This design comes from an exercise in tuning for small area, a short achievable clock period and few clock cycles on the open sky130 flow, not from production work.
Where RTL was checked, it was by simulation tests only, not by an equivalence proof against the original.
Some runs may be left out. An edit can pass the tests and still lose a function that they never use.
The RTL of runs 2, 3, 7 and 8 was laid out without a check of its function.

$ cat config.mk
export PLATFORM = sky130hd
export DESIGN_NAME = fewcore
export DESIGN_NICKNAME = fewcore
export VERILOG_FILES = /design/flow/design.v
export SDC_FILE = /design/flow/constraint.sdc
export NUM_CORES = 4
export LEC_CHECK = 0
export CAP_MARGIN = 20
export CORE_MARGIN = 2
export CORE_UTILIZATION = 40
export PLACE_DENSITY = 0.6
export SLEW_MARGIN = 20
$ cat constraint.sdc
create_clock -name core_clock -period 12.5 [get_ports {clk}]
set_input_delay 2.5000 -clock core_clock [delete_from_list [all_inputs] [get_ports {clk}]]
set_output_delay 2.5000 -clock core_clock [all_outputs]
set_load 0.01 [all_outputs]
$ cat design.v
module forwardingBoard(lastRd,rs1,rs2,encFB_1,encFB_2);
	input [4:0] lastRd,rs1,rs2;
	output encFB_1, encFB_2;
	assign encFB_1 = (lastRd == rs1 && rs1 != 0);
	assign encFB_2 = (lastRd == rs2 && rs2 != 0);
endmodule
module control (clk, reset, lastRD, curRS1, curRS2, ALU_forwarding_RS1, ALU_forwarding_RS2);
input clk, reset;
input [4:0] lastRD, curRS1, curRS2;
output reg ALU_forwarding_RS1, ALU_forwarding_RS2;
wire i_FB_1;
wire i_FB_2;
always @(posedge clk) begin
	if (reset) begin
		ALU_forwarding_RS1 <= 1'b0;
		ALU_forwarding_RS2 <= 1'b0;
	end else begin
		ALU_forwarding_RS1 <= i_FB_1;
		ALU_forwarding_RS2 <= i_FB_2;
	end
end
forwardingBoard forwarding_board_m(
	.lastRd(lastRD),
	.rs1(curRS1),
	.rs2(curRS2),
	.encFB_1(i_FB_1),
	.encFB_2(i_FB_2)
);
endmodule
module decoder(
		input [31:0] inst,
		output reg [4:0] rs1i,
		output reg [4:0] rs2i,
		output reg [4:0] rdi,
		output reg [31:0] imm,
		output reg [11:0] code,
		output reg isLoad,
		output reg isBranch
	 );
	always @* begin
		rs2i      = 5'b1;
		rs1i      = 5'b1;
		rdi       = 5'b1;
		imm       = 32'b1;
		code      = 12'b1;
		isBranch  = 1'b0;
		isLoad    = 1'b0;
		case (inst[6:0])
			7'b0010111: begin                  
				imm          = {inst[31:12], {12{1'b0}}};
				rdi          = inst[11:7];
				rs1i         = {5{1'b0}};
				rs2i         = {5{1'b0}};
				code         = {{5{1'b0}} , inst[6:0]};
				isBranch     = 1'b0;
				isLoad       = 1'b0;
			end
			7'b0110111: begin                  
				imm          = {inst[31:12], {12{1'b0}}};
				rdi          = inst[11:7];
				rs1i         = {5{1'b0}};
				rs2i         = {5{1'b0}};
				code         = {{5{1'b0}} , inst[6:0]};
				isBranch     = 1'b0;
				isLoad       = 1'b0;
			end
			7'b1101111: begin                              
				imm          = {{11{inst[31]}},inst[31],inst[19:12],inst[20],inst[30:21],1'b0};
				rdi          = inst[11:7];
				rs1i         = {5{1'b0}};
				rs2i         = {5{1'b0}};
				code         = {{5{1'b0}} , inst[6:0]};
				isBranch     = 1'b1;
				isLoad       = 1'b0;
			end
			7'b1100111: begin                              
				if (inst[14:12] == 3'b000) begin
					imm      = {{20{inst[31]}},inst[31:20]};
					rs1i     = inst[19:15];
					rdi      = inst[11:7];
					rs2i     = {5{1'b0}};
					code     = {{2{1'b0}} ,inst[14:12] , inst[6:0]};
					isBranch = 1'b1;
					isLoad   = 1'b0;
				end
			end
			7'b1100011: begin                              
				if((inst[14] == 1'b1)||(inst[14:13] == 2'b00)) begin
					imm      = {{19{inst[31]}},inst[31],inst[7],inst[30:25],inst[11:8],1'b0};
					rdi      = {5{1'b0}};
					rs1i     = inst[19:15];
					rs2i     = inst[24:20];
					code     = {{2{1'b0}} ,inst[14:12] , inst[6:0]};
					isBranch = 1'b1;
					isLoad   = 1'b0;
				end
			end
			7'b0000011: begin                              
				if(((inst[14] == 1'b0)&&(inst[13:12] != 2'b11))||(inst[14:13] == 2'b10)) begin  
					imm      = {{20{inst[31]}},inst[31:20]};
					rs1i     = inst[19:15];
					rdi      = inst[11:7];
					rs2i     = {5{1'b0}};
					code     = {{2{1'b0}} ,inst[14:12] , inst[6:0]};
					isBranch = 1'b0;
					isLoad   = 1'b1;
				end
			end
			7'b0100011: begin                              
				if((inst[14] == 1'b0)&&(inst[13:12] != 2'b11)) begin     
					imm      = {{20{inst[31]}},inst[31:25],inst[11:7]} ;
					rs1i     = inst[19:15];
					rs2i     = inst[24:20];
					rdi      = {5{1'b0}};
					code     = {{2{1'b0}} ,inst[14:12] , inst[6:0]};
					isBranch = 1'b0;
					isLoad   = 1'b0;
				end
			end
			7'b0010011: begin  
				if (inst[13:12] != 2'b01)begin  
					rdi      = inst[11:7];
					rs1i     = inst[19:15];
					rs2i     = {5{1'b0}};
					imm      = {{20{inst[31]}},inst[31:20]};
					code     = {2'b00 ,inst[14:12] , inst[6:0]};
					isBranch = 1'b0;
					isLoad   = 1'b0;
				end else begin  
					rdi      = inst[11:7];
					rs1i     = inst[19:15];
					rs2i     = {5{1'b0}};
					imm      = {{20{inst[31]}},inst[31:20]};
					code     = {1'b0, inst[30] ,inst[14:12] , inst[6:0]};   
					isBranch = 1'b0;
					isLoad   = 1'b0;
				end
			end
			7'b0110011: begin  
				if({inst[31], inst[29:25]} == 6'b000000) begin  
					rs2i     = inst[24:20];
					rs1i     = inst[19:15];
					rdi      = inst[11:7];
					imm      = {32{1'b0}};
					code     = {inst[30],inst[25] ,inst[14:12] , inst[6:0]};
					isBranch = 1'b0;
					isLoad   = 1'b0;
				end
			end
		endcase
	end
endmodule
module alu(clk,operation,opr1,opr2,pc,alu_out,zero);
parameter XLEN = 32;
input clk;
input [11:0] operation;  
input [XLEN-1:0] opr1;
input [XLEN-1:0] opr2;
input [XLEN-1:0] pc;
output reg [XLEN-1:0] alu_out;
output reg zero;
	always @*
	 begin
		case (operation)
			12'b000000010011,12'b000000110011, 12'b000000000011,12'b000010000011,12'b000100000011,12'b001000000011,12'b001010000011,12'b000000100011,12'b000010100011,12'b000100100011: begin  
				alu_out <= opr1 + opr2;
				zero    <= 1'b0;
			end
			12'b100000110011: begin  
				alu_out <= opr1 - opr2;
				zero    <= 1'b0;
			end
			12'b001110010011,12'b001110110011: begin  
				alu_out <= opr1 & opr2;
				zero    <= 1'b0;
			end
			12'b001000010011,12'b001000110011: begin  
				alu_out <= opr1 ^ opr2;
				zero    <= 1'b0;
			end
			12'b001100010011,12'b001100110011: begin  
				alu_out <= opr1 | opr2;
				zero    <= 1'b0;
			end
			12'b000100010011,12'b000100110011: begin  
				alu_out <= $signed(opr1) < $signed(opr2);
				zero    <= 1'b0;
			end
			12'b000110010011,12'b000110110011: begin  
				alu_out <= opr1 < opr2;
				zero    <= 1'b0;
			end
			12'b000001100011: begin  
				alu_out <= 'b0;
				zero    <= opr1 == opr2;
			end
			12'b001011100011: begin  
				alu_out <= 'b0;
				zero    <= $signed(opr1) >= $signed(opr2);
			end
			12'b000011100011: begin  
				alu_out <= 'b0;
				zero    <= !(opr1 == opr2);
			end
			12'b001001100011: begin  
				alu_out <= 'b0;
				zero    <= $signed(opr1) <= $signed(opr2);
			end
			12'b001101100011: begin  
				alu_out <= 'b0;
				zero    <= opr1 <= opr2;
			end
			12'b001111100011: begin  
				alu_out <= 'b0;
				zero    <= opr1 >= opr2;
			end
			12'b001010110011,12'b001010010011: begin  
				alu_out <= opr1 >> opr2[4:0];
				zero    <= 1'b0;
			end
			12'b000010110011,12'b000010010011: begin  
				alu_out <= opr1 << opr2[4:0];
				zero    <= 1'b0;
			end
			12'b101010110011,12'b011010010011: begin  
				alu_out <= opr1 >>> opr2[4:0];
				zero    <= 1'b0;
			end
			12'b000001101111,12'b000001100111: begin  
				alu_out <= pc + 3'b100;
				zero    <= 1'b1;
			end
			12'b000000010111: begin  
				alu_out <= pc + opr2;
				zero    <= 1'b0;
			end
			12'b000000110111: begin  
				alu_out <= opr2;
				zero    <= 1'b0;
			end
			default: begin  
				alu_out <= 'b1;
				zero    <= 1'b0;
			end
		endcase
	end
endmodule
module loadUnit(operation, memData, aluResult, out);
	input [9:0] operation;
	input [31:0] memData, aluResult;
	output reg [31:0] out;
	always @* begin
		case(operation[9:0])
			10'b0000000011: out = {{24{memData[31]}}, memData[31:24]};  
			10'b0010000011: out = {{16{memData[31]}}, memData[31:16]};  
			10'b0100000011: out = memData;                              
			10'b1000000011: out = {{24{1'b0}}, memData[31:24]};         
			10'b1010000011: out = {{16{1'b0}}, memData[31:16]};         
			default:        out = aluResult;  
		endcase
	end
endmodule
module bancoRegistrador(clk,reset,rs1, rs2, data, rd, wEn, r1, r2);
	parameter XLEN=32;
	parameter AMOUNT=16;
	parameter ADDRESSLEN=5;
	input [ADDRESSLEN-1:0] rs1, rs2, rd;
	input wEn, reset;
	input [XLEN-1:0] data;
	input clk;
	output reg [XLEN-1:0] r1, r2;
	reg [XLEN-1:0] registers [AMOUNT-1:1];
	integer i;
	always @(posedge clk) begin
		if (reset) begin
			for (i = 1; i < AMOUNT; i = i + 1)
				registers[i] <= 0;
		end else if (wEn && rd[3:0] != 0) begin
			registers[rd[3:0]] <= data;
		end
	end
	always @* begin
		if (rs1 == 0)
			r1 = 'b0;
		else if (wEn && rd == rs1)
			r1 = data;
		else
			r1 = registers[rs1[3:0]];
		if (rs2 == 0)
			r2 = 'b0;
		else if (wEn && rd == rs2)
			r2 = data;
		else
			r2 = registers[rs2[3:0]];
	end
endmodule
module fetch(
	clk,
	reset,
	pcBranch,
	originPc,
	instr,
	imemAddr,
	rd,
	rs1,
	rs2,
	imm,
	code,
	isLoad,
	isBranch,
	writeEnabled,
	pcOut
);
	parameter XLEN = 32;
	input clk,reset,originPc;
	input [31:0] pcBranch;
	input [XLEN-1:0] instr;       
	output [31:0] imemAddr;       
	output [XLEN-1:0] imm;
	output reg [31:0] pcOut;      
	output [4:0] rd;
	output [11:0] code;
	output isLoad, isBranch;
	output [4:0] rs1, rs2;
	output writeEnabled;          
	reg [31:0] pc;
	reg fetched;
	decoder dec(
		.inst(instr),
		.rs1i(rs1),
		.rs2i(rs2),
		.rdi(rd),
		.imm(imm),
		.code(code),
		.isLoad(isLoad),
		.isBranch(isBranch)
	);
	assign imemAddr = originPc ? pcBranch : pc;
	assign writeEnabled = fetched & ~originPc;
	always @(posedge clk) begin
		if (reset) begin
			pc      <= 32'b0;
			pcOut   <= 32'b0;
			fetched <= 1'b0;
		end
		else begin
			pcOut   <= imemAddr;
			pc      <= imemAddr + 32'b100;
			fetched <= 1'b1;
		end
	end
endmodule
module execute(clk,operation,rs1,rs2,imm,fwd,rs1_fwd,rs2_fwd,pc,reset,isBranch,new_pc,execOut,originPc, storeData, resultALU, isStore);
parameter  XLEN = 32;
input clk;
input [11:0] operation;  
input [XLEN-1:0] rs1;
input [XLEN-1:0] rs2;
input [XLEN-1:0] imm, fwd;
input rs1_fwd;
input rs2_fwd;
input [XLEN-1:0] pc;
input reset;
input isBranch;
output reg [XLEN-1:0] new_pc;
output originPc;
output [XLEN-1:0] execOut;
output [XLEN-1:0] storeData;
output [XLEN-1:0] resultALU;
output reg isStore;
wire zero;
wire [31:0] operando1, operando2;
assign originPc = isBranch & zero;
assign operando1 = rs1_fwd ? fwd : rs1;
assign operando2 = ((operation[6:0] == 7'b0110011 || operation[6:0] == 7'b1100011)) ? (rs2_fwd ? fwd : rs2) : imm;
assign storeData = rs2_fwd ? fwd : rs2;
alu alu_m(
	.clk(clk),
	.operation(operation),
	.opr1(operando1),
	.opr2(operando2),
	.pc(pc),
	.alu_out(resultALU),
	.zero(zero)
);
wire [XLEN-1:0] new_pc_intermediario;
assign new_pc_intermediario = operando1 + imm;
always @* begin
	case(operation[9:0])
		10'b0001100111: begin  
			new_pc = {new_pc_intermediario[31:1], 1'b0};
		end
		default: begin
			new_pc = pc + imm;
		end
	endcase
end
assign execOut = resultALU;
always @* begin
	case(operation[6:0])
		7'b0100011: begin
			isStore = 1'b1;
		end
		default: begin
			isStore = 1'b0;
		end
	endcase
end
endmodule
module fewcore (clk, reset, imem_addr, imem_rdata, dmem_addr, dmem_wdata, dmem_we, dmem_rdata);
	input clk, reset;
	output [31:0] imem_addr;
	input  [31:0] imem_rdata;
	output [31:0] dmem_addr;
	output [31:0] dmem_wdata;
	output dmem_we;
	input  [31:0] dmem_rdata;
	wire [31:0] pcBranch;
	wire originPc, isLoad, isBranch;
	wire writeEnabled, isStore;
	wire [4:0] inst_rd_f, inst_rs1_f, inst_rs2_f;
	wire [31:0] inst_rs1_f_v, inst_rs2_f_v, inst_imm_f_v, current_pc_v;
	wire [11:0] dec_code;
	wire [31:0] exec_out, mem_address_e, store_data_e, wb_data;
	reg [31:0] exec_out_e;
	reg [9:0] code_e;
	reg [4:0] rd_e;
	reg banco_write_enabled;
	reg [31:0] rs1_f_v, rs2_f_v, imm_f_v, old_pc_v;
	reg [11:0] code_f;
	reg [4:0] rd_f;
	reg isLoad_f, isBranch_f, writeEnabled_f;
	wire fwd_rs1_f, fwd_rs2_f;
	bancoRegistrador bancoRegistrador_m(
		.clk(clk),
		.reset(reset),
		.rs1(inst_rs1_f),
		.rs2(inst_rs2_f),
		.data(wb_data),
		.rd(rd_e),
		.wEn(banco_write_enabled),
		.r1(inst_rs1_f_v),
		.r2(inst_rs2_f_v)
	);
	control control_m(
		.clk(clk),
		.reset(reset),
		.lastRD(writeEnabled_f ? rd_f : 5'b0),
		.curRS1(inst_rs1_f),
		.curRS2(inst_rs2_f),
		.ALU_forwarding_RS1(fwd_rs1_f),
		.ALU_forwarding_RS2(fwd_rs2_f)
	);
	fetch fetch_m(
		.clk(clk),
		.reset(reset),
		.pcBranch(pcBranch),
		.originPc(originPc),
		.instr(imem_rdata),
		.imemAddr(imem_addr),
		.rs1(inst_rs1_f),
		.rs2(inst_rs2_f),
		.rd(inst_rd_f),
		.imm(inst_imm_f_v),
		.code(dec_code),
		.isLoad(isLoad),
		.isBranch(isBranch),
		.pcOut(current_pc_v),
		.writeEnabled(writeEnabled)
	);
	always @(posedge clk) begin
		if (reset) begin
			rs1_f_v             <= 0;
			rs2_f_v             <= 0;
			rd_f                <= 0;
			imm_f_v             <= 0;
			code_f              <= 0;
			isLoad_f            <= 0;
			isBranch_f          <= 0;
			old_pc_v            <= 0;
			writeEnabled_f      <= 0;
		end else begin
			rs1_f_v             <= inst_rs1_f_v;
			rs2_f_v             <= inst_rs2_f_v;
			rd_f                <= inst_rd_f;
			imm_f_v             <= inst_imm_f_v;
			code_f              <= dec_code;
			isLoad_f            <= isLoad;
			isBranch_f          <= isBranch;
			old_pc_v            <= current_pc_v;
			writeEnabled_f      <= writeEnabled;
		end
	end
	wire originPc_e;
	execute execute_m(
		.clk(clk),
		.reset(reset),
		.operation(code_f),
		.rs1(rs1_f_v),
		.rs2(rs2_f_v),
		.imm(imm_f_v),
		.fwd(wb_data),
		.rs1_fwd(fwd_rs1_f),
		.rs2_fwd(fwd_rs2_f),
		.isBranch(isBranch_f),
		.resultALU(mem_address_e),
		.pc(old_pc_v),
		.new_pc(pcBranch),
		.execOut(exec_out),
		.originPc(originPc_e),
		.storeData(store_data_e),
		.isStore(isStore)
	);
	assign originPc = originPc_e & writeEnabled_f;
	assign dmem_addr  = mem_address_e;
	assign dmem_wdata = store_data_e;
	assign dmem_we    = writeEnabled_f & isStore & ~reset;
	always @(posedge clk) begin
		if (reset) begin
			banco_write_enabled <= 0;
			rd_e                <= 0;
			code_e              <= 0;
			exec_out_e          <= 0;
		end else begin
			banco_write_enabled <= writeEnabled_f;
			rd_e                <= rd_f;
			code_e              <= code_f[9:0];
			exec_out_e          <= exec_out;
		end
	end
	loadUnit loadUnit_m(
		.operation(code_e),
		.memData(dmem_rdata),
		.aluResult(exec_out_e),
		.out(wb_data)
	);
endmodule
$ cat run.sh
#!/bin/bash
# synth_recipe.tcl (not shown) runs the flow's synth.tcl, then flattens the netlist and writes it again
# the make line also repeats each setting of config.mk as NAME=value (left out here)
make -C /OpenROAD-flow-scripts/flow DESIGN_CONFIG=/design/flow/config.mk WORK_HOME=/design/flow/orfs CLKGATE_MAP_FILE= SYNTH_SCRIPT=/design/flow/synth_recipe.tcl finish
**Run 1: metal 2**

The bar under the picture is 100 microns long.
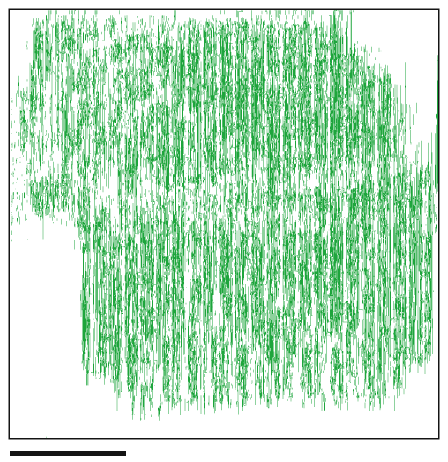
share of all routed wire = 40%
main direction = vertical
GRT met2 Usage: 0.4871
vias: 51,770
Post-Route WL: 244,500 microns

**Run 1: final layout**

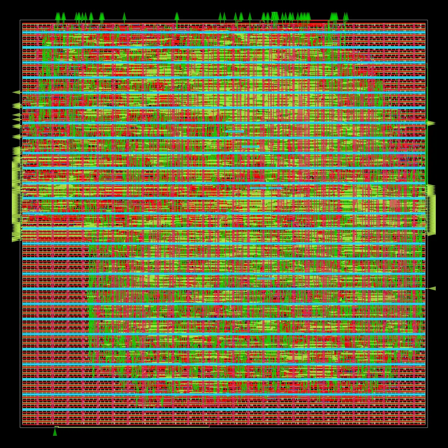
final core utilization: 0.4533
FP Rows: 133
I/O pin cnt: 163
Die Height: 367.5 microns
Die X: 367.5 microns

**Run 1: signal wires on met4**

The bar under the picture is 100 microns long. Cells faint in the background.
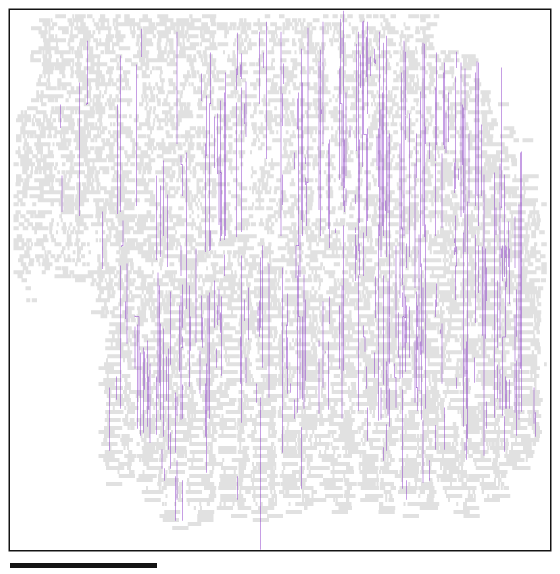
longest straight run = 191 microns
main direction = vertical

**Run 1: M1 wires**

The bar under the picture is 100 microns long. Cells faint in the background.
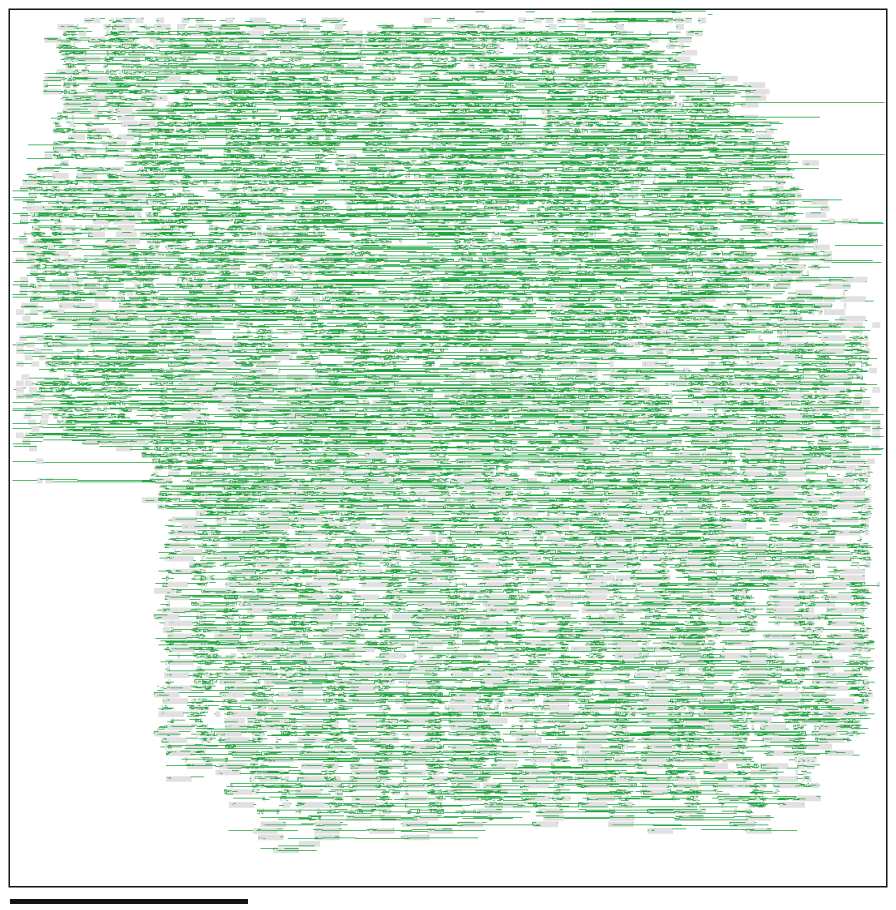
wire length on this layer = 97.0 mm
share of all routed wire = 40%
nets with wire on the layer = 6,036
met1 Use GR: 0.4821

==> flow_summary.yaml, run 1 <==
outcome:
  status: "no timing/DRC/antenna violations"
sta:
  holdWs_ps: 432.6
  setup-tns-final_ps: 0
  report.final.slew_viol_count: 0
  post-route-period-util: 0.9760
  fin_skew_ps: 48.75
  worst_slack_ps: 299.4
  rsz0062_at_grt: "false"
  fmax_mhz: 81.96
  hold_violations: 0
  fin_crit_ps: 12200
  relSlewSlack: 0.1467
  setup_viol: 0
  max_slew.worst_pin.slew_ps: 1280
finish:
  finalInstanceArea_sq_um: 59520
  seq_share: 0.3459
  inverters: 178
  largest_register: "bancoRegistrador_m.registers"
  final_cell_mix: "nand2_1, nor2_1, edfxtp_1"
  fillers: 12730
  seq_cell_count: 772
  fin_nets: 6439
  clock_buffers: 122
  largest_class: "multi-input gates"
  clkCellAreaFrac: 0.04963
  multi_input_area_share: 0.5060
  multiInputGateArea_sq_um: 30120
  area_growth_pct: 12.64
  final_common_cell: "nand2_1"
  nNonClkBuffers: 336
  largest_reg_flops: 512
  diodes: 2
  final_cells: 8008
  seq_area_sq_um: 20580
  drive_gt1_frac: 0.08863
  multi_input_gates: 4802
  buffer_area_frac: 0.05029
synth:
  syn_area_sq_um: 52840
  synth.top_cell.area_share: 0.2910
  async_flop_share: 0
  synth_top_family_by_area: "simple AND/OR/NAND/NOR gates"
  yosysSeqAreaShare: 0.3895
  avgSynthCellArea_sq_um: 8.520
  synth.top_cells.by_count: "nand2_1, nor2_1, edfxtp_1, clkbuf_1, a21oi_1"
  ys_warn_count: 8
  yosysMostFrequentCell: "nand2_1"
  syn_inst: 6202
  synth_edf_count: 512
  yosys_most_used_dff: "edfxtp_1"
  synth_top_cell_by_area: "edfxtp_1"
  yosys.area_share.simple: 0.2291
  ys_ff_latch: 772
  synth_compound_area_frac: 0.1778
  muxShareOfSynthArea: 0.08489
  synthXorXnorAreaFrac: 0.02370
  yosysUniqueCellTypes: 107
  synth.area.top_cells: "edfxtp_1, dfxtp_1, nand2_1"
  synthAdderAreaFrac: 0.04674
worst_setup_path:
  critPathMaxStageDelay_ps: 940
  cp-end-kind: "primary output"
  critical_path.startpoint_type: "primary input"
  cp_num_buf_inv: 6
  critical_path_depth: 22
  worstReg2RegEnd: "fetch_m.pc[10]$_SDFF_PP0_"
  reg2reg_from: "code_e[8]$_SDFF_PP0_"
  crit_path_cell_trace: "clkdlybuf4s50_1 -> nor2b_1 -> o21bai_1 -> and2_1 -> buf_4 -> nand2_1 -> o21ai_2 -> inv_1 -> mux2i_1 -> ha_1 -> nor4_1 -> nand4_1 -> a21oi_2 -> nor4_1 -> or4_4 -> a41o_1 -> nand2_1 -> buf_4 -> a21oi_1 -> a21oi_1 -> inv_1 -> clkdlybuf4s50_1"
  worstPathMaxFanout: 17
  cp.arrival_ps: 9700
  r2r_setup_slack_ps: 3510
  crit_start: "dmem_rdata[31]"
  cp.required_ps: 10000
  r2r_cells: 26
  critPathTopFamily: "simple AND/OR/NAND/NOR gates"
  worstSetupPathType: "in -> out"
  cp-endpoint: "imem_addr[12]"
  cpMaxStageDelayCell: "mux2i_1"
min_path:
  worstHoldPathCells: 1
  min_to: "old_pc_v[31]$_SDFF_PP0_"
  hold_class: "reg -> reg"
  hold_path.startpoint: "fetch_m.pcOut[31]$_SDFF_PP0_"
cts:
  clkTransAtPathRegs_ps: 60
  holdBufCountCts: 0
  cts_resized: 0
  insertion_delay_ps: 730
  cts_sinks: 772
  post_cts_buffers: 0
  htree_levels: 3
  cts_tree: "done"
  cts_buffers: 88
  cts_root_buffer: "clkbuf_16"
  clockBufferDepth: 3
global_route:
  grtUsageMet3: 0.1018
  grt_antenna_before_repair: 10
  overflow: 0
  grt_pass1_vias: 47900
  grt_pass1_wl_microns: 344600
  gr-max-usage-layer: "met2"
  grt_use_total: 0.3503
  grt_max_degree: 114
place:
  place_inst: 7843
  placed_cell_area_sq_um: 56560
  pre_cts_slack_ps: 758.9
  routabilityCongestion: 1.081
  place_hpwl_microns: 167100
  portBuffers: 162
floorplan:
  die_area_sq_um: 135000
  start_util: 0.4025
  core_area_sq_um: 131300
  taps: 1755
route:
  wl_met2_microns: 97900
  drt_iter0_drc: 8430
  final_antenna_net_count: 0
  top_layer: "met5"
  drc: 0
  drt_first_pass_iters: 9
  wl_per_cell_microns: 30.53
  m1WireLength_microns: 96990
  vias_per_cell: 6.465
  dr_wl_met3_microns: 33660
job:
  max_cap_viol_count: 0
Testbench counts for the RTL of run 1, summed over its fixed seeds: cycles 62,618.
--- run 2 (changed files replaced; the others as in run 1) ---
==> design.v <==
module decoder(
	input  [31:0] inst,
	output [3:0]  rs1,
	output [3:0]  rs2,
	output [3:0]  rd,
	output [31:0] imm,
	output        uses1,      
	output        uses2,      
	output        bImm,       
	output        wr,         
	output        isLoad,
	output        isStore,
	output        isJal,
	output        isJalr,
	output        sub,        
	output        cmpUns,     
	output        rSum, rLt, rXor, rOr, rAnd, rSh, rImm, rTgt, rNpc,
	output        shLeft,
	output        cEq, cNe, cLe, cGe,
	output        ldByte, ldHalf, ldUns
);
	wire [4:0] op = inst[6:2];
	wire [2:0] f3 = inst[14:12];
	wire lui   = op == 5'b01101;
	wire auipc = op == 5'b00101;
	wire jal   = op == 5'b11011;
	wire jalr  = op == 5'b11001;
	wire br    = op == 5'b11000;
	wire ld    = op == 5'b00000;
	wire st    = op == 5'b01000;
	wire opi   = op == 5'b00100;
	wire opr   = op == 5'b01100;
	wire alu   = opi | opr;
	assign rs1 = inst[18:15];
	assign rs2 = inst[23:20];
	assign rd  = inst[10:7];
	wire [31:0] immI = {{20{inst[31]}}, inst[31:20]};
	wire [31:0] immS = {{20{inst[31]}}, inst[31:25], inst[11:7]};
	wire [31:0] immB = {{19{inst[31]}}, inst[31], inst[7], inst[30:25], inst[11:8], 1'b0};
	wire [31:0] immU = {inst[31:12], 12'b0};
	wire [31:0] immJ = {{11{inst[31]}}, inst[31], inst[19:12], inst[20], inst[30:21], 1'b0};
	assign imm = st ? immS : br ? immB : (lui | auipc) ? immU : jal ? immJ : immI;
	assign uses1   = ~(lui | auipc | jal);
	assign uses2   = opr | br | st;
	assign bImm    = opi | ld | st | jalr;
	assign wr      = alu | lui | auipc | jal | jalr | ld;
	assign isLoad  = ld;
	assign isStore = st;
	assign isJal   = jal;
	assign isJalr  = jalr;
	assign sub    = br | (alu & f3[2:1] == 2'b01) | (opr & f3 == 3'b000 & inst[30]);
	assign cmpUns = br ? f3[1] : f3[0];
	assign rSum  = (alu & f3 == 3'b000) | ld | st;
	assign rLt   = alu & f3[2:1] == 2'b01;
	assign rXor  = alu & f3 == 3'b100;
	assign rOr   = alu & f3 == 3'b110;
	assign rAnd  = alu & f3 == 3'b111;
	assign rSh   = alu & f3[1:0] == 2'b01;
	assign shLeft = ~f3[2];
	assign rImm  = lui;
	assign rTgt  = auipc;
	assign rNpc  = jal | jalr;
	assign cEq = br & f3 == 3'b000;
	assign cNe = br & f3 == 3'b001;
	assign cLe = br & f3[2] & ~f3[0];
	assign cGe = br & f3[2] &  f3[0];
	assign ldByte = f3[1:0] == 2'b00;
	assign ldHalf = f3[1:0] == 2'b01;
	assign ldUns  = f3[2];
endmodule
module alu(a, b, sub, cmpUns, shLeft, sum, lt, eq, shOut);
	input  [31:0] a, b;
	input  sub, cmpUns, shLeft;
	output [31:0] sum;
	output lt, eq;
	output [31:0] shOut;
	wire [31:0] bx = b ^ {32{sub}};
	wire [32:0] s  = {a, 1'b1} + {bx, sub};
	assign sum = s[32:1];
	wire sg = ~cmpUns;
	assign lt = {a[31] ^ sg, a[30:0]} < {b[31] ^ sg, b[30:0]};
	assign eq = a == b;
	reg [31:0] ain, rout;
	integer i;
	always @* begin
		for (i = 0; i < 32; i = i + 1) ain[i] = shLeft ? a[31 - i] : a[i];
	end
	wire [31:0] r = ain >> b[4:0];
	always @* begin
		for (i = 0; i < 32; i = i + 1) rout[i] = shLeft ? r[31 - i] : r[i];
	end
	assign shOut = rout;
endmodule
module loadUnit(ldByte, ldHalf, ldUns, memData, out);
	input ldByte, ldHalf, ldUns;
	input [31:0] memData;
	output [31:0] out;
	wire s = ~ldUns & memData[31];
	assign out[31:16] = (ldByte | ldHalf) ? {16{s}} : memData[31:16];
	assign out[15:8]  = ldByte ? {8{s}} : ldHalf ? memData[31:24] : memData[15:8];
	assign out[7:0]   = ldByte ? memData[31:24] : ldHalf ? memData[23:16] : memData[7:0];
endmodule
module bancoRegistrador(clk, reset, rs1, rs2, data, rd, wEn, r1, r2);
	input clk, reset;
	input [3:0] rs1, rs2, rd;
	input wEn;                
	input [31:0] data;
	output [31:0] r1, r2;
	reg [31:0] registers [1:15];
	reg [15:1] valid;
	integer i;
	always @(posedge clk) begin
		for (i = 1; i < 16; i = i + 1)
			if (wEn && rd == i) registers[i] <= data;
	end
	always @(posedge clk) begin
		if (reset) valid <= 15'b0;
		else if (wEn) valid[rd] <= 1'b1;
	end
	wire wt1 = wEn && rd == rs1;
	wire wt2 = wEn && rd == rs2;
	reg [31:0] a, b;
	always @* begin
		a = wt1 ? data : 32'b0;
		b = wt2 ? data : 32'b0;
		for (i = 1; i < 16; i = i + 1) begin
			if (rs1 == i && valid[i] && !(wEn && rd == i)) a = a | registers[i];
			if (rs2 == i && valid[i] && !(wEn && rd == i)) b = b | registers[i];
		end
	end
	assign r1 = a;
	assign r2 = b;
endmodule
module fewcore (clk, reset, imem_addr, imem_rdata, dmem_addr, dmem_wdata, dmem_we, dmem_rdata);
	input clk, reset;
	output [31:0] imem_addr;
	input  [31:0] imem_rdata;
	output [31:0] dmem_addr;
	output [31:0] dmem_wdata;
	output dmem_we;
	input  [31:0] dmem_rdata;
	reg  [31:0] pcF;           
	reg         fv;            
	wire        redir;
	wire [31:0] redirPc;
	wire        dHaz;
	assign imem_addr = redir ? redirPc : pcF;
	wire [31:0] pcD = pcF - 32'd4;     
	wire        refetch = fv & dHaz & ~redir;
	always @(posedge clk) begin
		if (reset) begin
			pcF <= 32'b0;
			fv  <= 1'b0;
		end else begin
			pcF <= refetch ? pcD : {imem_addr[31:2] + 30'd1, imem_addr[1:0]};
			fv  <= ~refetch;
		end
	end
	wire [3:0]  dRs1, dRs2, dRd;
	wire [31:0] dImm;
	wire dUses1, dUses2, dBImm, dWr, dLoad, dStore, dJal, dJalr, dSub, dCmpUns;
	wire dRSum, dRLt, dRXor, dROr, dRAnd, dRSh, dRImm, dRTgt, dRNpc, dShLeft;
	wire dCEq, dCNe, dCLe, dCGe, dLdByte, dLdHalf, dLdUns;
	decoder dec(
		.inst(imem_rdata), .rs1(dRs1), .rs2(dRs2), .rd(dRd), .imm(dImm),
		.uses1(dUses1), .uses2(dUses2), .bImm(dBImm), .wr(dWr),
		.isLoad(dLoad), .isStore(dStore), .isJal(dJal), .isJalr(dJalr),
		.sub(dSub), .cmpUns(dCmpUns),
		.rSum(dRSum), .rLt(dRLt), .rXor(dRXor), .rOr(dROr), .rAnd(dRAnd),
		.rSh(dRSh), .rImm(dRImm), .rTgt(dRTgt), .rNpc(dRNpc), .shLeft(dShLeft),
		.cEq(dCEq), .cNe(dCNe), .cLe(dCLe), .cGe(dCGe),
		.ldByte(dLdByte), .ldHalf(dLdHalf), .ldUns(dLdUns)
	);
	wire [31:0] dX = (dRTgt | dJal | dCEq | dCNe | dCLe | dCGe) ? pcD + dImm : dImm;
	reg  [3:0]  rdW;
	reg         wW, ldW, ldByteW, ldHalfW, ldUnsW;
	reg  [31:0] resW;
	wire [31:0] ldData, wbData;
	loadUnit lu(.ldByte(ldByteW), .ldHalf(ldHalfW), .ldUns(ldUnsW), .memData(dmem_rdata), .out(ldData));
	assign wbData = ldW ? ldData : resW;
	wire [31:0] rf1, rf2;
	bancoRegistrador rf(
		.clk(clk), .reset(reset), .rs1(dRs1), .rs2(dRs2),
		.data(wbData), .rd(rdW), .wEn(wW), .r1(rf1), .r2(rf2)
	);
	reg  [3:0] rdX;
	reg        wrX, ldX;       
	wire m1 = dRs1 == rdX && wrX;
	wire m2 = dRs2 == rdX && wrX;
	assign dHaz = ldX & ((dUses1 & m1) | (dUses2 & m2));
	reg  [31:0] aX, bX, xX, npcX;
	reg  fa, faR, fb, fbR, fi, fs, fsR;    
	reg  vX, stX, jmpX, jtX, subX, cmpUnsX, shLeftX;
	reg  rSumX, rLtX, rXorX, rOrX, rAndX, rShX, rXX, rNpcX;
	reg  cEqX, cNeX, cLeX, cGeX, ldByteX, ldHalfX, ldUnsX;
	always @(posedge clk) begin
		aX   <= rf1;
		bX   <= rf2;
		xX   <= dX;
		npcX <= pcF;
		rdX  <= dRd;
		fa <= m1;  faR <= ~m1;
		fb <= m2 & ~dBImm;  fbR <= ~m2 & ~dBImm;  fi <= dBImm;
		fs <= m2;  fsR <= ~m2;
		jtX  <= dJalr;
		subX <= dSub;  cmpUnsX <= dCmpUns;  shLeftX <= dShLeft;
		rSumX <= dRSum; rLtX <= dRLt; rXorX <= dRXor; rOrX <= dROr; rAndX <= dRAnd;
		rShX <= dRSh; rXX <= dRImm | dRTgt; rNpcX <= dRNpc;
		ldByteX <= dLdByte; ldHalfX <= dLdHalf; ldUnsX <= dLdUns;
		stX  <= dStore;
		jmpX <= dJal | dJalr;
		cEqX <= dCEq; cNeX <= dCNe; cLeX <= dCLe; cGeX <= dCGe;
		if (reset) begin
			vX <= 1'b0; wrX <= 1'b0; ldX <= 1'b0;
		end else begin
			vX   <= fv & ~redir & ~dHaz;
			wrX  <= fv & ~redir & ~dHaz & dWr & (dRd != 4'd0);
			ldX  <= fv & ~redir & ~dHaz & dLoad;
		end
	end
	wire [31:0] opA = ({32{fa}} & resW) | ({32{faR}} & aX);
	wire [31:0] opB = ({32{fb}} & resW) | ({32{fbR}} & bX) | ({32{fi}} & xX);
	wire [31:0] stData = ({32{fs}} & resW) | ({32{fsR}} & bX);
	wire [31:0] sum, shOut;
	wire lt, eq;
	alu alu_m(.a(opA), .b(opB), .sub(subX), .cmpUns(cmpUnsX), .shLeft(shLeftX),
	          .sum(sum), .lt(lt), .eq(eq), .shOut(shOut));
	wire [31:0] res = ({32{rSumX}} & sum) | {31'b0, rLtX & lt} |
	                  ({32{rXorX}} & (opA ^ opB)) | ({32{rOrX}} & (opA | opB)) |
	                  ({32{rAndX}} & (opA & opB)) | ({32{rShX}} & shOut) |
	                  ({32{rXX}} & xX) | ({32{rNpcX}} & npcX);
	wire taken = jmpX | (cEqX & eq) | (cNeX & ~eq) | (cLeX & (lt | eq)) | (cGeX & ~lt);
	assign redir   = vX & taken;
	assign redirPc = jtX ? {sum[31:1], 1'b0} : xX;
	assign dmem_addr  = sum;
	assign dmem_wdata = stData;
	assign dmem_we    = vX & stX & ~reset;
	always @(posedge clk) begin
		resW <= res;
		rdW  <= rdX;
		ldByteW <= ldByteX; ldHalfW <= ldHalfX; ldUnsW <= ldUnsX;
		if (reset) begin
			wW  <= 1'b0;
			ldW <= 1'b0;
		end else begin
			wW  <= vX & wrX;
			ldW <= ldX;
		end
	end
endmodule
==> config.mk <==
export PLATFORM = sky130hd
export DESIGN_NAME = fewcore
export DESIGN_NICKNAME = fewcore
export VERILOG_FILES = /design/flow/design.v
export SDC_FILE = /design/flow/constraint.sdc
export NUM_CORES = 4
export LEC_CHECK = 0
export ABC_CLOCK_PERIOD_IN_PS = 4000
export CAP_MARGIN = 20
export CORE_MARGIN = 2
export CORE_UTILIZATION = 40
export PLACE_DENSITY = 0.6
export SLEW_MARGIN = 20
**Run 2: signal wires on met4**

The bar under the picture is 100 microns long. Cells faint in the background.
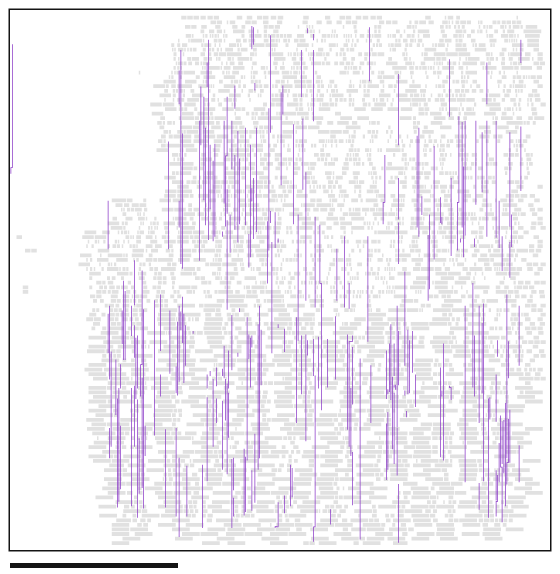
nets with wire on the layer = 148
longest straight run = 127 microns
share of all routed wire = 5.1%
vias: 36,470
Post-Route WL: 179,200 microns

**Run 2: metal 3**

The bar under the picture is 100 microns long. Cells faint in the background.
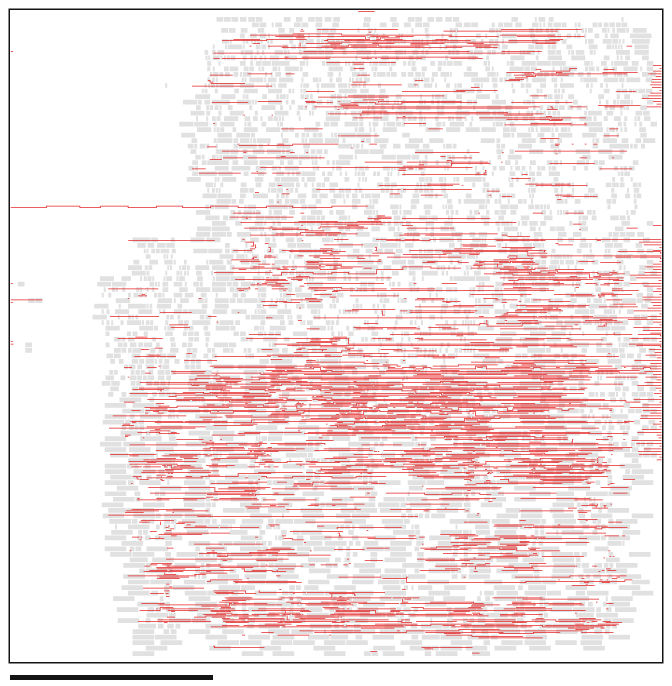
share of all routed wire = 15%
nets with wire on the layer = 691
main direction = horizontal
longest straight run = 175 microns
wire length on this layer = 26.3 mm
met3 Track Usage GR: 0.1152

**Run 2: M1 wires**

The bar under the picture is 100 microns long. Cells faint in the background.
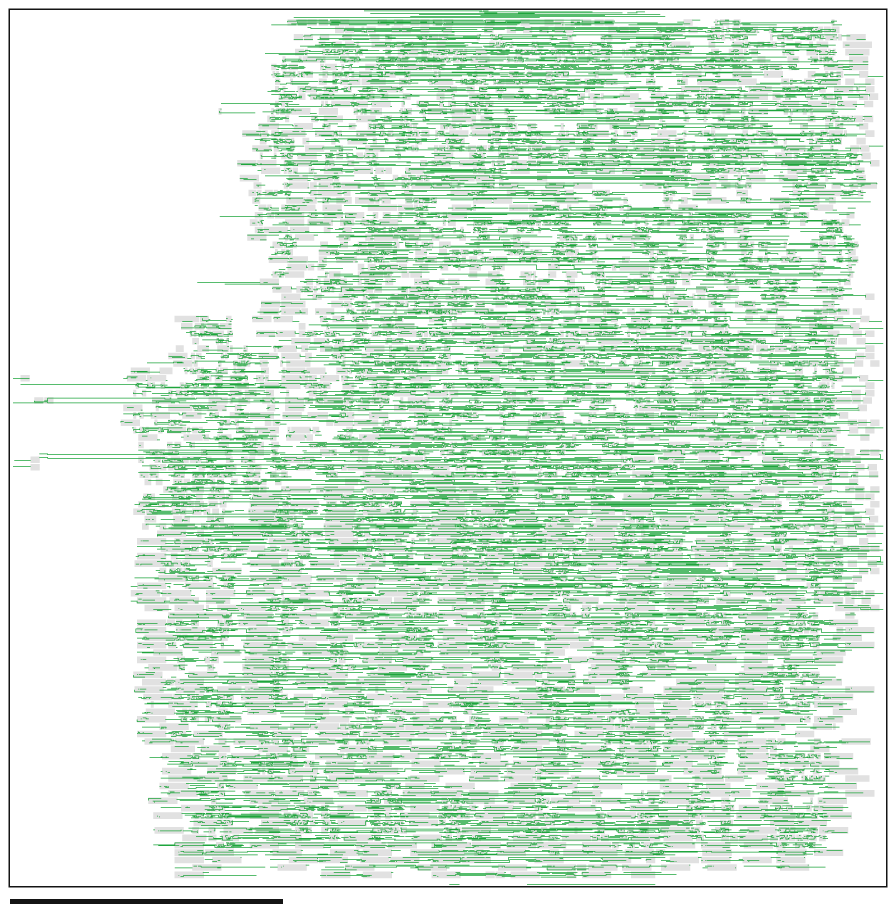
wire length on this layer = 69.0 mm
nets with wire on the layer = 3,832
met1 Use GR: 0.4510

==> flow_summary.yaml, run 2 <==
synth:
  syn_area_sq_um: 40310
  synth.area.top_cells: "edfxtp_1, dfxtp_1, ha_1"
  muxShareOfSynthArea: 0.03700
  yosysUniqueCellTypes: 100
  ys_ff_latch: 731
  synth_top_family_by_area: "compound AO/OA/AOI/OAI gates"
  ys_warn_count: 4
  synth.top_cell.area_share: 0.3576
  async_flop_share: 0
  yosysMostFrequentCell: "edfxtp_1"
  synth_compound_area_frac: 0.2244
  yosysSeqAreaShare: 0.4822
  avgSynthCellArea_sq_um: 10.57
  syn_inst: 3813
  yosys.area_share.simple: 0.1280
  synthXorXnorAreaFrac: 0.03451
  synth_top_cell_by_area: "edfxtp_1"
  yosys_most_used_dff: "edfxtp_1"
  synth_edf_count: 480
  synthAdderAreaFrac: 0.05388
route:
  final_antenna_net_count: 0
  wl_met2_microns: 74640
  top_layer: "met5"
  m1WireLength_microns: 69020
  dr_wl_met3_microns: 26320
  drc: 0
  drt_first_pass_iters: 10
  wl_per_cell_microns: 34.06
  drt_iter0_drc: 7722
  vias_per_cell: 6.933
finish:
  largest_register: "rf.registers"
  multiInputGateArea_sq_um: 19500
  clock_buffers: 107
  multi_input_gates: 2659
  final_common_cell: "edfxtp_1"
  seq_area_sq_um: 19440
  final_cell_mix: "edfxtp_1, nand2_1, a22oi_1"
  fin_nets: 4134
  inverters: 166
  final_cells: 5260
  fillers: 9227
  drive_gt1_frac: 0.09417
  seq_cell_count: 731
  nNonClkBuffers: 256
  area_growth_pct: 15.04
  diodes: 1
  buffer_area_frac: 0.04997
  multi_input_area_share: 0.4205
  finalInstanceArea_sq_um: 46370
  largest_reg_flops: 480
  seq_share: 0.4193
  postLayoutCoreUtil: 0.4637
  largest_class: "multi-input gates"
  clkCellAreaFrac: 0.06173
sta:
  report.final.slew_viol_count: 0
  setup_viol: 0
  post-route-period-util: 0.7872
  holdWs_ps: 326.5
  rsz0062_at_grt: "false"
  fin_skew_ps: 51.05
  setup-tns-final_ps: 0
  fmax_mhz: 101.6
  hold_violations: 0
  max_slew.worst_pin.slew_ps: 1329
  worst_slack_ps: 2660
  fin_crit_ps: 9840
  relSlewSlack: 0.1044
place:
  place_hpwl_microns: 115100
  pre_cts_slack_ps: 3585
  place_inst: 5110
  placed_cell_area_sq_um: 43500
  portBuffers: 160
  routabilityCongestion: 0.9970
cts:
  cts_buffers: 81
  insertion_delay_ps: 680
  cts_tree: "done"
  post_cts_buffers: 0
  clockBufferDepth: 3
  cts_sinks: 731
  cts_resized: 0
  htree_levels: 3
  clkTransAtPathRegs_ps: 60
  holdBufCountCts: 0
worst_setup_path:
  critPathTopFamily: "compound AO/OA/AOI/OAI gates"
  worstPathMaxFanout: 32
  cp_num_buf_inv: 3
  worstSetupPathType: "reg -> out"
  crit_path_cell_trace: "buf_4 -> a22oi_1 -> nand2_1 -> inv_1 -> xnor2_1 -> ha_1 -> a21oi_1 -> a21oi_1 -> a211oi_4 -> o211ai_2 -> nand3_1 -> a31oi_1 -> o41ai_1 -> xnor2_1 -> mux2i_1 -> o21ai_0 -> clkdlybuf4s50_1"
  reg2reg_from: "fb$_DFF_P_"
  r2r_setup_slack_ps: 4210
  critical_path.startpoint_type: "register"
  cp.required_ps: 10000
  critPathMaxStageDelay_ps: 750
  critical_path_depth: 17
  cpMaxStageDelayCell: "nand2_1"
  cp.arrival_ps: 7340
  cp-endpoint: "imem_addr[31]"
  worstReg2RegEnd: "pcF[30]$_SDFF_PP0_"
  r2r_cells: 21
  crit_start: "fi$_DFF_P_"
  cp-end-kind: "primary output"
outcome:
  status: "no timing/DRC/antenna violations"
floorplan:
  start_util: 0.4031
  die_height_microns: 321.5
  taps: 1298
  io_pins: 163
  die_w_microns: 321.5
  core_area_sq_um: 100000
  die_area_sq_um: 103300
  num_rows: 116
min_path:
  hold_path.startpoint: "ldByteX$_DFF_P_"
  worstHoldPathCells: 0
  min_to: "ldByteW$_DFF_P_"
  hold_class: "reg -> reg"
global_route:
  grt_antenna_before_repair: 6
  grt_pass1_vias: 33950
  grt_pass1_wl_microns: 248400
  grt_max_degree: 58
  use_met2: 0.4825
  overflow: 0
  gr-max-usage-layer: "met2"
  grt_use_total: 0.3349
job:
  max_cap_viol_count: 0
==> run 2 -> run 3 <==
==> flow/run.sh (new file) <==
#!/bin/bash
# Own flow: the standard layout (standard.sh, unchanged synthesis), with
# the ports buffered by a plain buffer cell instead of the delay cell the
# resizer picks by default, and timing repair asked to leave setup margin.
set -uo pipefail
MARGIN=${FLOW_SETUP_MARGIN:-7}
bash standard.sh "SETUP_SLACK_MARGIN=$MARGIN" \
  "BUFFER_PORTS_ARGS=-buffer_cell sky130_fd_sc_hd__buf_2" \
  finish > standard_make.log 2>&1
status=$?
cp -f orfs/logs/sky130hd/fewcore/base/*.log . 2>/dev/null || true
exit $status
==> standard.sh (new file) <==
#!/bin/bash
# synth_recipe.tcl (not shown) runs the flow's synth.tcl, then flattens the netlist and writes it again
# the make line also repeats each setting of config.mk as NAME=value (left out here)
make -C /OpenROAD-flow-scripts/flow DESIGN_CONFIG=/design/flow/config.mk WORK_HOME=/design/flow/orfs CLKGATE_MAP_FILE= SYNTH_SCRIPT=/design/flow/synth_recipe.tcl "${@:-finish}"
removed: run.sh
**Run 3: M1 wires**

The bar under the picture is 100 microns long. Cells faint in the background.
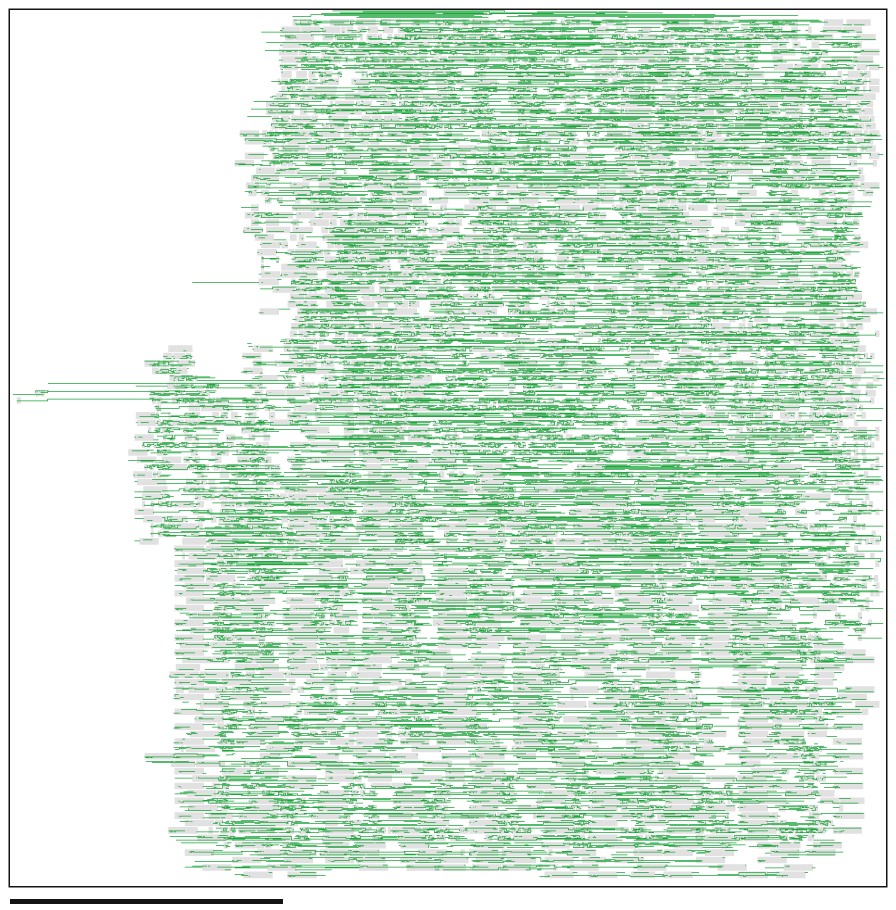
met1 Use GR: 0.4537
vias: 38,320

**Run 3: metal 3**

The bar under the picture is 100 microns long. Cells faint in the background.
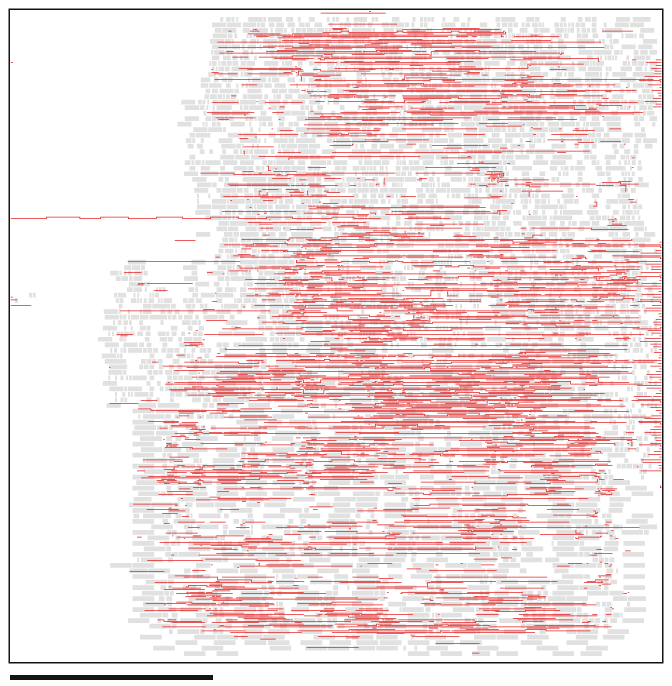
Post-Route WL: 188,100 microns
met3 Track Usage GR: 0.1402

**Run 3: final layout**

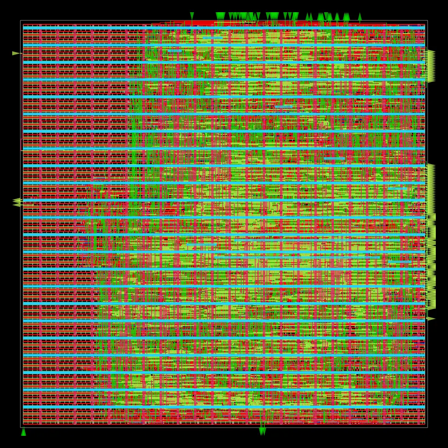
FP Rows: 116
Design Area, Final: 50,790 sq um
Die Height: 321.5 microns
Die Area: 103,300 sq um

==> flow_summary.yaml, run 3 <==
finish:
  seq_area_sq_um: 19450
  clock_buffers: 115
  fillers: 8750
  fin_nets: 4414
  area_growth_pct: 25.99
  postLayoutCoreUtil: 0.5079
  multi_input_area_share: 0.4279
  seq_cell_count: 731
  drive_gt1_frac: 0.2566
  seq_share: 0.3829
  largest_register: "rf.registers"
  buffer_area_frac: 0.08996
  largest_reg_flops: 480
  diodes: 1
  inverters: 168
  multi_input_gates: 2662
  final_cell_mix: "edfxtp_1, buf_4, a22oi_1"
  nNonClkBuffers: 532
  multiInputGateArea_sq_um: 21740
  largest_class: "multi-input gates"
  final_common_cell: "edfxtp_1"
  final_cells: 5539
sta:
  setup-tns-final_ps: 0
  rsz0062_at_grt: "true"
  worst_slack_ps: 5155
  relSlewSlack: 0.1775
  holdWs_ps: 326.9
  fin_crit_ps: 7345
  post-route-period-util: 0.5876
  fin_skew_ps: 43.71
  report.final.slew_viol_count: 0
  max_slew.worst_pin.slew_ps: 1230
  setup_viol: 0
  hold_violations: 0
  fmax_mhz: 136.1
worst_setup_path:
  r2r_setup_slack_ps: 6380
  r2r_cells: 24
  cp.required_ps: 10000
  worstSetupPathType: "reg -> out"
  crit_path_cell_trace: "buf_8 -> a222oi_1 -> inv_1 -> ha_4 -> nor4_4 -> nand4_1 -> buf_6 -> or3_4 -> nor2_4 -> mux2_4 -> a311oi_4 -> a21o_4 -> buf_12 -> buf_16 -> o21ai_2 -> buf_4 -> buf_2"
  critPathTopFamily: "buffers and inverters"
  reg2reg_from: "fb$_DFF_P_"
  cp-endpoint: "imem_addr[31]"
  critical_path.startpoint_type: "register"
  cpMaxStageDelayCell: "dfxtp_4"
  worstReg2RegEnd: "pcF[24]$_SDFF_PP0_"
  cp_num_buf_inv: 7
  critPathMaxStageDelay_ps: 410
  crit_start: "fb$_DFF_P_"
  critical_path_depth: 17
  cp-end-kind: "primary output"
  worstPathMaxFanout: 6
synth:
  async_flop_share: 0
  muxShareOfSynthArea: 0.03700
  syn_inst: 3813
  avgSynthCellArea_sq_um: 10.57
  yosys_most_used_dff: "edfxtp_1"
  yosysSeqAreaShare: 0.4822
  yosys.area_share.simple: 0.1280
  ys_ff_latch: 731
  ys_warn_count: 4
  synthXorXnorAreaFrac: 0.03451
  synth_top_family_by_area: "compound AO/OA/AOI/OAI gates"
  synth_edf_count: 480
  synth.top_cells.by_count: "edfxtp_1, nand2_1, a22oi_1, dfxtp_1, nor2_1"
  yosysUniqueCellTypes: 100
  synth_compound_area_frac: 0.2244
  syn_area_sq_um: 40310
  yosysMostFrequentCell: "edfxtp_1"
min_path:
  hold_path.startpoint: "ldUnsX$_DFF_P_"
  worstHoldPathCells: 0
  hold_class: "reg -> reg"
  min_to: "ldUnsW$_DFF_P_"
cts:
  insertion_delay_ps: 680
  cts_buffers: 80
  cts_resized: 220
  cts_root_buffer: "clkbuf_16"
  htree_levels: 3
  post_cts_buffers: 106
  cts_tree: "done"
route:
  final_antenna_net_count: 0
  dr_wl_met3_microns: 30730
  m1WireLength_microns: 69150
  wl_per_cell_microns: 33.95
  drt_first_pass_iters: 11
  wl_met2_microns: 77430
  drt_iter0_drc: 7759
  top_layer: "met5"
  drc: 0
global_route:
  grt_use_total: 0.3432
  use_met2: 0.4865
  overflow: 0
  grt_antenna_before_repair: 7
  grt_pass1_vias: 34920
  grt_pass1_wl_microns: 254700
  gr-max-usage-layer: "met2"
  grt_max_degree: 58
place:
  place_inst: 5110
  pre_cts_slack_ps: 4182
  portBuffers: 160
  place_hpwl_microns: 115000
floorplan:
  start_util: 0.4031
  core_area_sq_um: 100000
  io_pins: 163
  die_w_microns: 321.5
  taps: 1298
outcome:
  status: "no timing/DRC/antenna violations"
==> run 3 -> run 4 <==
--- a/design.v
+++ b/design.v
@@ -49,7 +49,7 @@
 	assign isJal   = jal;
 	assign isJalr  = jalr;
-	assign sub    = br | (alu & f3[2:1] == 2'b01) | (opr & f3 == 3'b000 & inst[30]);
+	assign sub    = (alu & f3[2:1] == 2'b01) | (opr & f3 == 3'b000 & inst[30]);
 	assign cmpUns = br ? f3[1] : f3[0];
-	assign rSum  = (alu & f3 == 3'b000) | ld | st;
+	assign rSum  = alu & f3 == 3'b000;
 	assign rLt   = alu & f3[2:1] == 2'b01;
 	assign rXor  = alu & f3 == 3'b100;
@@ -69,16 +69,17 @@
 	assign ldUns  = f3[2];
 endmodule
-module alu(a, b, sub, cmpUns, shLeft, sum, lt, eq, shOut);
+module alu(a, b, sub, cmpUns, shLeft, shamt, sum, lt, shOut);
 	input  [31:0] a, b;
 	input  sub, cmpUns, shLeft;
+	input  [4:0] shamt;
 	output [31:0] sum;
-	output lt, eq;
+	output lt;
 	output [31:0] shOut;
 	wire [31:0] bx = b ^ {32{sub}};
-	wire [32:0] s  = {a, 1'b1} + {bx, sub};
+	wire [33:0] s  = {1'b0, a, 1'b1} + {1'b0, bx, sub};
 	assign sum = s[32:1];
-	wire sg = ~cmpUns;
-	assign lt = {a[31] ^ sg, a[30:0]} < {b[31] ^ sg, b[30:0]};
-	assign eq = a == b;
+	wire ltu = ~s[33];
+	wire lts = (a[31] ^ b[31]) ? a[31] : s[32];
+	assign lt = cmpUns ? ltu : lts;
 	reg [31:0] ain, rout;
 	integer i;
@@ -86,5 +87,5 @@
 		for (i = 0; i < 32; i = i + 1) ain[i] = shLeft ? a[31 - i] : a[i];
 	end
-	wire [31:0] r = ain >> b[4:0];
+	wire [31:0] r = ain >> shamt;
 	always @* begin
 		for (i = 0; i < 32; i = i + 1) rout[i] = shLeft ? r[31 - i] : r[i];
@@ -140,19 +141,24 @@
 	output dmem_we;
 	input  [31:0] dmem_rdata;
+	reg  [31:0] xX;
 	reg  [31:0] pcF;           
 	reg         fv;            
-	wire        redir;
-	wire [31:0] redirPc;
+	reg         again;         
+	wire        redirJ, redirB;
+	wire [31:0] jalrPc;
 	wire        dHaz;
-	assign imem_addr = redir ? redirPc : pcF;
-	wire [31:0] pcD = pcF - 32'd4;     
+	wire [31:0] pcF4 = {pcF[31:2] + 30'd1, pcF[1:0]};
+	assign imem_addr = redirJ ? jalrPc : redirB ? xX : again ? pcF : pcF4;
+	wire        redir   = redirJ | redirB;
 	wire        refetch = fv & dHaz & ~redir;
 	always @(posedge clk) begin
 		if (reset) begin
-			pcF <= 32'b0;
-			fv  <= 1'b0;
+			pcF   <= 32'hfffffffc;
+			fv    <= 1'b0;
+			again <= 1'b0;
 		end else begin
-			pcF <= refetch ? pcD : {imem_addr[31:2] + 30'd1, imem_addr[1:0]};
-			fv  <= ~refetch;
+			pcF   <= refetch ? pcF : imem_addr;
+			fv    <= ~refetch;
+			again <= refetch;
 		end
 	end
@@ -172,5 +178,5 @@
 		.ldByte(dLdByte), .ldHalf(dLdHalf), .ldUns(dLdUns)
 	);
-	wire [31:0] dX = (dRTgt | dJal | dCEq | dCNe | dCLe | dCGe) ? pcD + dImm : dImm;
+	wire [31:0] dX = (dRTgt | dJal | dCEq | dCNe | dCLe | dCGe) ? pcF + dImm : dImm;
 	reg  [3:0]  rdW;
 	reg         wW, ldW, ldByteW, ldHalfW, ldUnsW;
@@ -189,15 +195,16 @@
 	wire m2 = dRs2 == rdX && wrX;
 	assign dHaz = ldX & ((dUses1 & m1) | (dUses2 & m2));
-	reg  [31:0] aX, bX, xX, npcX;
+	reg  [31:0] aX, bX;
+	reg  [4:0] shX;
 	reg  fa, faR, fb, fbR, fi, fs, fsR;    
-	reg  vX, stX, jmpX, jtX, subX, cmpUnsX, shLeftX;
+	reg  vX, stX, jalX, jtX, subX, cmpUnsX, shLeftX;
 	reg  rSumX, rLtX, rXorX, rOrX, rAndX, rShX, rXX, rNpcX;
 	reg  cEqX, cNeX, cLeX, cGeX, ldByteX, ldHalfX, ldUnsX;
 	always @(posedge clk) begin
 		aX   <= rf1;
-		bX   <= rf2;
+		bX   <= (dJal | dJalr) ? pcF4 : rf2;    
 		xX   <= dX;
-		npcX <= pcF;
 		rdX  <= dRd;
+		shX  <= dBImm ? dImm[4:0] : rf2[4:0];
 		fa <= m1;  faR <= ~m1;
 		fb <= m2 & ~dBImm;  fbR <= ~m2 & ~dBImm;  fi <= dBImm;
@@ -209,5 +216,5 @@
 		ldByteX <= dLdByte; ldHalfX <= dLdHalf; ldUnsX <= dLdUns;
 		stX  <= dStore;
-		jmpX <= dJal | dJalr;
+		jalX <= dJal;
 		cEqX <= dCEq; cNeX <= dCNe; cLeX <= dCLe; cGeX <= dCGe;
 		if (reset) begin
@@ -220,19 +227,24 @@
 	end
 	wire [31:0] opA = ({32{fa}} & resW) | ({32{faR}} & aX);
+	wire [31:0] opR = ({32{fs}} & resW) | ({32{fsR}} & bX);      
 	wire [31:0] opB = ({32{fb}} & resW) | ({32{fbR}} & bX) | ({32{fi}} & xX);
-	wire [31:0] stData = ({32{fs}} & resW) | ({32{fsR}} & bX);
+	wire [4:0]  shamt = fb ? resW[4:0] : shX;
 	wire [31:0] sum, shOut;
-	wire lt, eq;
-	alu alu_m(.a(opA), .b(opB), .sub(subX), .cmpUns(cmpUnsX), .shLeft(shLeftX),
-	          .sum(sum), .lt(lt), .eq(eq), .shOut(shOut));
+	wire lt;
+	alu alu_m(.a(opA), .b(opB), .sub(subX), .cmpUns(cmpUnsX), .shLeft(shLeftX), .shamt(shamt),
+	          .sum(sum), .lt(lt), .shOut(shOut));
+	wire [31:0] addr = opA + xX;
+	wire sg  = ~cmpUnsX;
+	wire bLt = {opA[31] ^ sg, opA[30:0]} < {opR[31] ^ sg, opR[30:0]};
+	wire bEq = opA == opR;
 	wire [31:0] res = ({32{rSumX}} & sum) | {31'b0, rLtX & lt} |
 	                  ({32{rXorX}} & (opA ^ opB)) | ({32{rOrX}} & (opA | opB)) |
 	                  ({32{rAndX}} & (opA & opB)) | ({32{rShX}} & shOut) |
-	                  ({32{rXX}} & xX) | ({32{rNpcX}} & npcX);
-	wire taken = jmpX | (cEqX & eq) | (cNeX & ~eq) | (cLeX & (lt | eq)) | (cGeX & ~lt);
-	assign redir   = vX & taken;
-	assign redirPc = jtX ? {sum[31:1], 1'b0} : xX;
-	assign dmem_addr  = sum;
-	assign dmem_wdata = stData;
+	                  ({32{rXX}} & xX) | ({32{rNpcX}} & bX);
+	assign redirJ = vX & jtX;
+	assign redirB = vX & (jalX | (cEqX & bEq) | (cNeX & ~bEq) | (cLeX & (bLt | bEq)) | (cGeX & ~bLt));
+	assign jalrPc = {addr[31:1], 1'b0};
+	assign dmem_addr  = addr;
+	assign dmem_wdata = opR;
 	assign dmem_we    = vX & stX & ~reset;
 	always @(posedge clk) begin
==> run.sh (new file) <==
#!/bin/bash
# synth_recipe.tcl (not shown) runs the flow's synth.tcl, then flattens the netlist and writes it again
# the make line also repeats each setting of config.mk as NAME=value (left out here)
make -C /OpenROAD-flow-scripts/flow DESIGN_CONFIG=/design/flow/config.mk WORK_HOME=/design/flow/orfs CLKGATE_MAP_FILE= SYNTH_SCRIPT=/design/flow/synth_recipe.tcl finish
removed: flow/run.sh
removed: standard.sh
**Run 4: final layout**

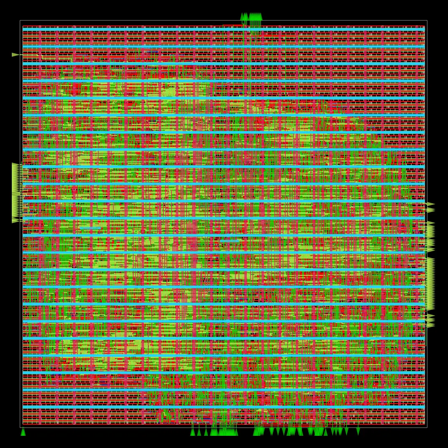
final core utilization: 0.4640
Die Height: 322.7 microns
Die X: 322.7 microns

**Run 4: signal wires on met4**

The bar under the picture is 100 microns long. Cells faint in the background.
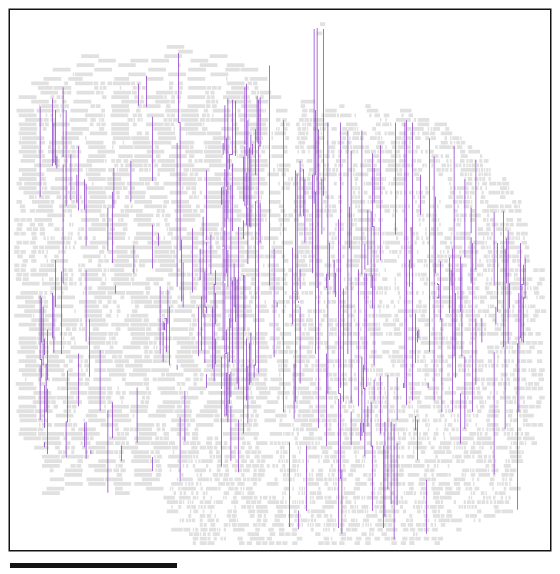
longest straight run = 178 microns
main direction = vertical
share of all routed wire = 6.3%
nets with wire on the layer = 140
wire length on this layer = 11,300 microns
Post-Route WL: 180,200 microns
vias: 36,990

**Run 4: metal 2**

The bar under the picture is 100 microns long.
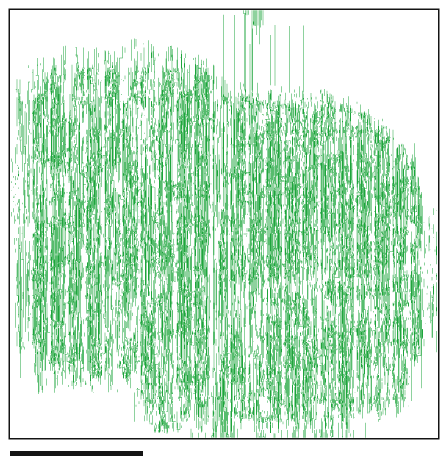
GRT met2 Usage: 0.5094

==> flow_summary.yaml, run 4 <==
synth:
  synth_edf_count: 480
  muxShareOfSynthArea: 0.04146
  avgSynthCellArea_sq_um: 10.38
  yosys.area_share.simple: 0.1131
  yosysSeqAreaShare: 0.4663
  yosys_most_used_dff: "edfxtp_1"
  synth_top_family_by_area: "compound AO/OA/AOI/OAI gates"
  yosysUniqueCellTypes: 81
  synth.top_cell.area_share: 0.3549
  synth_compound_area_frac: 0.2343
  synth.area.top_cells: "edfxtp_1, dfxtp_1, ha_1"
  syn_area_sq_um: 40620
  syn_inst: 3913
  async_flop_share: 0
  synth.top_cells.by_count: "edfxtp_1, nand2_1, nor2_1, a22oi_1, a21oi_1"
  yosysMostFrequentCell: "edfxtp_1"
finish:
  area_growth_pct: 14.73
  seq_area_sq_um: 18950
  diodes: 0
  largest_register: "rf.registers"
  buffer_area_frac: 0.05015
  clock_buffers: 116
  seq_cell_count: 706
  final_cell_mix: "edfxtp_1, nand2_1, a22oi_1"
  inverters: 156
  multi_input_gates: 2784
  finalInstanceArea_sq_um: 46600
  fin_nets: 4257
  fillers: 9419
  nNonClkBuffers: 258
  seq_share: 0.4066
  final_cells: 5411
sta:
  setup_viol: 0
  post-route-period-util: 0.8222
  hold_violations: 0
  fin_crit_ps: 10280
  report.final.slew_viol_count: 0
  relSlewSlack: 0.2447
  fmax_mhz: 97.30
  worst_slack_ps: 2222
  max_slew.worst_pin.slew_ps: 1133
  fin_skew_ps: 60.71
place:
  portBuffers: 160
  routabilityCongestion: 1.041
  pre_cts_slack_ps: 3168
  place_hpwl_microns: 117100
  placed_cell_area_sq_um: 43960
global_route:
  gr-max-usage-layer: "met2"
  overflow: 0
  grt_antenna_before_repair: 7
  grtUsageMet1: 0.4226
  grt_pass1_wl_microns: 252300
cts:
  insertion_delay_ps: 690
  htree_levels: 3
  clkTransAtPathRegs_ps: 60
  post_cts_buffers: 0
  holdBufCountCts: 0
  cts_tree: "done"
  clockBufferDepth: 3
  cts_resized: 0
floorplan:
  core_area_sq_um: 100400
  io_pins: 163
  taps: 1357
  die_area_sq_um: 104100
worst_setup_path:
  critical_path_depth: 14
  r2r_setup_slack_ps: 5340
  worstPathMaxFanout: 21
  critical_path.startpoint_type: "register"
  cp-endpoint: "imem_addr[21]"
  crit_path_cell_trace: "buf_4 -> a22oi_1 -> inv_1 -> ha_1 -> nand4_1 -> or4_1 -> a21o_1 -> a31oi_1 -> o21ai_1 -> a2111o_1 -> nand2_1 -> nor3_1 -> a211oi_1 -> clkdlybuf4s50_1"
  crit_start: "fa$_DFF_P_"
  cpMaxStageDelayCell: "a22oi_1"
  worstReg2RegEnd: "pcF[30]$_SDFFE_PP1N_"
  critPathMaxStageDelay_ps: 910
  cp.required_ps: 10000
  critPathTopFamily: "compound AO/OA/AOI/OAI gates"
  cp.arrival_ps: 7780
route:
  wl_per_cell_microns: 33.30
  top_layer: "met5"
  vias_per_cell: 6.837
  dr_wl_met3_microns: 25940
  final_antenna_net_count: 0
outcome:
  status: "no timing/DRC/antenna violations"
min_path:
  hold_path.startpoint: "ldByteX$_DFF_P_"
  min_to: "ldByteW$_DFF_P_"
  hold_class: "reg -> reg"
job:
  max_cap_viol_count: 0
Testbench counts for the RTL of run 4, summed over its fixed seeds: cycles 63,270.
==> run 5: a larger rewrite; changed files in full <==
removed: run.sh
==> design.v <==
module forwardingBoard(a, b, f3, taken);
	input [31:0] a, b;
	input [2:0] f3;
	output taken;
	wire sg = ~f3[1];
	wire lt = {a[31] ^ sg, a[30:0]} < {b[31] ^ sg, b[30:0]};
	wire eq = a == b;
	assign taken = f3[2] ? (f3[0] ? ~lt : (lt | eq)) : (f3[0] ? ~eq : eq);
endmodule
module decoder(
	input  [31:0] inst,
	output [3:0]  rs1,
	output [3:0]  rs2,
	output [3:0]  rd,
	output [31:0] imm,
	output        uses1,      
	output        uses2,      
	output        bImm,       
	output        wr,         
	output        isLoad,
	output        isStore,
	output        isJal,
	output        isJalr,
	output        sub,        
	output        cmpUns,     
	output        rSum, rLt, rXor, rOr, rAnd, rSh, rImm, rTgt, rNpc,
	output        shLeft,
	output        cEq, cNe, cLe, cGe,
	output        ldByte, ldHalf, ldUns
);
	wire [4:0] op = inst[6:2];
	wire [2:0] f3 = inst[14:12];
	wire lui   = op == 5'b01101;
	wire auipc = op == 5'b00101;
	wire jal   = op == 5'b11011;
	wire jalr  = op == 5'b11001;
	wire br    = op == 5'b11000;
	wire ld    = op == 5'b00000;
	wire st    = op == 5'b01000;
	wire opi   = op == 5'b00100;
	wire opr   = op == 5'b01100;
	wire alu   = opi | opr;
	assign rs1 = inst[18:15];
	assign rs2 = inst[23:20];
	assign rd  = inst[10:7];
	wire [31:0] immI = {{20{inst[31]}}, inst[31:20]};
	wire [31:0] immS = {{20{inst[31]}}, inst[31:25], inst[11:7]};
	wire [31:0] immB = {{19{inst[31]}}, inst[31], inst[7], inst[30:25], inst[11:8], 1'b0};
	wire [31:0] immU = {inst[31:12], 12'b0};
	wire [31:0] immJ = {{11{inst[31]}}, inst[31], inst[19:12], inst[20], inst[30:21], 1'b0};
	assign imm = st ? immS : br ? immB : (lui | auipc) ? immU : jal ? immJ : immI;
	assign uses1   = ~(lui | auipc | jal);
	assign uses2   = opr | br | st;
	assign bImm    = opi | ld | st | jalr;
	assign wr      = alu | lui | auipc | jal | jalr | ld;
	assign isLoad  = ld;
	assign isStore = st;
	assign isJal   = jal;
	assign isJalr  = jalr;
	assign sub    = (alu & f3[2:1] == 2'b01) | (opr & f3 == 3'b000 & inst[30]);
	assign cmpUns = br ? f3[1] : f3[0];
	assign rSum  = alu & f3 == 3'b000;
	assign rLt   = alu & f3[2:1] == 2'b01;
	assign rXor  = alu & f3 == 3'b100;
	assign rOr   = alu & f3 == 3'b110;
	assign rAnd  = alu & f3 == 3'b111;
	assign rSh   = alu & f3[1:0] == 2'b01;
	assign shLeft = ~f3[2];
	assign rImm  = lui;
	assign rTgt  = auipc;
	assign rNpc  = jal | jalr;
	assign cEq = br & f3 == 3'b000;
	assign cNe = br & f3 == 3'b001;
	assign cLe = br & f3[2] & ~f3[0];
	assign cGe = br & f3[2] &  f3[0];
	assign ldByte = f3[1:0] == 2'b00;
	assign ldHalf = f3[1:0] == 2'b01;
	assign ldUns  = f3[2];
endmodule
module alu(a, b, sub, cmpUns, shLeft, sum, lt, shOut);
	input  [31:0] a, b;
	input  sub, cmpUns, shLeft;
	output [31:0] sum;
	output lt;
	output [31:0] shOut;
	wire [31:0] bx = b ^ {32{sub}};
	wire [33:0] s  = {1'b0, a, 1'b1} + {1'b0, bx, sub};
	assign sum = s[32:1];
	wire ltu = ~s[33];
	wire lts = (a[31] ^ b[31]) ? a[31] : s[32];
	assign lt = cmpUns ? ltu : lts;
	reg [31:0] ain, rout;
	integer i;
	always @* begin
		for (i = 0; i < 32; i = i + 1) ain[i] = shLeft ? a[31 - i] : a[i];
	end
	wire [31:0] r = ain >> b[4:0];
	always @* begin
		for (i = 0; i < 32; i = i + 1) rout[i] = shLeft ? r[31 - i] : r[i];
	end
	assign shOut = rout;
endmodule
module loadUnit(ldByte, ldHalf, ldUns, memData, out);
	input ldByte, ldHalf, ldUns;
	input [31:0] memData;
	output [31:0] out;
	wire s = ~ldUns & memData[31];
	assign out[31:16] = (ldByte | ldHalf) ? {16{s}} : memData[31:16];
	assign out[15:8]  = ldByte ? {8{s}} : ldHalf ? memData[31:24] : memData[15:8];
	assign out[7:0]   = ldByte ? memData[31:24] : ldHalf ? memData[23:16] : memData[7:0];
endmodule
module bancoRegistrador(clk, reset, rs1, rs2, data, rd, wEn, r1, r2);
	input clk, reset;
	input [3:0] rs1, rs2, rd;
	input wEn;                
	input [31:0] data;
	output [31:0] r1, r2;
	reg [31:0] registers [1:15];
	reg [15:1] valid;
	integer i;
	always @(posedge clk) begin
		for (i = 1; i < 16; i = i + 1)
			if (wEn && rd == i) registers[i] <= data;
	end
	always @(posedge clk) begin
		if (reset) valid <= 15'b0;
		else if (wEn) valid[rd] <= 1'b1;
	end
	wire wt1 = wEn && rd == rs1;
	wire wt2 = wEn && rd == rs2;
	reg [31:0] a, b;
	always @* begin
		a = wt1 ? data : 32'b0;
		b = wt2 ? data : 32'b0;
		for (i = 1; i < 16; i = i + 1) begin
			if (rs1 == i && valid[i] && !(wEn && rd == i)) a = a | registers[i];
			if (rs2 == i && valid[i] && !(wEn && rd == i)) b = b | registers[i];
		end
	end
	assign r1 = a;
	assign r2 = b;
endmodule
module fewcore (clk, reset, imem_addr, imem_rdata, dmem_addr, dmem_wdata, dmem_we, dmem_rdata);
	input clk, reset;
	output [31:0] imem_addr;
	input  [31:0] imem_rdata;
	output [31:0] dmem_addr;
	output [31:0] dmem_wdata;
	output dmem_we;
	input  [31:0] dmem_rdata;
	reg  [31:0] pcF;           
	reg         fv;            
	reg         again;         
	reg  [31:0] xX;            
	reg  [31:0] aX, bX;        
	reg         vX, jalrX, takeX;
	wire [31:0] pcF4 = {pcF[31:2] + 30'd1, pcF[1:0]};
	wire [31:0] addr = aX + xX;     
	wire        redirJ = vX & jalrX;
	wire        redirB = vX & takeX;
	wire        redir  = redirJ | redirB;
	wire        dHaz;
	wire        refetch = fv & dHaz & ~redir;
	assign imem_addr = redirJ ? {addr[31:1], 1'b0} : redirB ? xX : again ? pcF : pcF4;
	always @(posedge clk) begin
		if (reset) begin
			pcF   <= 32'hfffffffc;
			fv    <= 1'b0;
			again <= 1'b0;
		end else begin
			pcF   <= refetch ? pcF : imem_addr;
			fv    <= ~refetch;
			again <= refetch;
		end
	end
	wire [3:0]  dRs1, dRs2, dRd;
	wire [31:0] dImm;
	wire dUses1, dUses2, dBImm, dWr, dLoad, dStore, dJal, dJalr, dSub, dCmpUns;
	wire dRSum, dRLt, dRXor, dROr, dRAnd, dRSh, dRImm, dRTgt, dRNpc, dShLeft;
	wire dCEq, dCNe, dCLe, dCGe, dLdByte, dLdHalf, dLdUns;
	decoder dec(
		.inst(imem_rdata), .rs1(dRs1), .rs2(dRs2), .rd(dRd), .imm(dImm),
		.uses1(dUses1), .uses2(dUses2), .bImm(dBImm), .wr(dWr),
		.isLoad(dLoad), .isStore(dStore), .isJal(dJal), .isJalr(dJalr),
		.sub(dSub), .cmpUns(dCmpUns),
		.rSum(dRSum), .rLt(dRLt), .rXor(dRXor), .rOr(dROr), .rAnd(dRAnd),
		.rSh(dRSh), .rImm(dRImm), .rTgt(dRTgt), .rNpc(dRNpc), .shLeft(dShLeft),
		.cEq(dCEq), .cNe(dCNe), .cLe(dCLe), .cGe(dCGe),
		.ldByte(dLdByte), .ldHalf(dLdHalf), .ldUns(dLdUns)
	);
	wire dBr = dCEq | dCNe | dCLe | dCGe;
	reg  [3:0]  rdW;
	reg         wW, ldW, ldByteW, ldHalfW, ldUnsW;
	reg  [31:0] resW;
	wire [31:0] ldData, wbData;
	loadUnit lu(.ldByte(ldByteW), .ldHalf(ldHalfW), .ldUns(ldUnsW), .memData(dmem_rdata), .out(ldData));
	assign wbData = ldW ? ldData : resW;
	wire [31:0] rf1, rf2;
	bancoRegistrador rf(
		.clk(clk), .reset(reset), .rs1(dRs1), .rs2(dRs2),
		.data(wbData), .rd(rdW), .wEn(wW), .r1(rf1), .r2(rf2)
	);
	reg  [3:0]  rdX;
	reg         wrX, ldX;      
	wire [31:0] res;           
	wire m1 = dRs1 == rdX && wrX;
	wire m2 = dRs2 == rdX && wrX;
	assign dHaz = ldX & ((dUses1 & m1) | (dUses2 & m2));
	wire [31:0] dA = m1 ? res : rf1;
	wire [31:0] dB = m2 ? res : rf2;
	wire dTake;
	forwardingBoard bcmp(.a(dA), .b(dB), .f3(imem_rdata[14:12]), .taken(dTake));
	reg  fi, stX, subX, cmpUnsX, shLeftX;
	reg  rSumX, rLtX, rXorX, rOrX, rAndX, rShX, rXX, rNpcX;
	reg  ldByteX, ldHalfX, ldUnsX;
	always @(posedge clk) begin
		aX   <= dA;
		bX   <= dB;
		xX   <= (dRTgt | dJal | dBr) ? pcF + dImm : dImm;
		rdX  <= dRd;
		fi   <= dBImm;
		subX <= dSub;  cmpUnsX <= dCmpUns;  shLeftX <= dShLeft;
		rSumX <= dRSum; rLtX <= dRLt; rXorX <= dRXor; rOrX <= dROr; rAndX <= dRAnd;
		rShX <= dRSh; rXX <= dRImm | dRTgt; rNpcX <= dRNpc;
		ldByteX <= dLdByte; ldHalfX <= dLdHalf; ldUnsX <= dLdUns;
		stX   <= dStore;
		jalrX <= dJalr;
		takeX <= dJal | (dBr & dTake);
		if (reset) begin
			vX <= 1'b0; wrX <= 1'b0; ldX <= 1'b0;
		end else begin
			vX   <= fv & ~redir & ~dHaz;
			wrX  <= fv & ~redir & ~dHaz & dWr & (dRd != 4'd0);
			ldX  <= fv & ~redir & ~dHaz & dLoad;
		end
	end
	wire [31:0] opB = fi ? xX : bX;
	wire [31:0] sum, shOut;
	wire lt;
	alu alu_m(.a(aX), .b(opB), .sub(subX), .cmpUns(cmpUnsX), .shLeft(shLeftX),
	          .sum(sum), .lt(lt), .shOut(shOut));
	assign res = ({32{rSumX}} & sum) | {31'b0, rLtX & lt} |
	             ({32{rXorX}} & (aX ^ opB)) | ({32{rOrX}} & (aX | opB)) |
	             ({32{rAndX}} & (aX & opB)) | ({32{rShX}} & shOut) |
	             ({32{rXX}} & xX) | ({32{rNpcX}} & pcF);
	assign dmem_addr  = addr;
	assign dmem_wdata = bX;
	assign dmem_we    = vX & stX & ~reset;
	always @(posedge clk) begin
		resW <= res;
		rdW  <= rdX;
		ldByteW <= ldByteX; ldHalfW <= ldHalfX; ldUnsW <= ldUnsX;
		if (reset) begin
			wW  <= 1'b0;
			ldW <= 1'b0;
		end else begin
			wW  <= vX & wrX;
			ldW <= ldX;
		end
	end
endmodule
==> flow/run.sh <==
#!/bin/bash
# Own flow: the standard layout (standard.sh, unchanged synthesis), with
# the ports buffered by a plain buffer cell instead of the delay cell the
# resizer picks by default, and timing repair asked to leave setup margin.
set -uo pipefail
MARGIN=${FLOW_SETUP_MARGIN:-7}
bash standard.sh "SETUP_SLACK_MARGIN=$MARGIN" \
  "BUFFER_PORTS_ARGS=-buffer_cell sky130_fd_sc_hd__buf_2" \
  finish > standard_make.log 2>&1
status=$?
cp -f orfs/logs/sky130hd/fewcore/base/*.log . 2>/dev/null || true
exit $status
==> standard.sh <==
#!/bin/bash
# synth_recipe.tcl (not shown) runs the flow's synth.tcl, then flattens the netlist and writes it again
# the make line also repeats each setting of config.mk as NAME=value (left out here)
make -C /OpenROAD-flow-scripts/flow DESIGN_CONFIG=/design/flow/config.mk WORK_HOME=/design/flow/orfs CLKGATE_MAP_FILE= SYNTH_SCRIPT=/design/flow/synth_recipe.tcl "${@:-finish}"
==> config.mk <==
export PLATFORM = sky130hd
export DESIGN_NAME = fewcore
export DESIGN_NICKNAME = fewcore
export VERILOG_FILES = /design/flow/design.v
export SDC_FILE = /design/flow/constraint.sdc
export NUM_CORES = 4
export LEC_CHECK = 0
export ABC_AREA = 1
export CAP_MARGIN = 20
export CORE_MARGIN = 2
export CORE_UTILIZATION = 55
export PLACE_DENSITY = 0.7
export SLEW_MARGIN = 20
**Run 5: metal 3**

The bar under the picture is 100 microns long. Cells faint in the background.
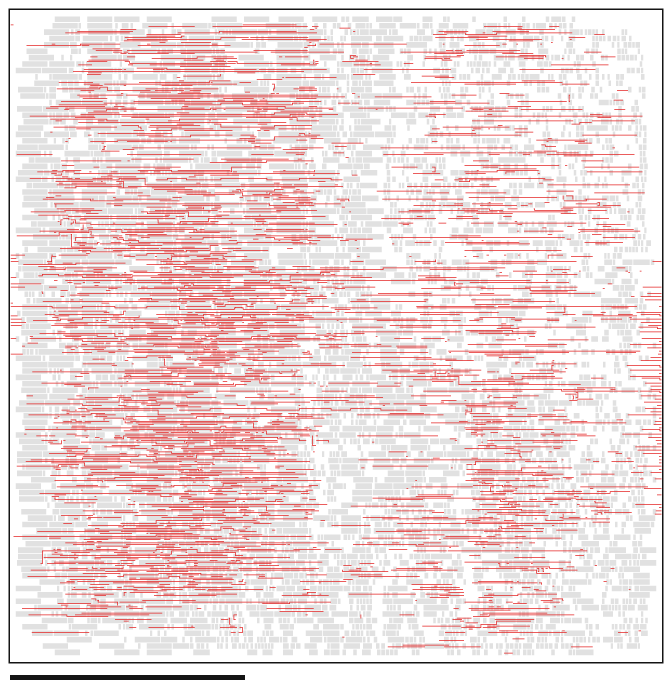
longest straight run = 113 microns
wire length on this layer = 26.6 mm
main direction = horizontal
nets with wire on the layer = 1,006
share of all routed wire = 14%
vias: 42,120
met3 Track Usage GR: 0.1298

**Run 5: final layout**

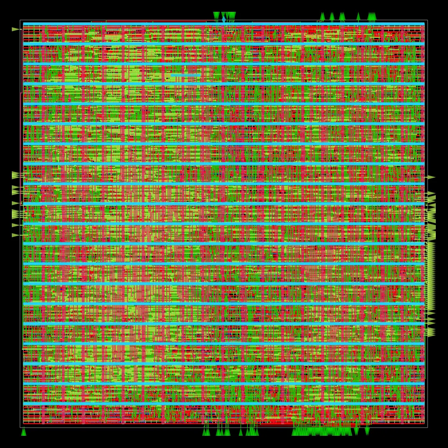
Post-Route WL: 192,600 microns
Design Area, Final: 50,480 sq um
Die Area: 76,900 sq um
fin cells: 6,250
Die Height: 277.3 microns

**Run 5: signal wires on met4**

The bar under the picture is 100 microns long. Cells faint in the background.
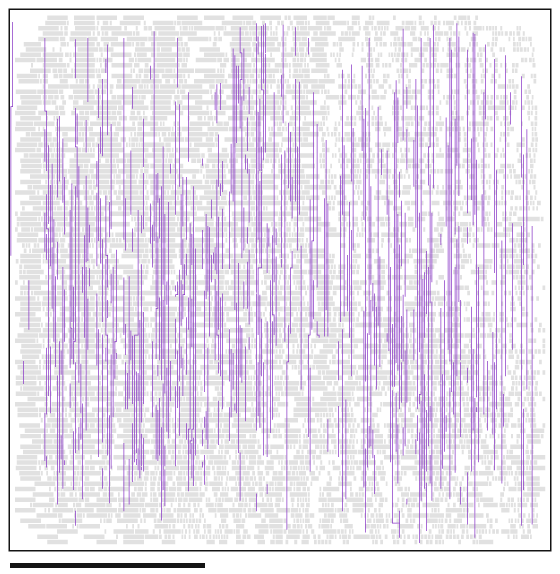
share of all routed wire = 9.8%
main direction = vertical

==> flow_summary.yaml, run 5 <==
finish:
  clock_buffers: 106
  drive_gt1_frac: 0.2130
  fillers: 5897
  largest_class: "multi-input gates"
  inverters: 645
  fin_nets: 5488
  largest_reg_flops: 480
  final_cell_mix: "nand2_1, inv_1, edfxtp_1"
  seq_area_sq_um: 18810
  largest_register: "rf.registers"
  clkCellAreaFrac: 0.04989
  postLayoutCoreUtil: 0.6804
  buffer_area_frac: 0.08236
  final_common_cell: "nand2_1"
  seq_share: 0.3725
  multi_input_gates: 3321
  multiInputGateArea_sq_um: 21170
  seq_cell_count: 691
  nNonClkBuffers: 484
sta:
  worst_slack_ps: 6834
  fin_crit_ps: 5666
  setup_viol: 0
  holdWs_ps: 302.6
  post-route-period-util: 0.4533
  max_slew.worst_pin.slew_ps: 1301
  setup-tns-final_ps: 0
  hold_violations: 0
  fmax_mhz: 176.5
  fin_skew_ps: 68.34
  rsz0062_at_grt: "true"
  report.final.slew_viol_count: 0
floorplan:
  start_util: 0.5537
  num_rows: 100
  core_area_sq_um: 74200
  die_w_microns: 277.3
  io_pins: 163
  taps: 969
synth:
  synth_top_family_by_area: "compound AO/OA/AOI/OAI gates"
  yosys_most_used_dff: "edfxtp_1"
  ys_ff_latch: 691
  synth_top_cell_by_area: "edfxtp_1"
  ys_warn_count: 4
  synthAdderAreaFrac: 0.06249
  yosysUniqueCellTypes: 75
  syn_area_sq_um: 41090
  synth.area.top_cells: "edfxtp_1, dfxtp_1, nand2_1"
  yosysMostFrequentCell: "nand2_1"
  synth.top_cell.area_share: 0.3508
  muxShareOfSynthArea: 0.0007309
  yosys.area_share.simple: 0.1803
  async_flop_share: 0
  synth_compound_area_frac: 0.1953
  synth.top_cells.by_count: "nand2_1, inv_1, edfxtp_1, o21ai_0, a21oi_1"
global_route:
  grt_use_total: 0.4663
  grtUsageMet1: 0.5755
  grt_pass1_wl_microns: 258100
  grt_pass1_vias: 37330
  grt_antenna_before_repair: 4
  grt_max_degree: 95
  overflow: 0
  use_met2: 0.6887
  gr-max-usage-layer: "met2"
route:
  drt_first_pass_iters: 9
  drc: 0
  m1WireLength_microns: 66190
  vias_per_cell: 6.739
  dr_wl_met3_microns: 26630
  wl_per_cell_microns: 30.81
  drt_iter0_drc: 7182
  top_layer: "met5"
  final_antenna_net_count: 0
  wl_met2_microns: 80890
place:
  place_inst: 5868
  routabilityCongestion: 1.080
  place_hpwl_microns: 127900
  pre_cts_slack_ps: 4194
  placed_cell_area_sq_um: 42860
cts:
  cts_tree: "done"
  htree_levels: 3
  cts_resized: 307
  insertion_delay_ps: 670
  cts_sinks: 691
  holdBufCountCts: 0
  clockBufferDepth: 3
  cts_root_buffer: "clkbuf_16"
  post_cts_buffers: 53
  clkTransAtPathRegs_ps: 60
worst_setup_path:
  cp-end-kind: "register"
  crit_start: "imem_rdata[17]"
  cpMaxStageDelayCell: "nor3_1"
  worstReg2RegEnd: "takeX$_DFF_P_"
  critPathMaxStageDelay_ps: 1040
  cp_num_buf_inv: 2
  reg2reg_from: "fi$_DFF_P_"
  cp.required_ps: 13060
  cp.arrival_ps: 6230
  r2r_setup_slack_ps: 7130
  worstPathMaxFanout: 6
  crit_path_cell_trace: "buf_6 -> nand2_4 -> nor3_1 -> a32o_1 -> a2111oi_2 -> a41oi_2 -> ha_2 -> a21oi_4 -> o21a_1 -> o221ai_2 -> a221oi_2 -> buf_4 -> nand2_1 -> a21oi_2 -> nand2_1 -> nand3_2 -> nand2_1"
  critPathTopFamily: "compound AO/OA/AOI/OAI gates"
  critical_path_depth: 17
  worstSetupPathType: "in -> reg"
  r2r_cells: 27
min_path:
  hold_class: "reg -> reg"
  worstHoldPathCells: 0
  hold_path.startpoint: "ldUnsX$_DFF_P_"
outcome:
  status: "no timing/DRC/antenna violations"
Testbench counts for the RTL of run 5, summed over its fixed seeds: cycles 63,270.
==> run 5 -> run 6 <==
--- a/config.mk
+++ b/config.mk
@@ -9,5 +9,5 @@
 export CAP_MARGIN = 20
 export CORE_MARGIN = 2
-export CORE_UTILIZATION = 55
-export PLACE_DENSITY = 0.7
+export CORE_UTILIZATION = 40
+export PLACE_DENSITY = 0.6
 export SLEW_MARGIN = 20
**Run 6: metal 2**

The bar under the picture is 100 microns long.
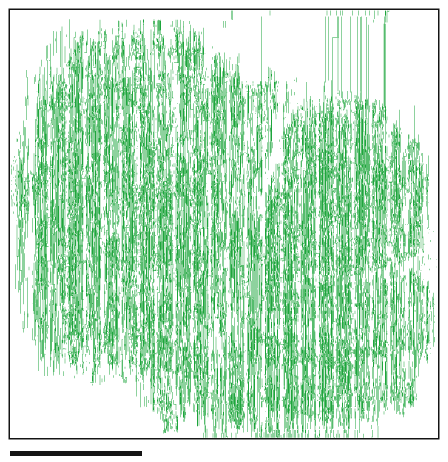
Post-Route WL: 194,800 microns
GRT met2 Usage: 0.5314
vias: 41,330

**Run 6: metal 3**

The bar under the picture is 100 microns long. Cells faint in the background.
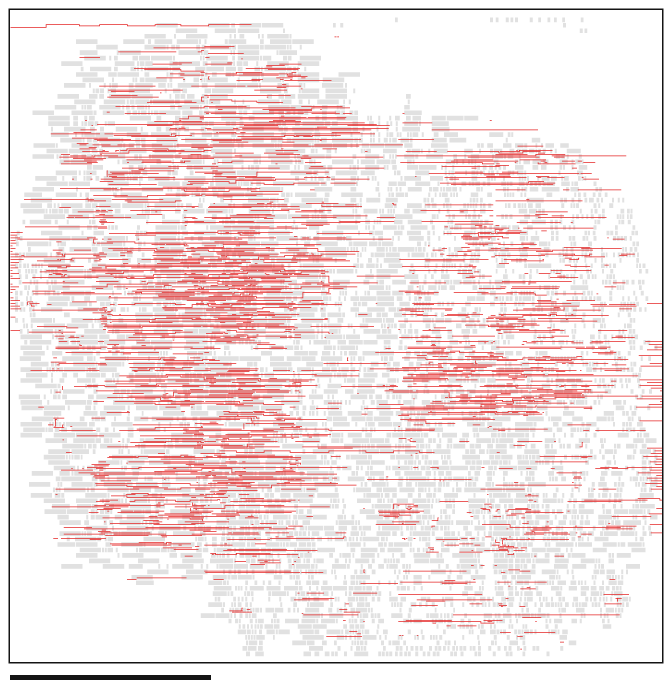
met3 Track Usage GR: 0.08586

**Run 6: M1 wires**

The bar under the picture is 100 microns long. Cells faint in the background.
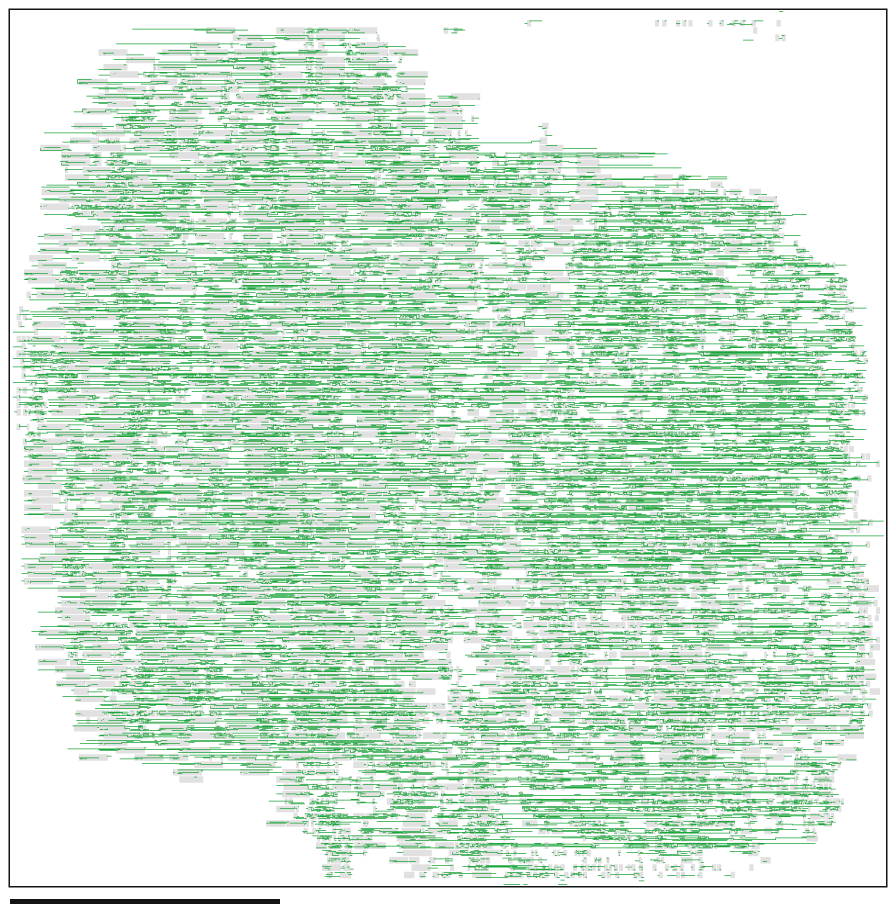
share of all routed wire = 36%
nets with wire on the layer = 5,188
met1 Use GR: 0.4276

==> flow_summary.yaml, run 6 <==
cts:
  insertion_delay_ps: 690
  cts_tree: "done"
  cts_sinks: 691
  holdBufCountCts: 0
  clkTransAtPathRegs_ps: 60
  cts_root_buffer: "clkbuf_16"
  clockBufferDepth: 3
min_path:
  hold_class: "reg -> reg"
  worstHoldPathCells: 0
  min_to: "ldUnsW$_DFF_P_"
  hold_path.startpoint: "ldUnsX$_DFF_P_"
worst_setup_path:
  critPathMaxStageDelay_ps: 380
  critPathTopFamily: "buffers and inverters"
  critical_path_depth: 38
  reg2reg_from: "xX[0]$_DFF_P_"
  critical_path.startpoint_type: "register"
  r2r_cells: 38
  worstSetupPathType: "reg -> reg"
  cp.arrival_ps: 6130
  worstPathMaxFanout: 3
  r2r_setup_slack_ps: 6940
  cp-end-kind: "register"
  worstReg2RegEnd: "pcF[16]$_SDFFE_PP1N_"
  cp_num_buf_inv: 29
  cp.required_ps: 13070
finish:
  largest_class: "multi-input gates"
  area_growth_pct: 24.33
  postLayoutCoreUtil: 0.5014
  fin_nets: 5505
  final_cell_mix: "nand2_1, inv_1, edfxtp_1"
  multi_input_gates: 3321
  final_common_cell: "nand2_1"
  multiInputGateArea_sq_um: 21110
  fillers: 9576
  final_cells: 6673
  diodes: 6
  multi_input_area_share: 0.4132
  clkCellAreaFrac: 0.05014
  seq_area_sq_um: 18780
  clock_buffers: 96
  nNonClkBuffers: 499
  seq_share: 0.3677
  drive_gt1_frac: 0.2108
  finalInstanceArea_sq_um: 51080
synth:
  synthXorXnorAreaFrac: 0.02662
  avgSynthCellArea_sq_um: 8.445
  syn_area_sq_um: 41090
  muxShareOfSynthArea: 0.0007309
  synth.area.top_cells: "edfxtp_1, dfxtp_1, nand2_1"
  synth_top_cell_by_area: "edfxtp_1"
  yosysMostFrequentCell: "nand2_1"
  yosys_most_used_dff: "edfxtp_1"
  synth_edf_count: 480
  yosysSeqAreaShare: 0.4536
  syn_inst: 4865
  synth.top_cell.area_share: 0.3508
  synth_compound_area_frac: 0.1953
  ys_warn_count: 4
  ys_ff_latch: 691
  yosys.area_share.simple: 0.1803
  async_flop_share: 0
  yosysUniqueCellTypes: 75
place:
  placed_cell_area_sq_um: 43400
  place_inst: 6273
  pre_cts_slack_ps: 4710
  routabilityCongestion: 1.016
global_route:
  grt_use_total: 0.3421
  grt_pass1_wl_microns: 261200
  overflow: 0
  grt_pass1_vias: 36840
  gr-max-usage-layer: "met2"
  grt_max_degree: 60
sta:
  rsz0062_at_grt: "true"
  setup-tns-final_ps: 0
  setup_viol: 0
  post-route-period-util: 0.4444
  worst_slack_ps: 6944
  fin_skew_ps: 53.85
  fmax_mhz: 180.0
  hold_violations: 0
route:
  drt_first_pass_iters: 7
  drc: 0
  final_antenna_net_count: 0
  dr_wl_met3_microns: 24730
  wl_met2_microns: 84320
  wl_per_cell_microns: 29.18
  m1WireLength_microns: 70250
  drt_iter0_drc: 6403
floorplan:
  num_rows: 117
  core_area_sq_um: 101900
  taps: 1368
  io_pins: 163
  die_area_sq_um: 105300
  die_w_microns: 324.5
outcome:
  status: "no timing/DRC/antenna violations"
job:
  max_cap_viol_count: 0
==> run 6 -> run 7 <==
--- a/design.v
+++ b/design.v
@@ -84,9 +84,9 @@
 	output lt;
 	output [31:0] shOut;
-	wire [31:0] bx = b ^ {32{sub}};
-	wire [33:0] s  = {1'b0, a, 1'b1} + {1'b0, bx, sub};
+	wire [33:0] s = {1'b0, a, 1'b1} + {1'b0, b, sub};
 	assign sum = s[32:1];
+	wire b31 = b[31] ^ sub;            
 	wire ltu = ~s[33];
-	wire lts = (a[31] ^ b[31]) ? a[31] : s[32];
+	wire lts = (a[31] ^ b31) ? a[31] : s[32];
 	assign lt = cmpUns ? ltu : lts;
 	reg [31:0] ain, rout;
@@ -152,15 +152,13 @@
 	reg         fv;            
 	reg         again;         
-	reg  [31:0] xX;            
-	reg  [31:0] aX, bX;        
-	reg         vX, jalrX, takeX;
+	reg  [31:0] aX, oX;        
+	reg  [31:0] zX;            
+	reg         vX, takeX;
+	wire [31:0] sum;           
 	wire [31:0] pcF4 = {pcF[31:2] + 30'd1, pcF[1:0]};
-	wire [31:0] addr = aX + xX;     
-	wire        redirJ = vX & jalrX;
-	wire        redirB = vX & takeX;
-	wire        redir  = redirJ | redirB;
+	wire        redir = vX & takeX;
 	wire        dHaz;
 	wire        refetch = fv & dHaz & ~redir;
-	assign imem_addr = redirJ ? {addr[31:1], 1'b0} : redirB ? xX : again ? pcF : pcF4;
+	assign imem_addr = redir ? {sum[31:1], 1'b0} : again ? pcF : pcF4;
 	always @(posedge clk) begin
 		if (reset) begin
@@ -211,23 +209,21 @@
 	wire dTake;
 	forwardingBoard bcmp(.a(dA), .b(dB), .f3(imem_rdata[14:12]), .taken(dTake));
-	reg  fi, stX, subX, cmpUnsX, shLeftX;
+	reg  stV, subX, cmpUnsX, shLeftX;
 	reg  rSumX, rLtX, rXorX, rOrX, rAndX, rShX, rXX, rNpcX;
 	reg  ldByteX, ldHalfX, ldUnsX;
 	always @(posedge clk) begin
-		aX   <= dA;
-		bX   <= dB;
-		xX   <= (dRTgt | dJal | dBr) ? pcF + dImm : dImm;
+		aX   <= (dRTgt | dJal | dBr) ? pcF : dA;
+		oX   <= ((dBImm | dRTgt | dJal | dBr | dRImm) ? dImm : dB) ^ {32{dSub}};
+		zX   <= dB;
 		rdX  <= dRd;
-		fi   <= dBImm;
 		subX <= dSub;  cmpUnsX <= dCmpUns;  shLeftX <= dShLeft;
-		rSumX <= dRSum; rLtX <= dRLt; rXorX <= dRXor; rOrX <= dROr; rAndX <= dRAnd;
-		rShX <= dRSh; rXX <= dRImm | dRTgt; rNpcX <= dRNpc;
+		rSumX <= dRSum | dRTgt; rLtX <= dRLt; rXorX <= dRXor; rOrX <= dROr; rAndX <= dRAnd;
+		rShX <= dRSh; rXX <= dRImm; rNpcX <= dRNpc;
 		ldByteX <= dLdByte; ldHalfX <= dLdHalf; ldUnsX <= dLdUns;
-		stX   <= dStore;
-		jalrX <= dJalr;
-		takeX <= dJal | (dBr & dTake);
+		takeX <= dJal | dJalr | (dBr & dTake);
 		if (reset) begin
-			vX <= 1'b0; wrX <= 1'b0; ldX <= 1'b0;
+			vX <= 1'b0; wrX <= 1'b0; ldX <= 1'b0; stV <= 1'b0;
 		end else begin
+			stV  <= fv & ~redir & ~dHaz & dStore;
 			vX   <= fv & ~redir & ~dHaz;
 			wrX  <= fv & ~redir & ~dHaz & dWr & (dRd != 4'd0);
@@ -235,16 +231,15 @@
 		end
 	end
-	wire [31:0] opB = fi ? xX : bX;
-	wire [31:0] sum, shOut;
+	wire [31:0] shOut;
 	wire lt;
-	alu alu_m(.a(aX), .b(opB), .sub(subX), .cmpUns(cmpUnsX), .shLeft(shLeftX),
+	alu alu_m(.a(aX), .b(oX), .sub(subX), .cmpUns(cmpUnsX), .shLeft(shLeftX),
 	          .sum(sum), .lt(lt), .shOut(shOut));
 	assign res = ({32{rSumX}} & sum) | {31'b0, rLtX & lt} |
-	             ({32{rXorX}} & (aX ^ opB)) | ({32{rOrX}} & (aX | opB)) |
-	             ({32{rAndX}} & (aX & opB)) | ({32{rShX}} & shOut) |
-	             ({32{rXX}} & xX) | ({32{rNpcX}} & pcF);
-	assign dmem_addr  = addr;
-	assign dmem_wdata = bX;
-	assign dmem_we    = vX & stX & ~reset;
+	             ({32{rXorX}} & (aX ^ oX)) | ({32{rOrX}} & (aX | oX)) |
+	             ({32{rAndX}} & (aX & oX)) | ({32{rShX}} & shOut) |
+	             ({32{rXX}} & oX) | ({32{rNpcX}} & pcF);
+	assign dmem_addr  = sum;
+	assign dmem_wdata = zX;
+	assign dmem_we    = stV & ~reset;
 	always @(posedge clk) begin
 		resW <= res;
==> flow/run.sh (replaced) <==
#!/bin/bash
# Own flow: the standard layout (standard.sh, unchanged synthesis) with
#  - the ports buffered by a plain buffer cell instead of the delay cell the
#    resizer picks by default,
#  - timing repair asked to leave setup margin,
#  - a clock tree of fewer, smaller buffers without dummy loads.
# make's full output goes to standard_make.log; ORFS's per-step logs stay
# under orfs/logs.
set -uo pipefail
MARGIN=7
CTS="-sink_clustering_enable -repair_clock_nets -dont_use_dummy_load -sink_clustering_size 16 -sink_clustering_max_diameter 120 -buf_list sky130_fd_sc_hd__clkbuf_16"
bash standard.sh "SETUP_SLACK_MARGIN=$MARGIN" \
  "BUFFER_PORTS_ARGS=-buffer_cell sky130_fd_sc_hd__buf_2" \
  "CTS_ARGS=$CTS" \
  finish > standard_make.log 2>&1
**Run 7: metal 2**

The bar under the picture is 100 microns long.
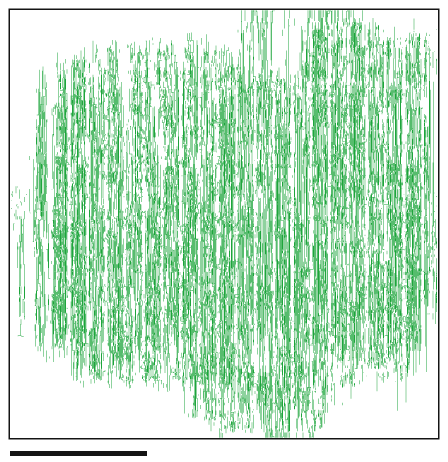
main direction = vertical
wire length on this layer = 76.7 mm
share of all routed wire = 42%
vias: 37,040
Post-Route WL: 183,100 microns
GRT met2 Usage: 0.5387

**Run 7: metal 3**

The bar under the picture is 100 microns long. Cells faint in the background.
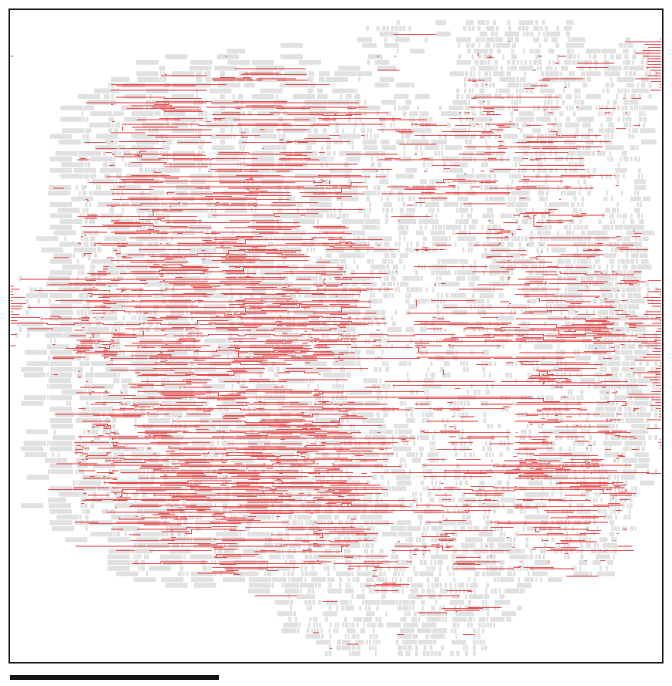
wire length on this layer = 24.4 mm
nets with wire on the layer = 779
main direction = horizontal
share of all routed wire = 13%
longest straight run = 150 microns
met3 Track Usage GR: 0.1001

**Run 7: signal wires on met4**

The bar under the picture is 100 microns long. Cells faint in the background.
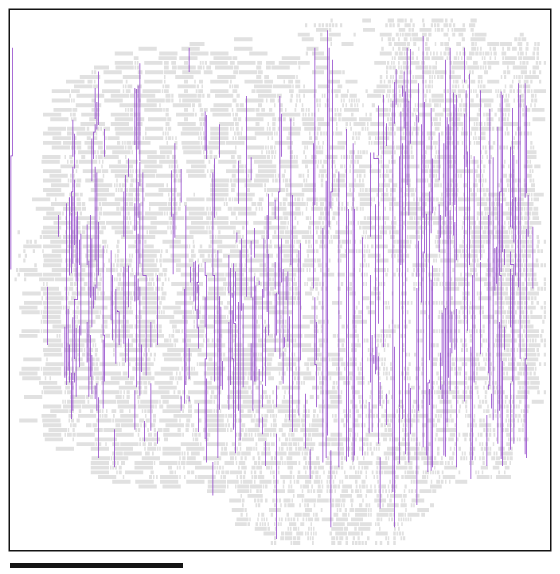
longest straight run = 234 microns
share of all routed wire = 8.9%

==> flow_summary.yaml, run 7 <==
worst_setup_path:
  r2r_setup_slack_ps: 7140
  critical_path.startpoint_type: "register"
  crit_start: "oX[3]$_DFF_P_"
  crit_path_cell_trace: "buf_12 -> inv_8 -> buf_12 -> ha_4 -> nand2_4 -> nor2_4 -> nand2_2 -> o211ai_1 -> buf_4 -> a21oi_4 -> buf_12 -> o21ai_4 -> xor2_4 -> nand2_1 -> o21ai_2 -> buf_2"
  cp_num_buf_inv: 6
  worstSetupPathType: "reg -> out"
  critPathMaxStageDelay_ps: 360
  cp-end-kind: "primary output"
  cp.required_ps: 10000
  cpMaxStageDelayCell: "dfxtp_4"
synth:
  syn_inst: 4438
  synth.area.top_cells: "edfxtp_1, nand2_1, dfxtp_1"
  synth.top_cell.area_share: 0.3797
  yosysSeqAreaShare: 0.4899
  synth_compound_area_frac: 0.1640
  async_flop_share: 0
  yosysUniqueCellTypes: 66
  muxShareOfSynthArea: 0.001879
  avgSynthCellArea_sq_um: 8.553
  yosysMostFrequentCell: "nand2_1"
  ys_warn_count: 4
route:
  wl_met2_microns: 76660
  drc: 0
  vias_per_cell: 6.201
  top_layer: "met4"
  wl_per_cell_microns: 30.66
  drt_iter0_drc: 5761
  drt_first_pass_iters: 7
finish:
  area_growth_pct: 20.81
  final_cells: 5974
  largest_reg_flops: 480
  buffer_area_frac: 0.08294
  multi_input_area_share: 0.3971
  finalInstanceArea_sq_um: 45860
  clkCellAreaFrac: 0.02728
  largest_class: "sequential cells"
  largest_register: "rf.registers"
  seq_cell_count: 689
  fillers: 8845
  postLayoutCoreUtil: 0.4892
  inverters: 562
  seq_area_sq_um: 18680
cts:
  cts_root_buffer: "clkbuf_16"
  insertion_delay_ps: 670
  holdBufCountCts: 0
  clockBufferDepth: 3
  clkTransAtPathRegs_ps: 80
  post_cts_buffers: 112
  cts_buffers: 50
  htree_levels: 2
place:
  place_hpwl_microns: 119200
  pre_cts_slack_ps: 4914
  placed_cell_area_sq_um: 40030
  place_inst: 5742
floorplan:
  core_area_sq_um: 93750
  num_rows: 112
  taps: 1254
  start_util: 0.4049
  die_w_microns: 312.1
  die_area_sq_um: 97380
  die_height_microns: 312.1
sta:
  worst_slack_ps: 6826
  setup_viol: 0
global_route:
  overflow: 0
  grt_use_total: 0.3622
  grt_pass1_vias: 33810
min_path:
  hold_path.startpoint: "ldHalfX$_DFF_P_"
job:
  max_cap_viol_count: 0
outcome:
  status: "no timing/DRC/antenna violations"
==> run 7 -> run 8 <==
--- a/flow/run.sh
+++ b/flow/run.sh
@@ -8,5 +8,5 @@
 # under orfs/logs.
 set -uo pipefail
-MARGIN=7
+MARGIN=6.5
 CTS="-sink_clustering_enable -repair_clock_nets -dont_use_dummy_load -sink_clustering_size 16 -sink_clustering_max_diameter 120 -buf_list sky130_fd_sc_hd__clkbuf_16"
 bash standard.sh "SETUP_SLACK_MARGIN=$MARGIN" \
**Run 8: signal wires on met4**

The bar under the picture is 100 microns long. Cells faint in the background.
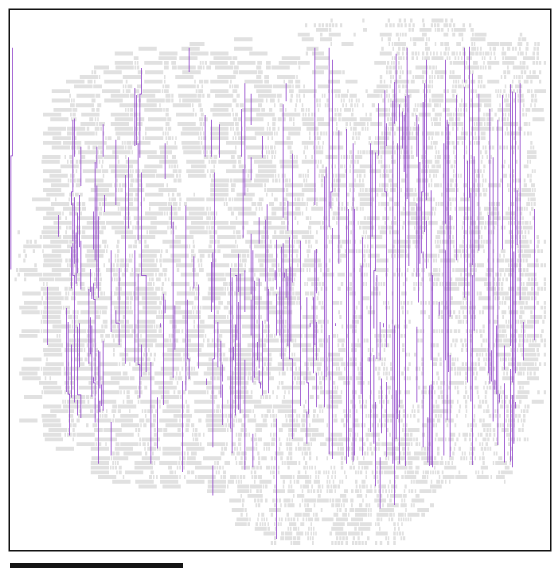
longest straight run = 214 microns
share of all routed wire = 7.7%
Post-Route WL: 175,400 microns
vias: 35,790

**Run 8: M1 wires**

The bar under the picture is 100 microns long. Cells faint in the background.
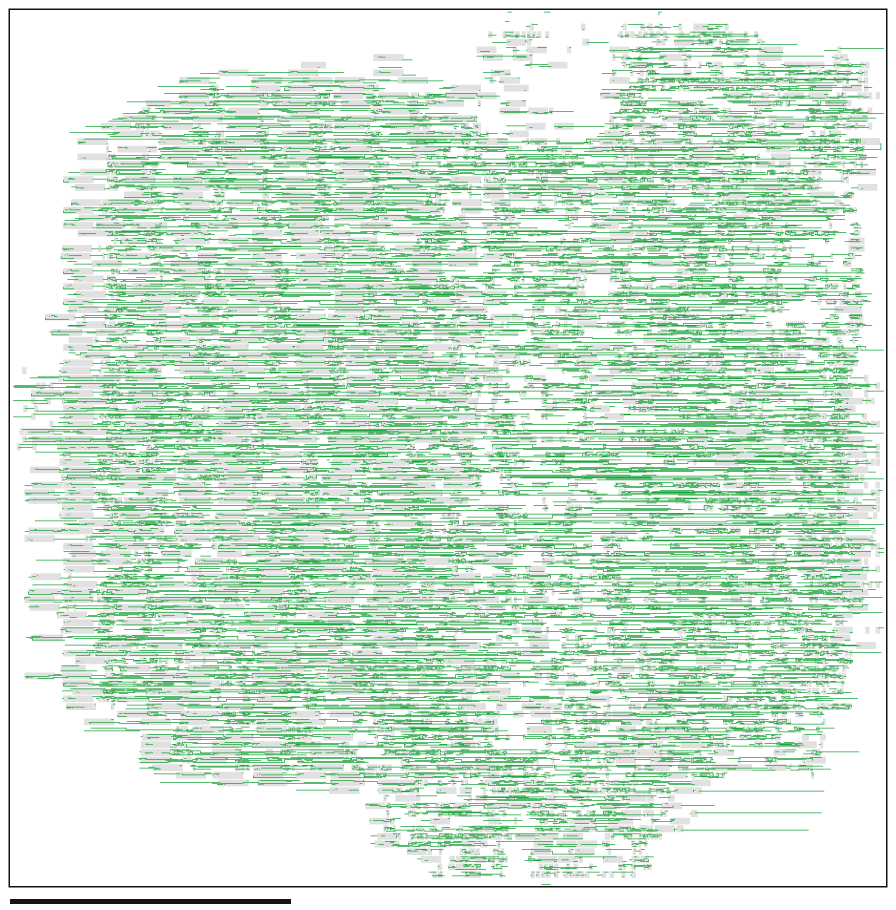
share of all routed wire = 38%
wire length on this layer = 65.9 mm
nets with wire on the layer = 4,447
main direction = horizontal
longest straight run = 86.0 microns
met1 Use GR: 0.4448

**Run 8: metal 2**

The bar under the picture is 100 microns long.
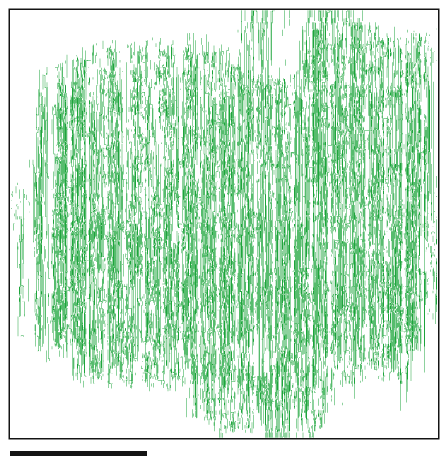
share of all routed wire = 43%
longest straight run = 134 microns
GRT met2 Usage: 0.5200

==> flow_summary.yaml, run 8 <==
job:
  max_cap_viol_count: 0
sta:
  rsz0062_at_grt: "true"
  fin_skew_ps: 73.43
  worst_slack_ps: 6426
  max_slew.worst_pin.slew_ps: 1279
  report.final.slew_viol_count: 0
  post-route-period-util: 0.4859
  holdWs_ps: 332.8
  relSlewSlack: 0.1385
  setup_viol: 0
synth:
  synth_top_cell_by_area: "edfxtp_1"
  synth_compound_area_frac: 0.1640
  synthXorXnorAreaFrac: 0.01124
  synth.top_cell.area_share: 0.3797
  synth.area.top_cells: "edfxtp_1, nand2_1, dfxtp_1"
  muxShareOfSynthArea: 0.001879
  avgSynthCellArea_sq_um: 8.553
  synth.top_cells.by_count: "nand2_1, inv_1, edfxtp_1, nand3_1, dfxtp_1"
  ys_warn_count: 4
finish:
  postLayoutCoreUtil: 0.4539
  multi_input_area_share: 0.3962
  diodes: 1
  clkCellAreaFrac: 0.02940
  seq_area_sq_um: 18620
  clock_buffers: 50
  drive_gt1_frac: 0.1281
  seq_cell_count: 689
  final_cells: 5829
  multi_input_gates: 2992
  largest_reg_flops: 480
  final_cell_mix: "nand2_1, edfxtp_1, inv_1"
  seq_share: 0.4375
outcome:
  status: "no timing/DRC/antenna violations"
worst_setup_path:
  critical_path.startpoint_type: "primary input"
  critPathTopFamily: "simple AND/OR/NAND/NOR gates"
  cp-endpoint: "takeX$_DFF_P_"
  worstSetupPathType: "in -> reg"
  crit_start: "imem_rdata[20]"
  r2r_cells: 23
  cp.required_ps: 13030
cts:
  insertion_delay_ps: 670
  cts_buffers: 50
  cts_sinks: 689
  cts_resized: 110
  clkTransAtPathRegs_ps: 80
  htree_levels: 2
floorplan:
  die_area_sq_um: 97380
  io_pins: 163
  die_w_microns: 312.1
min_path:
  hold_path.startpoint: "ldHalfX$_DFF_P_"
  hold_class: "reg -> reg"
  min_to: "ldHalfW$_DFF_P_"
route:
  drc: 0
  top_layer: "met5"
  final_antenna_net_count: 0
  vias_per_cell: 6.140
  wl_per_cell_microns: 30.10
global_route:
  grt_use_total: 0.3471
  grtUsageMet3: 0.08945
  grt_max_degree: 66
  grt_antenna_before_repair: 2
place:
  routabilityCongestion: 1.018
  placed_cell_area_sq_um: 40030
  place_hpwl_microns: 119200
  pre_cts_slack_ps: 4914
  portBuffers: 160

==> gallery <==
Final layout.
picture 1
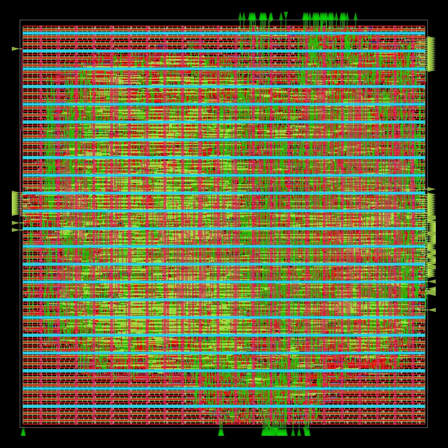
picture 2
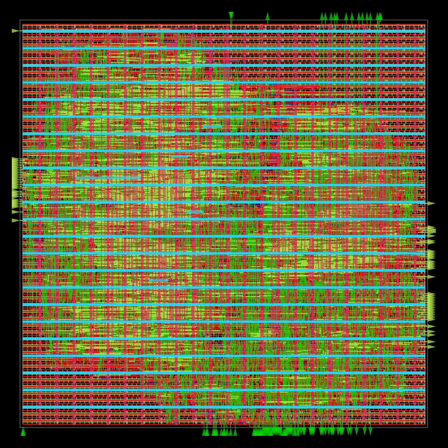
picture 3
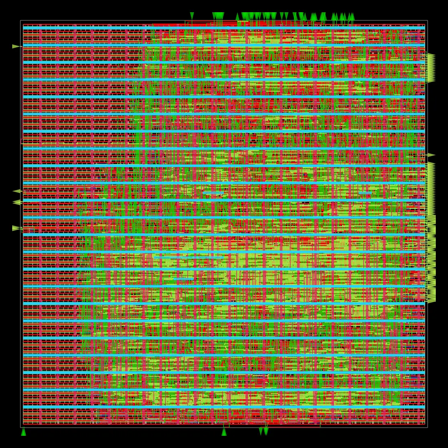
For run 2, see picture 3.
For run 7, see picture 1.
For run 6, see picture 2.


==> screenshots <==
Metal 3.
The bar under the picture is 100 microns long. Cells faint in the background.
image #1
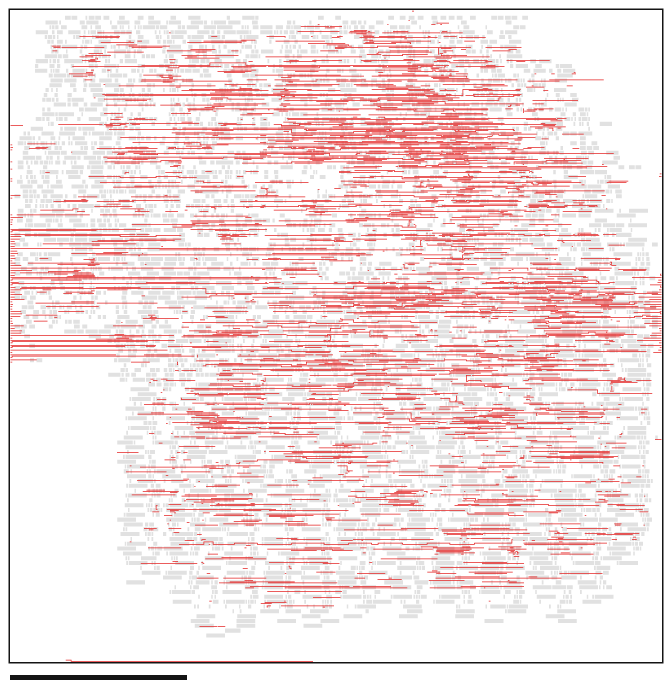
image #2
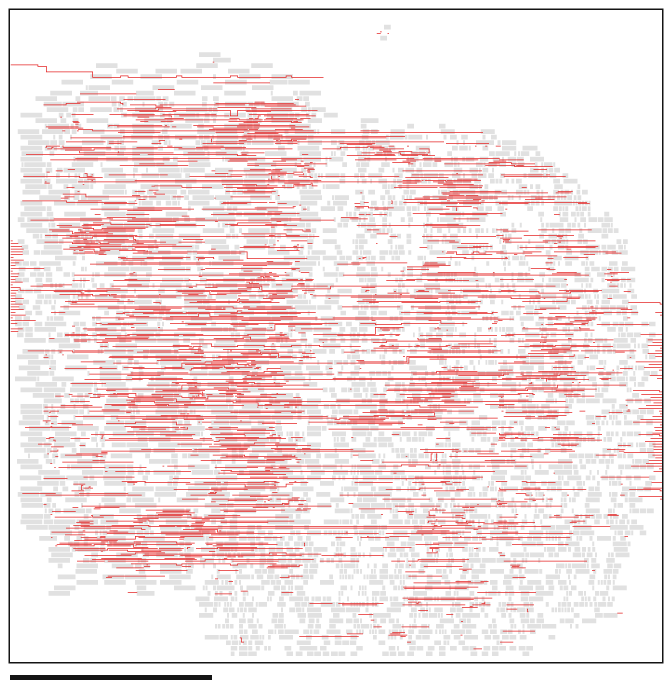
image #3
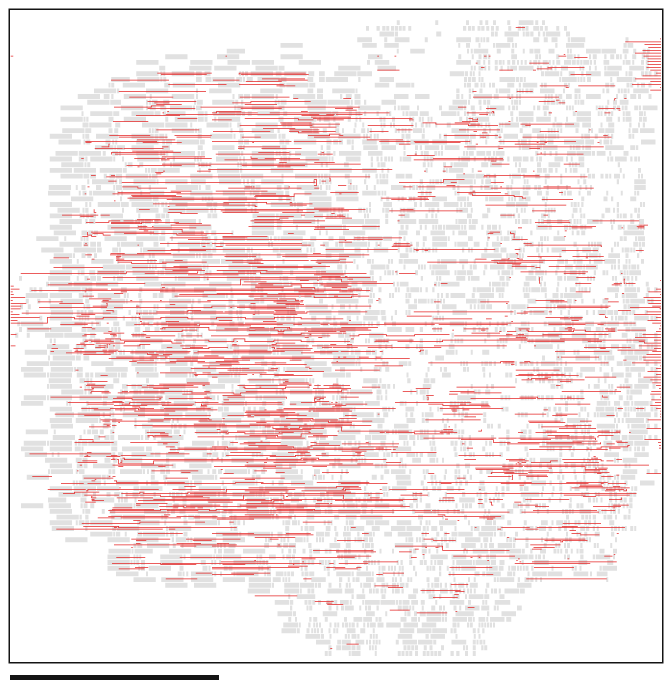
run 1 -> image #1
run 8 -> image #3
run 4 -> image #2
- largest die: image #1

Key to image #1:
longest straight run = 192 microns
share of all routed wire = 14%
nets with wire on the layer = 947
main direction = horizontal
wire length on this layer = 33.7 mm

separate check: timing with driven ports:
In the flow no input, the clock included, has a driving cell. The finished layouts below were timed again as built, in two steps.
Step 1 (the two cells are an assumption about what drives the block):
set clk [get_ports {clk}]
set_driving_cell -lib_cell sky130_fd_sc_hd__clkbuf_16 $clk
set_driving_cell -lib_cell sky130_fd_sc_hd__buf_2 [delete_from_list [all_inputs] $clk]
Step 2 also shifts input and output timing later by t, the mid clock arrival at the registers, as if the neighbouring blocks saw the same clock.
Three values: ideal, step 1, step 2; two values: the first two.
run | t, ns | setup WS [ns] | hold WS [ns] | worst setup path at the end | clock arrival spread, ns
run 1 | 0.774 | 0.299 / 0.250 / 0.250 | 0.433 / 0.433 / 0.433 | input to output | 0.049 / 0.049
run 2 | 0.727 | 2.660 / 2.589 / 3.316 | 0.326 / 0.326 / 0.326 | register to output | 0.052 / 0.052
run 3 | 0.727 | 5.155 / 5.084 / 5.811 | 0.327 / 0.327 / 0.327 | register to output | 0.046 / 0.046
run 4 | 0.728 | 2.222 / 2.152 / 2.879 | 0.339 / 0.339 / 0.339 | register to output | 0.062 / 0.061
run 5 | 0.704 | 6.834 / 6.854 / 6.150 | 0.303 / 0.303 / 0.303 | input to register | 0.069 / 0.069
run 6 | 0.740 | 6.944 / 6.940 / 6.250 | 0.339 / 0.339 / 0.339 | input to register | 0.056 / 0.056
run 7 | 0.705 | 6.826 / 6.756 / 6.172 | 0.331 / 0.331 / 0.331 | input to register | 0.069 / 0.069
run 8 | 0.702 | 6.426 / 6.474 / 5.772 | 0.333 / 0.333 / 0.333 | input to register | 0.074 / 0.073
After both steps every run listed still meets setup and hold. The setup slack of run 6, which loses most, moves by -0.004 ns with the drivers and by -0.694 ns with both steps.
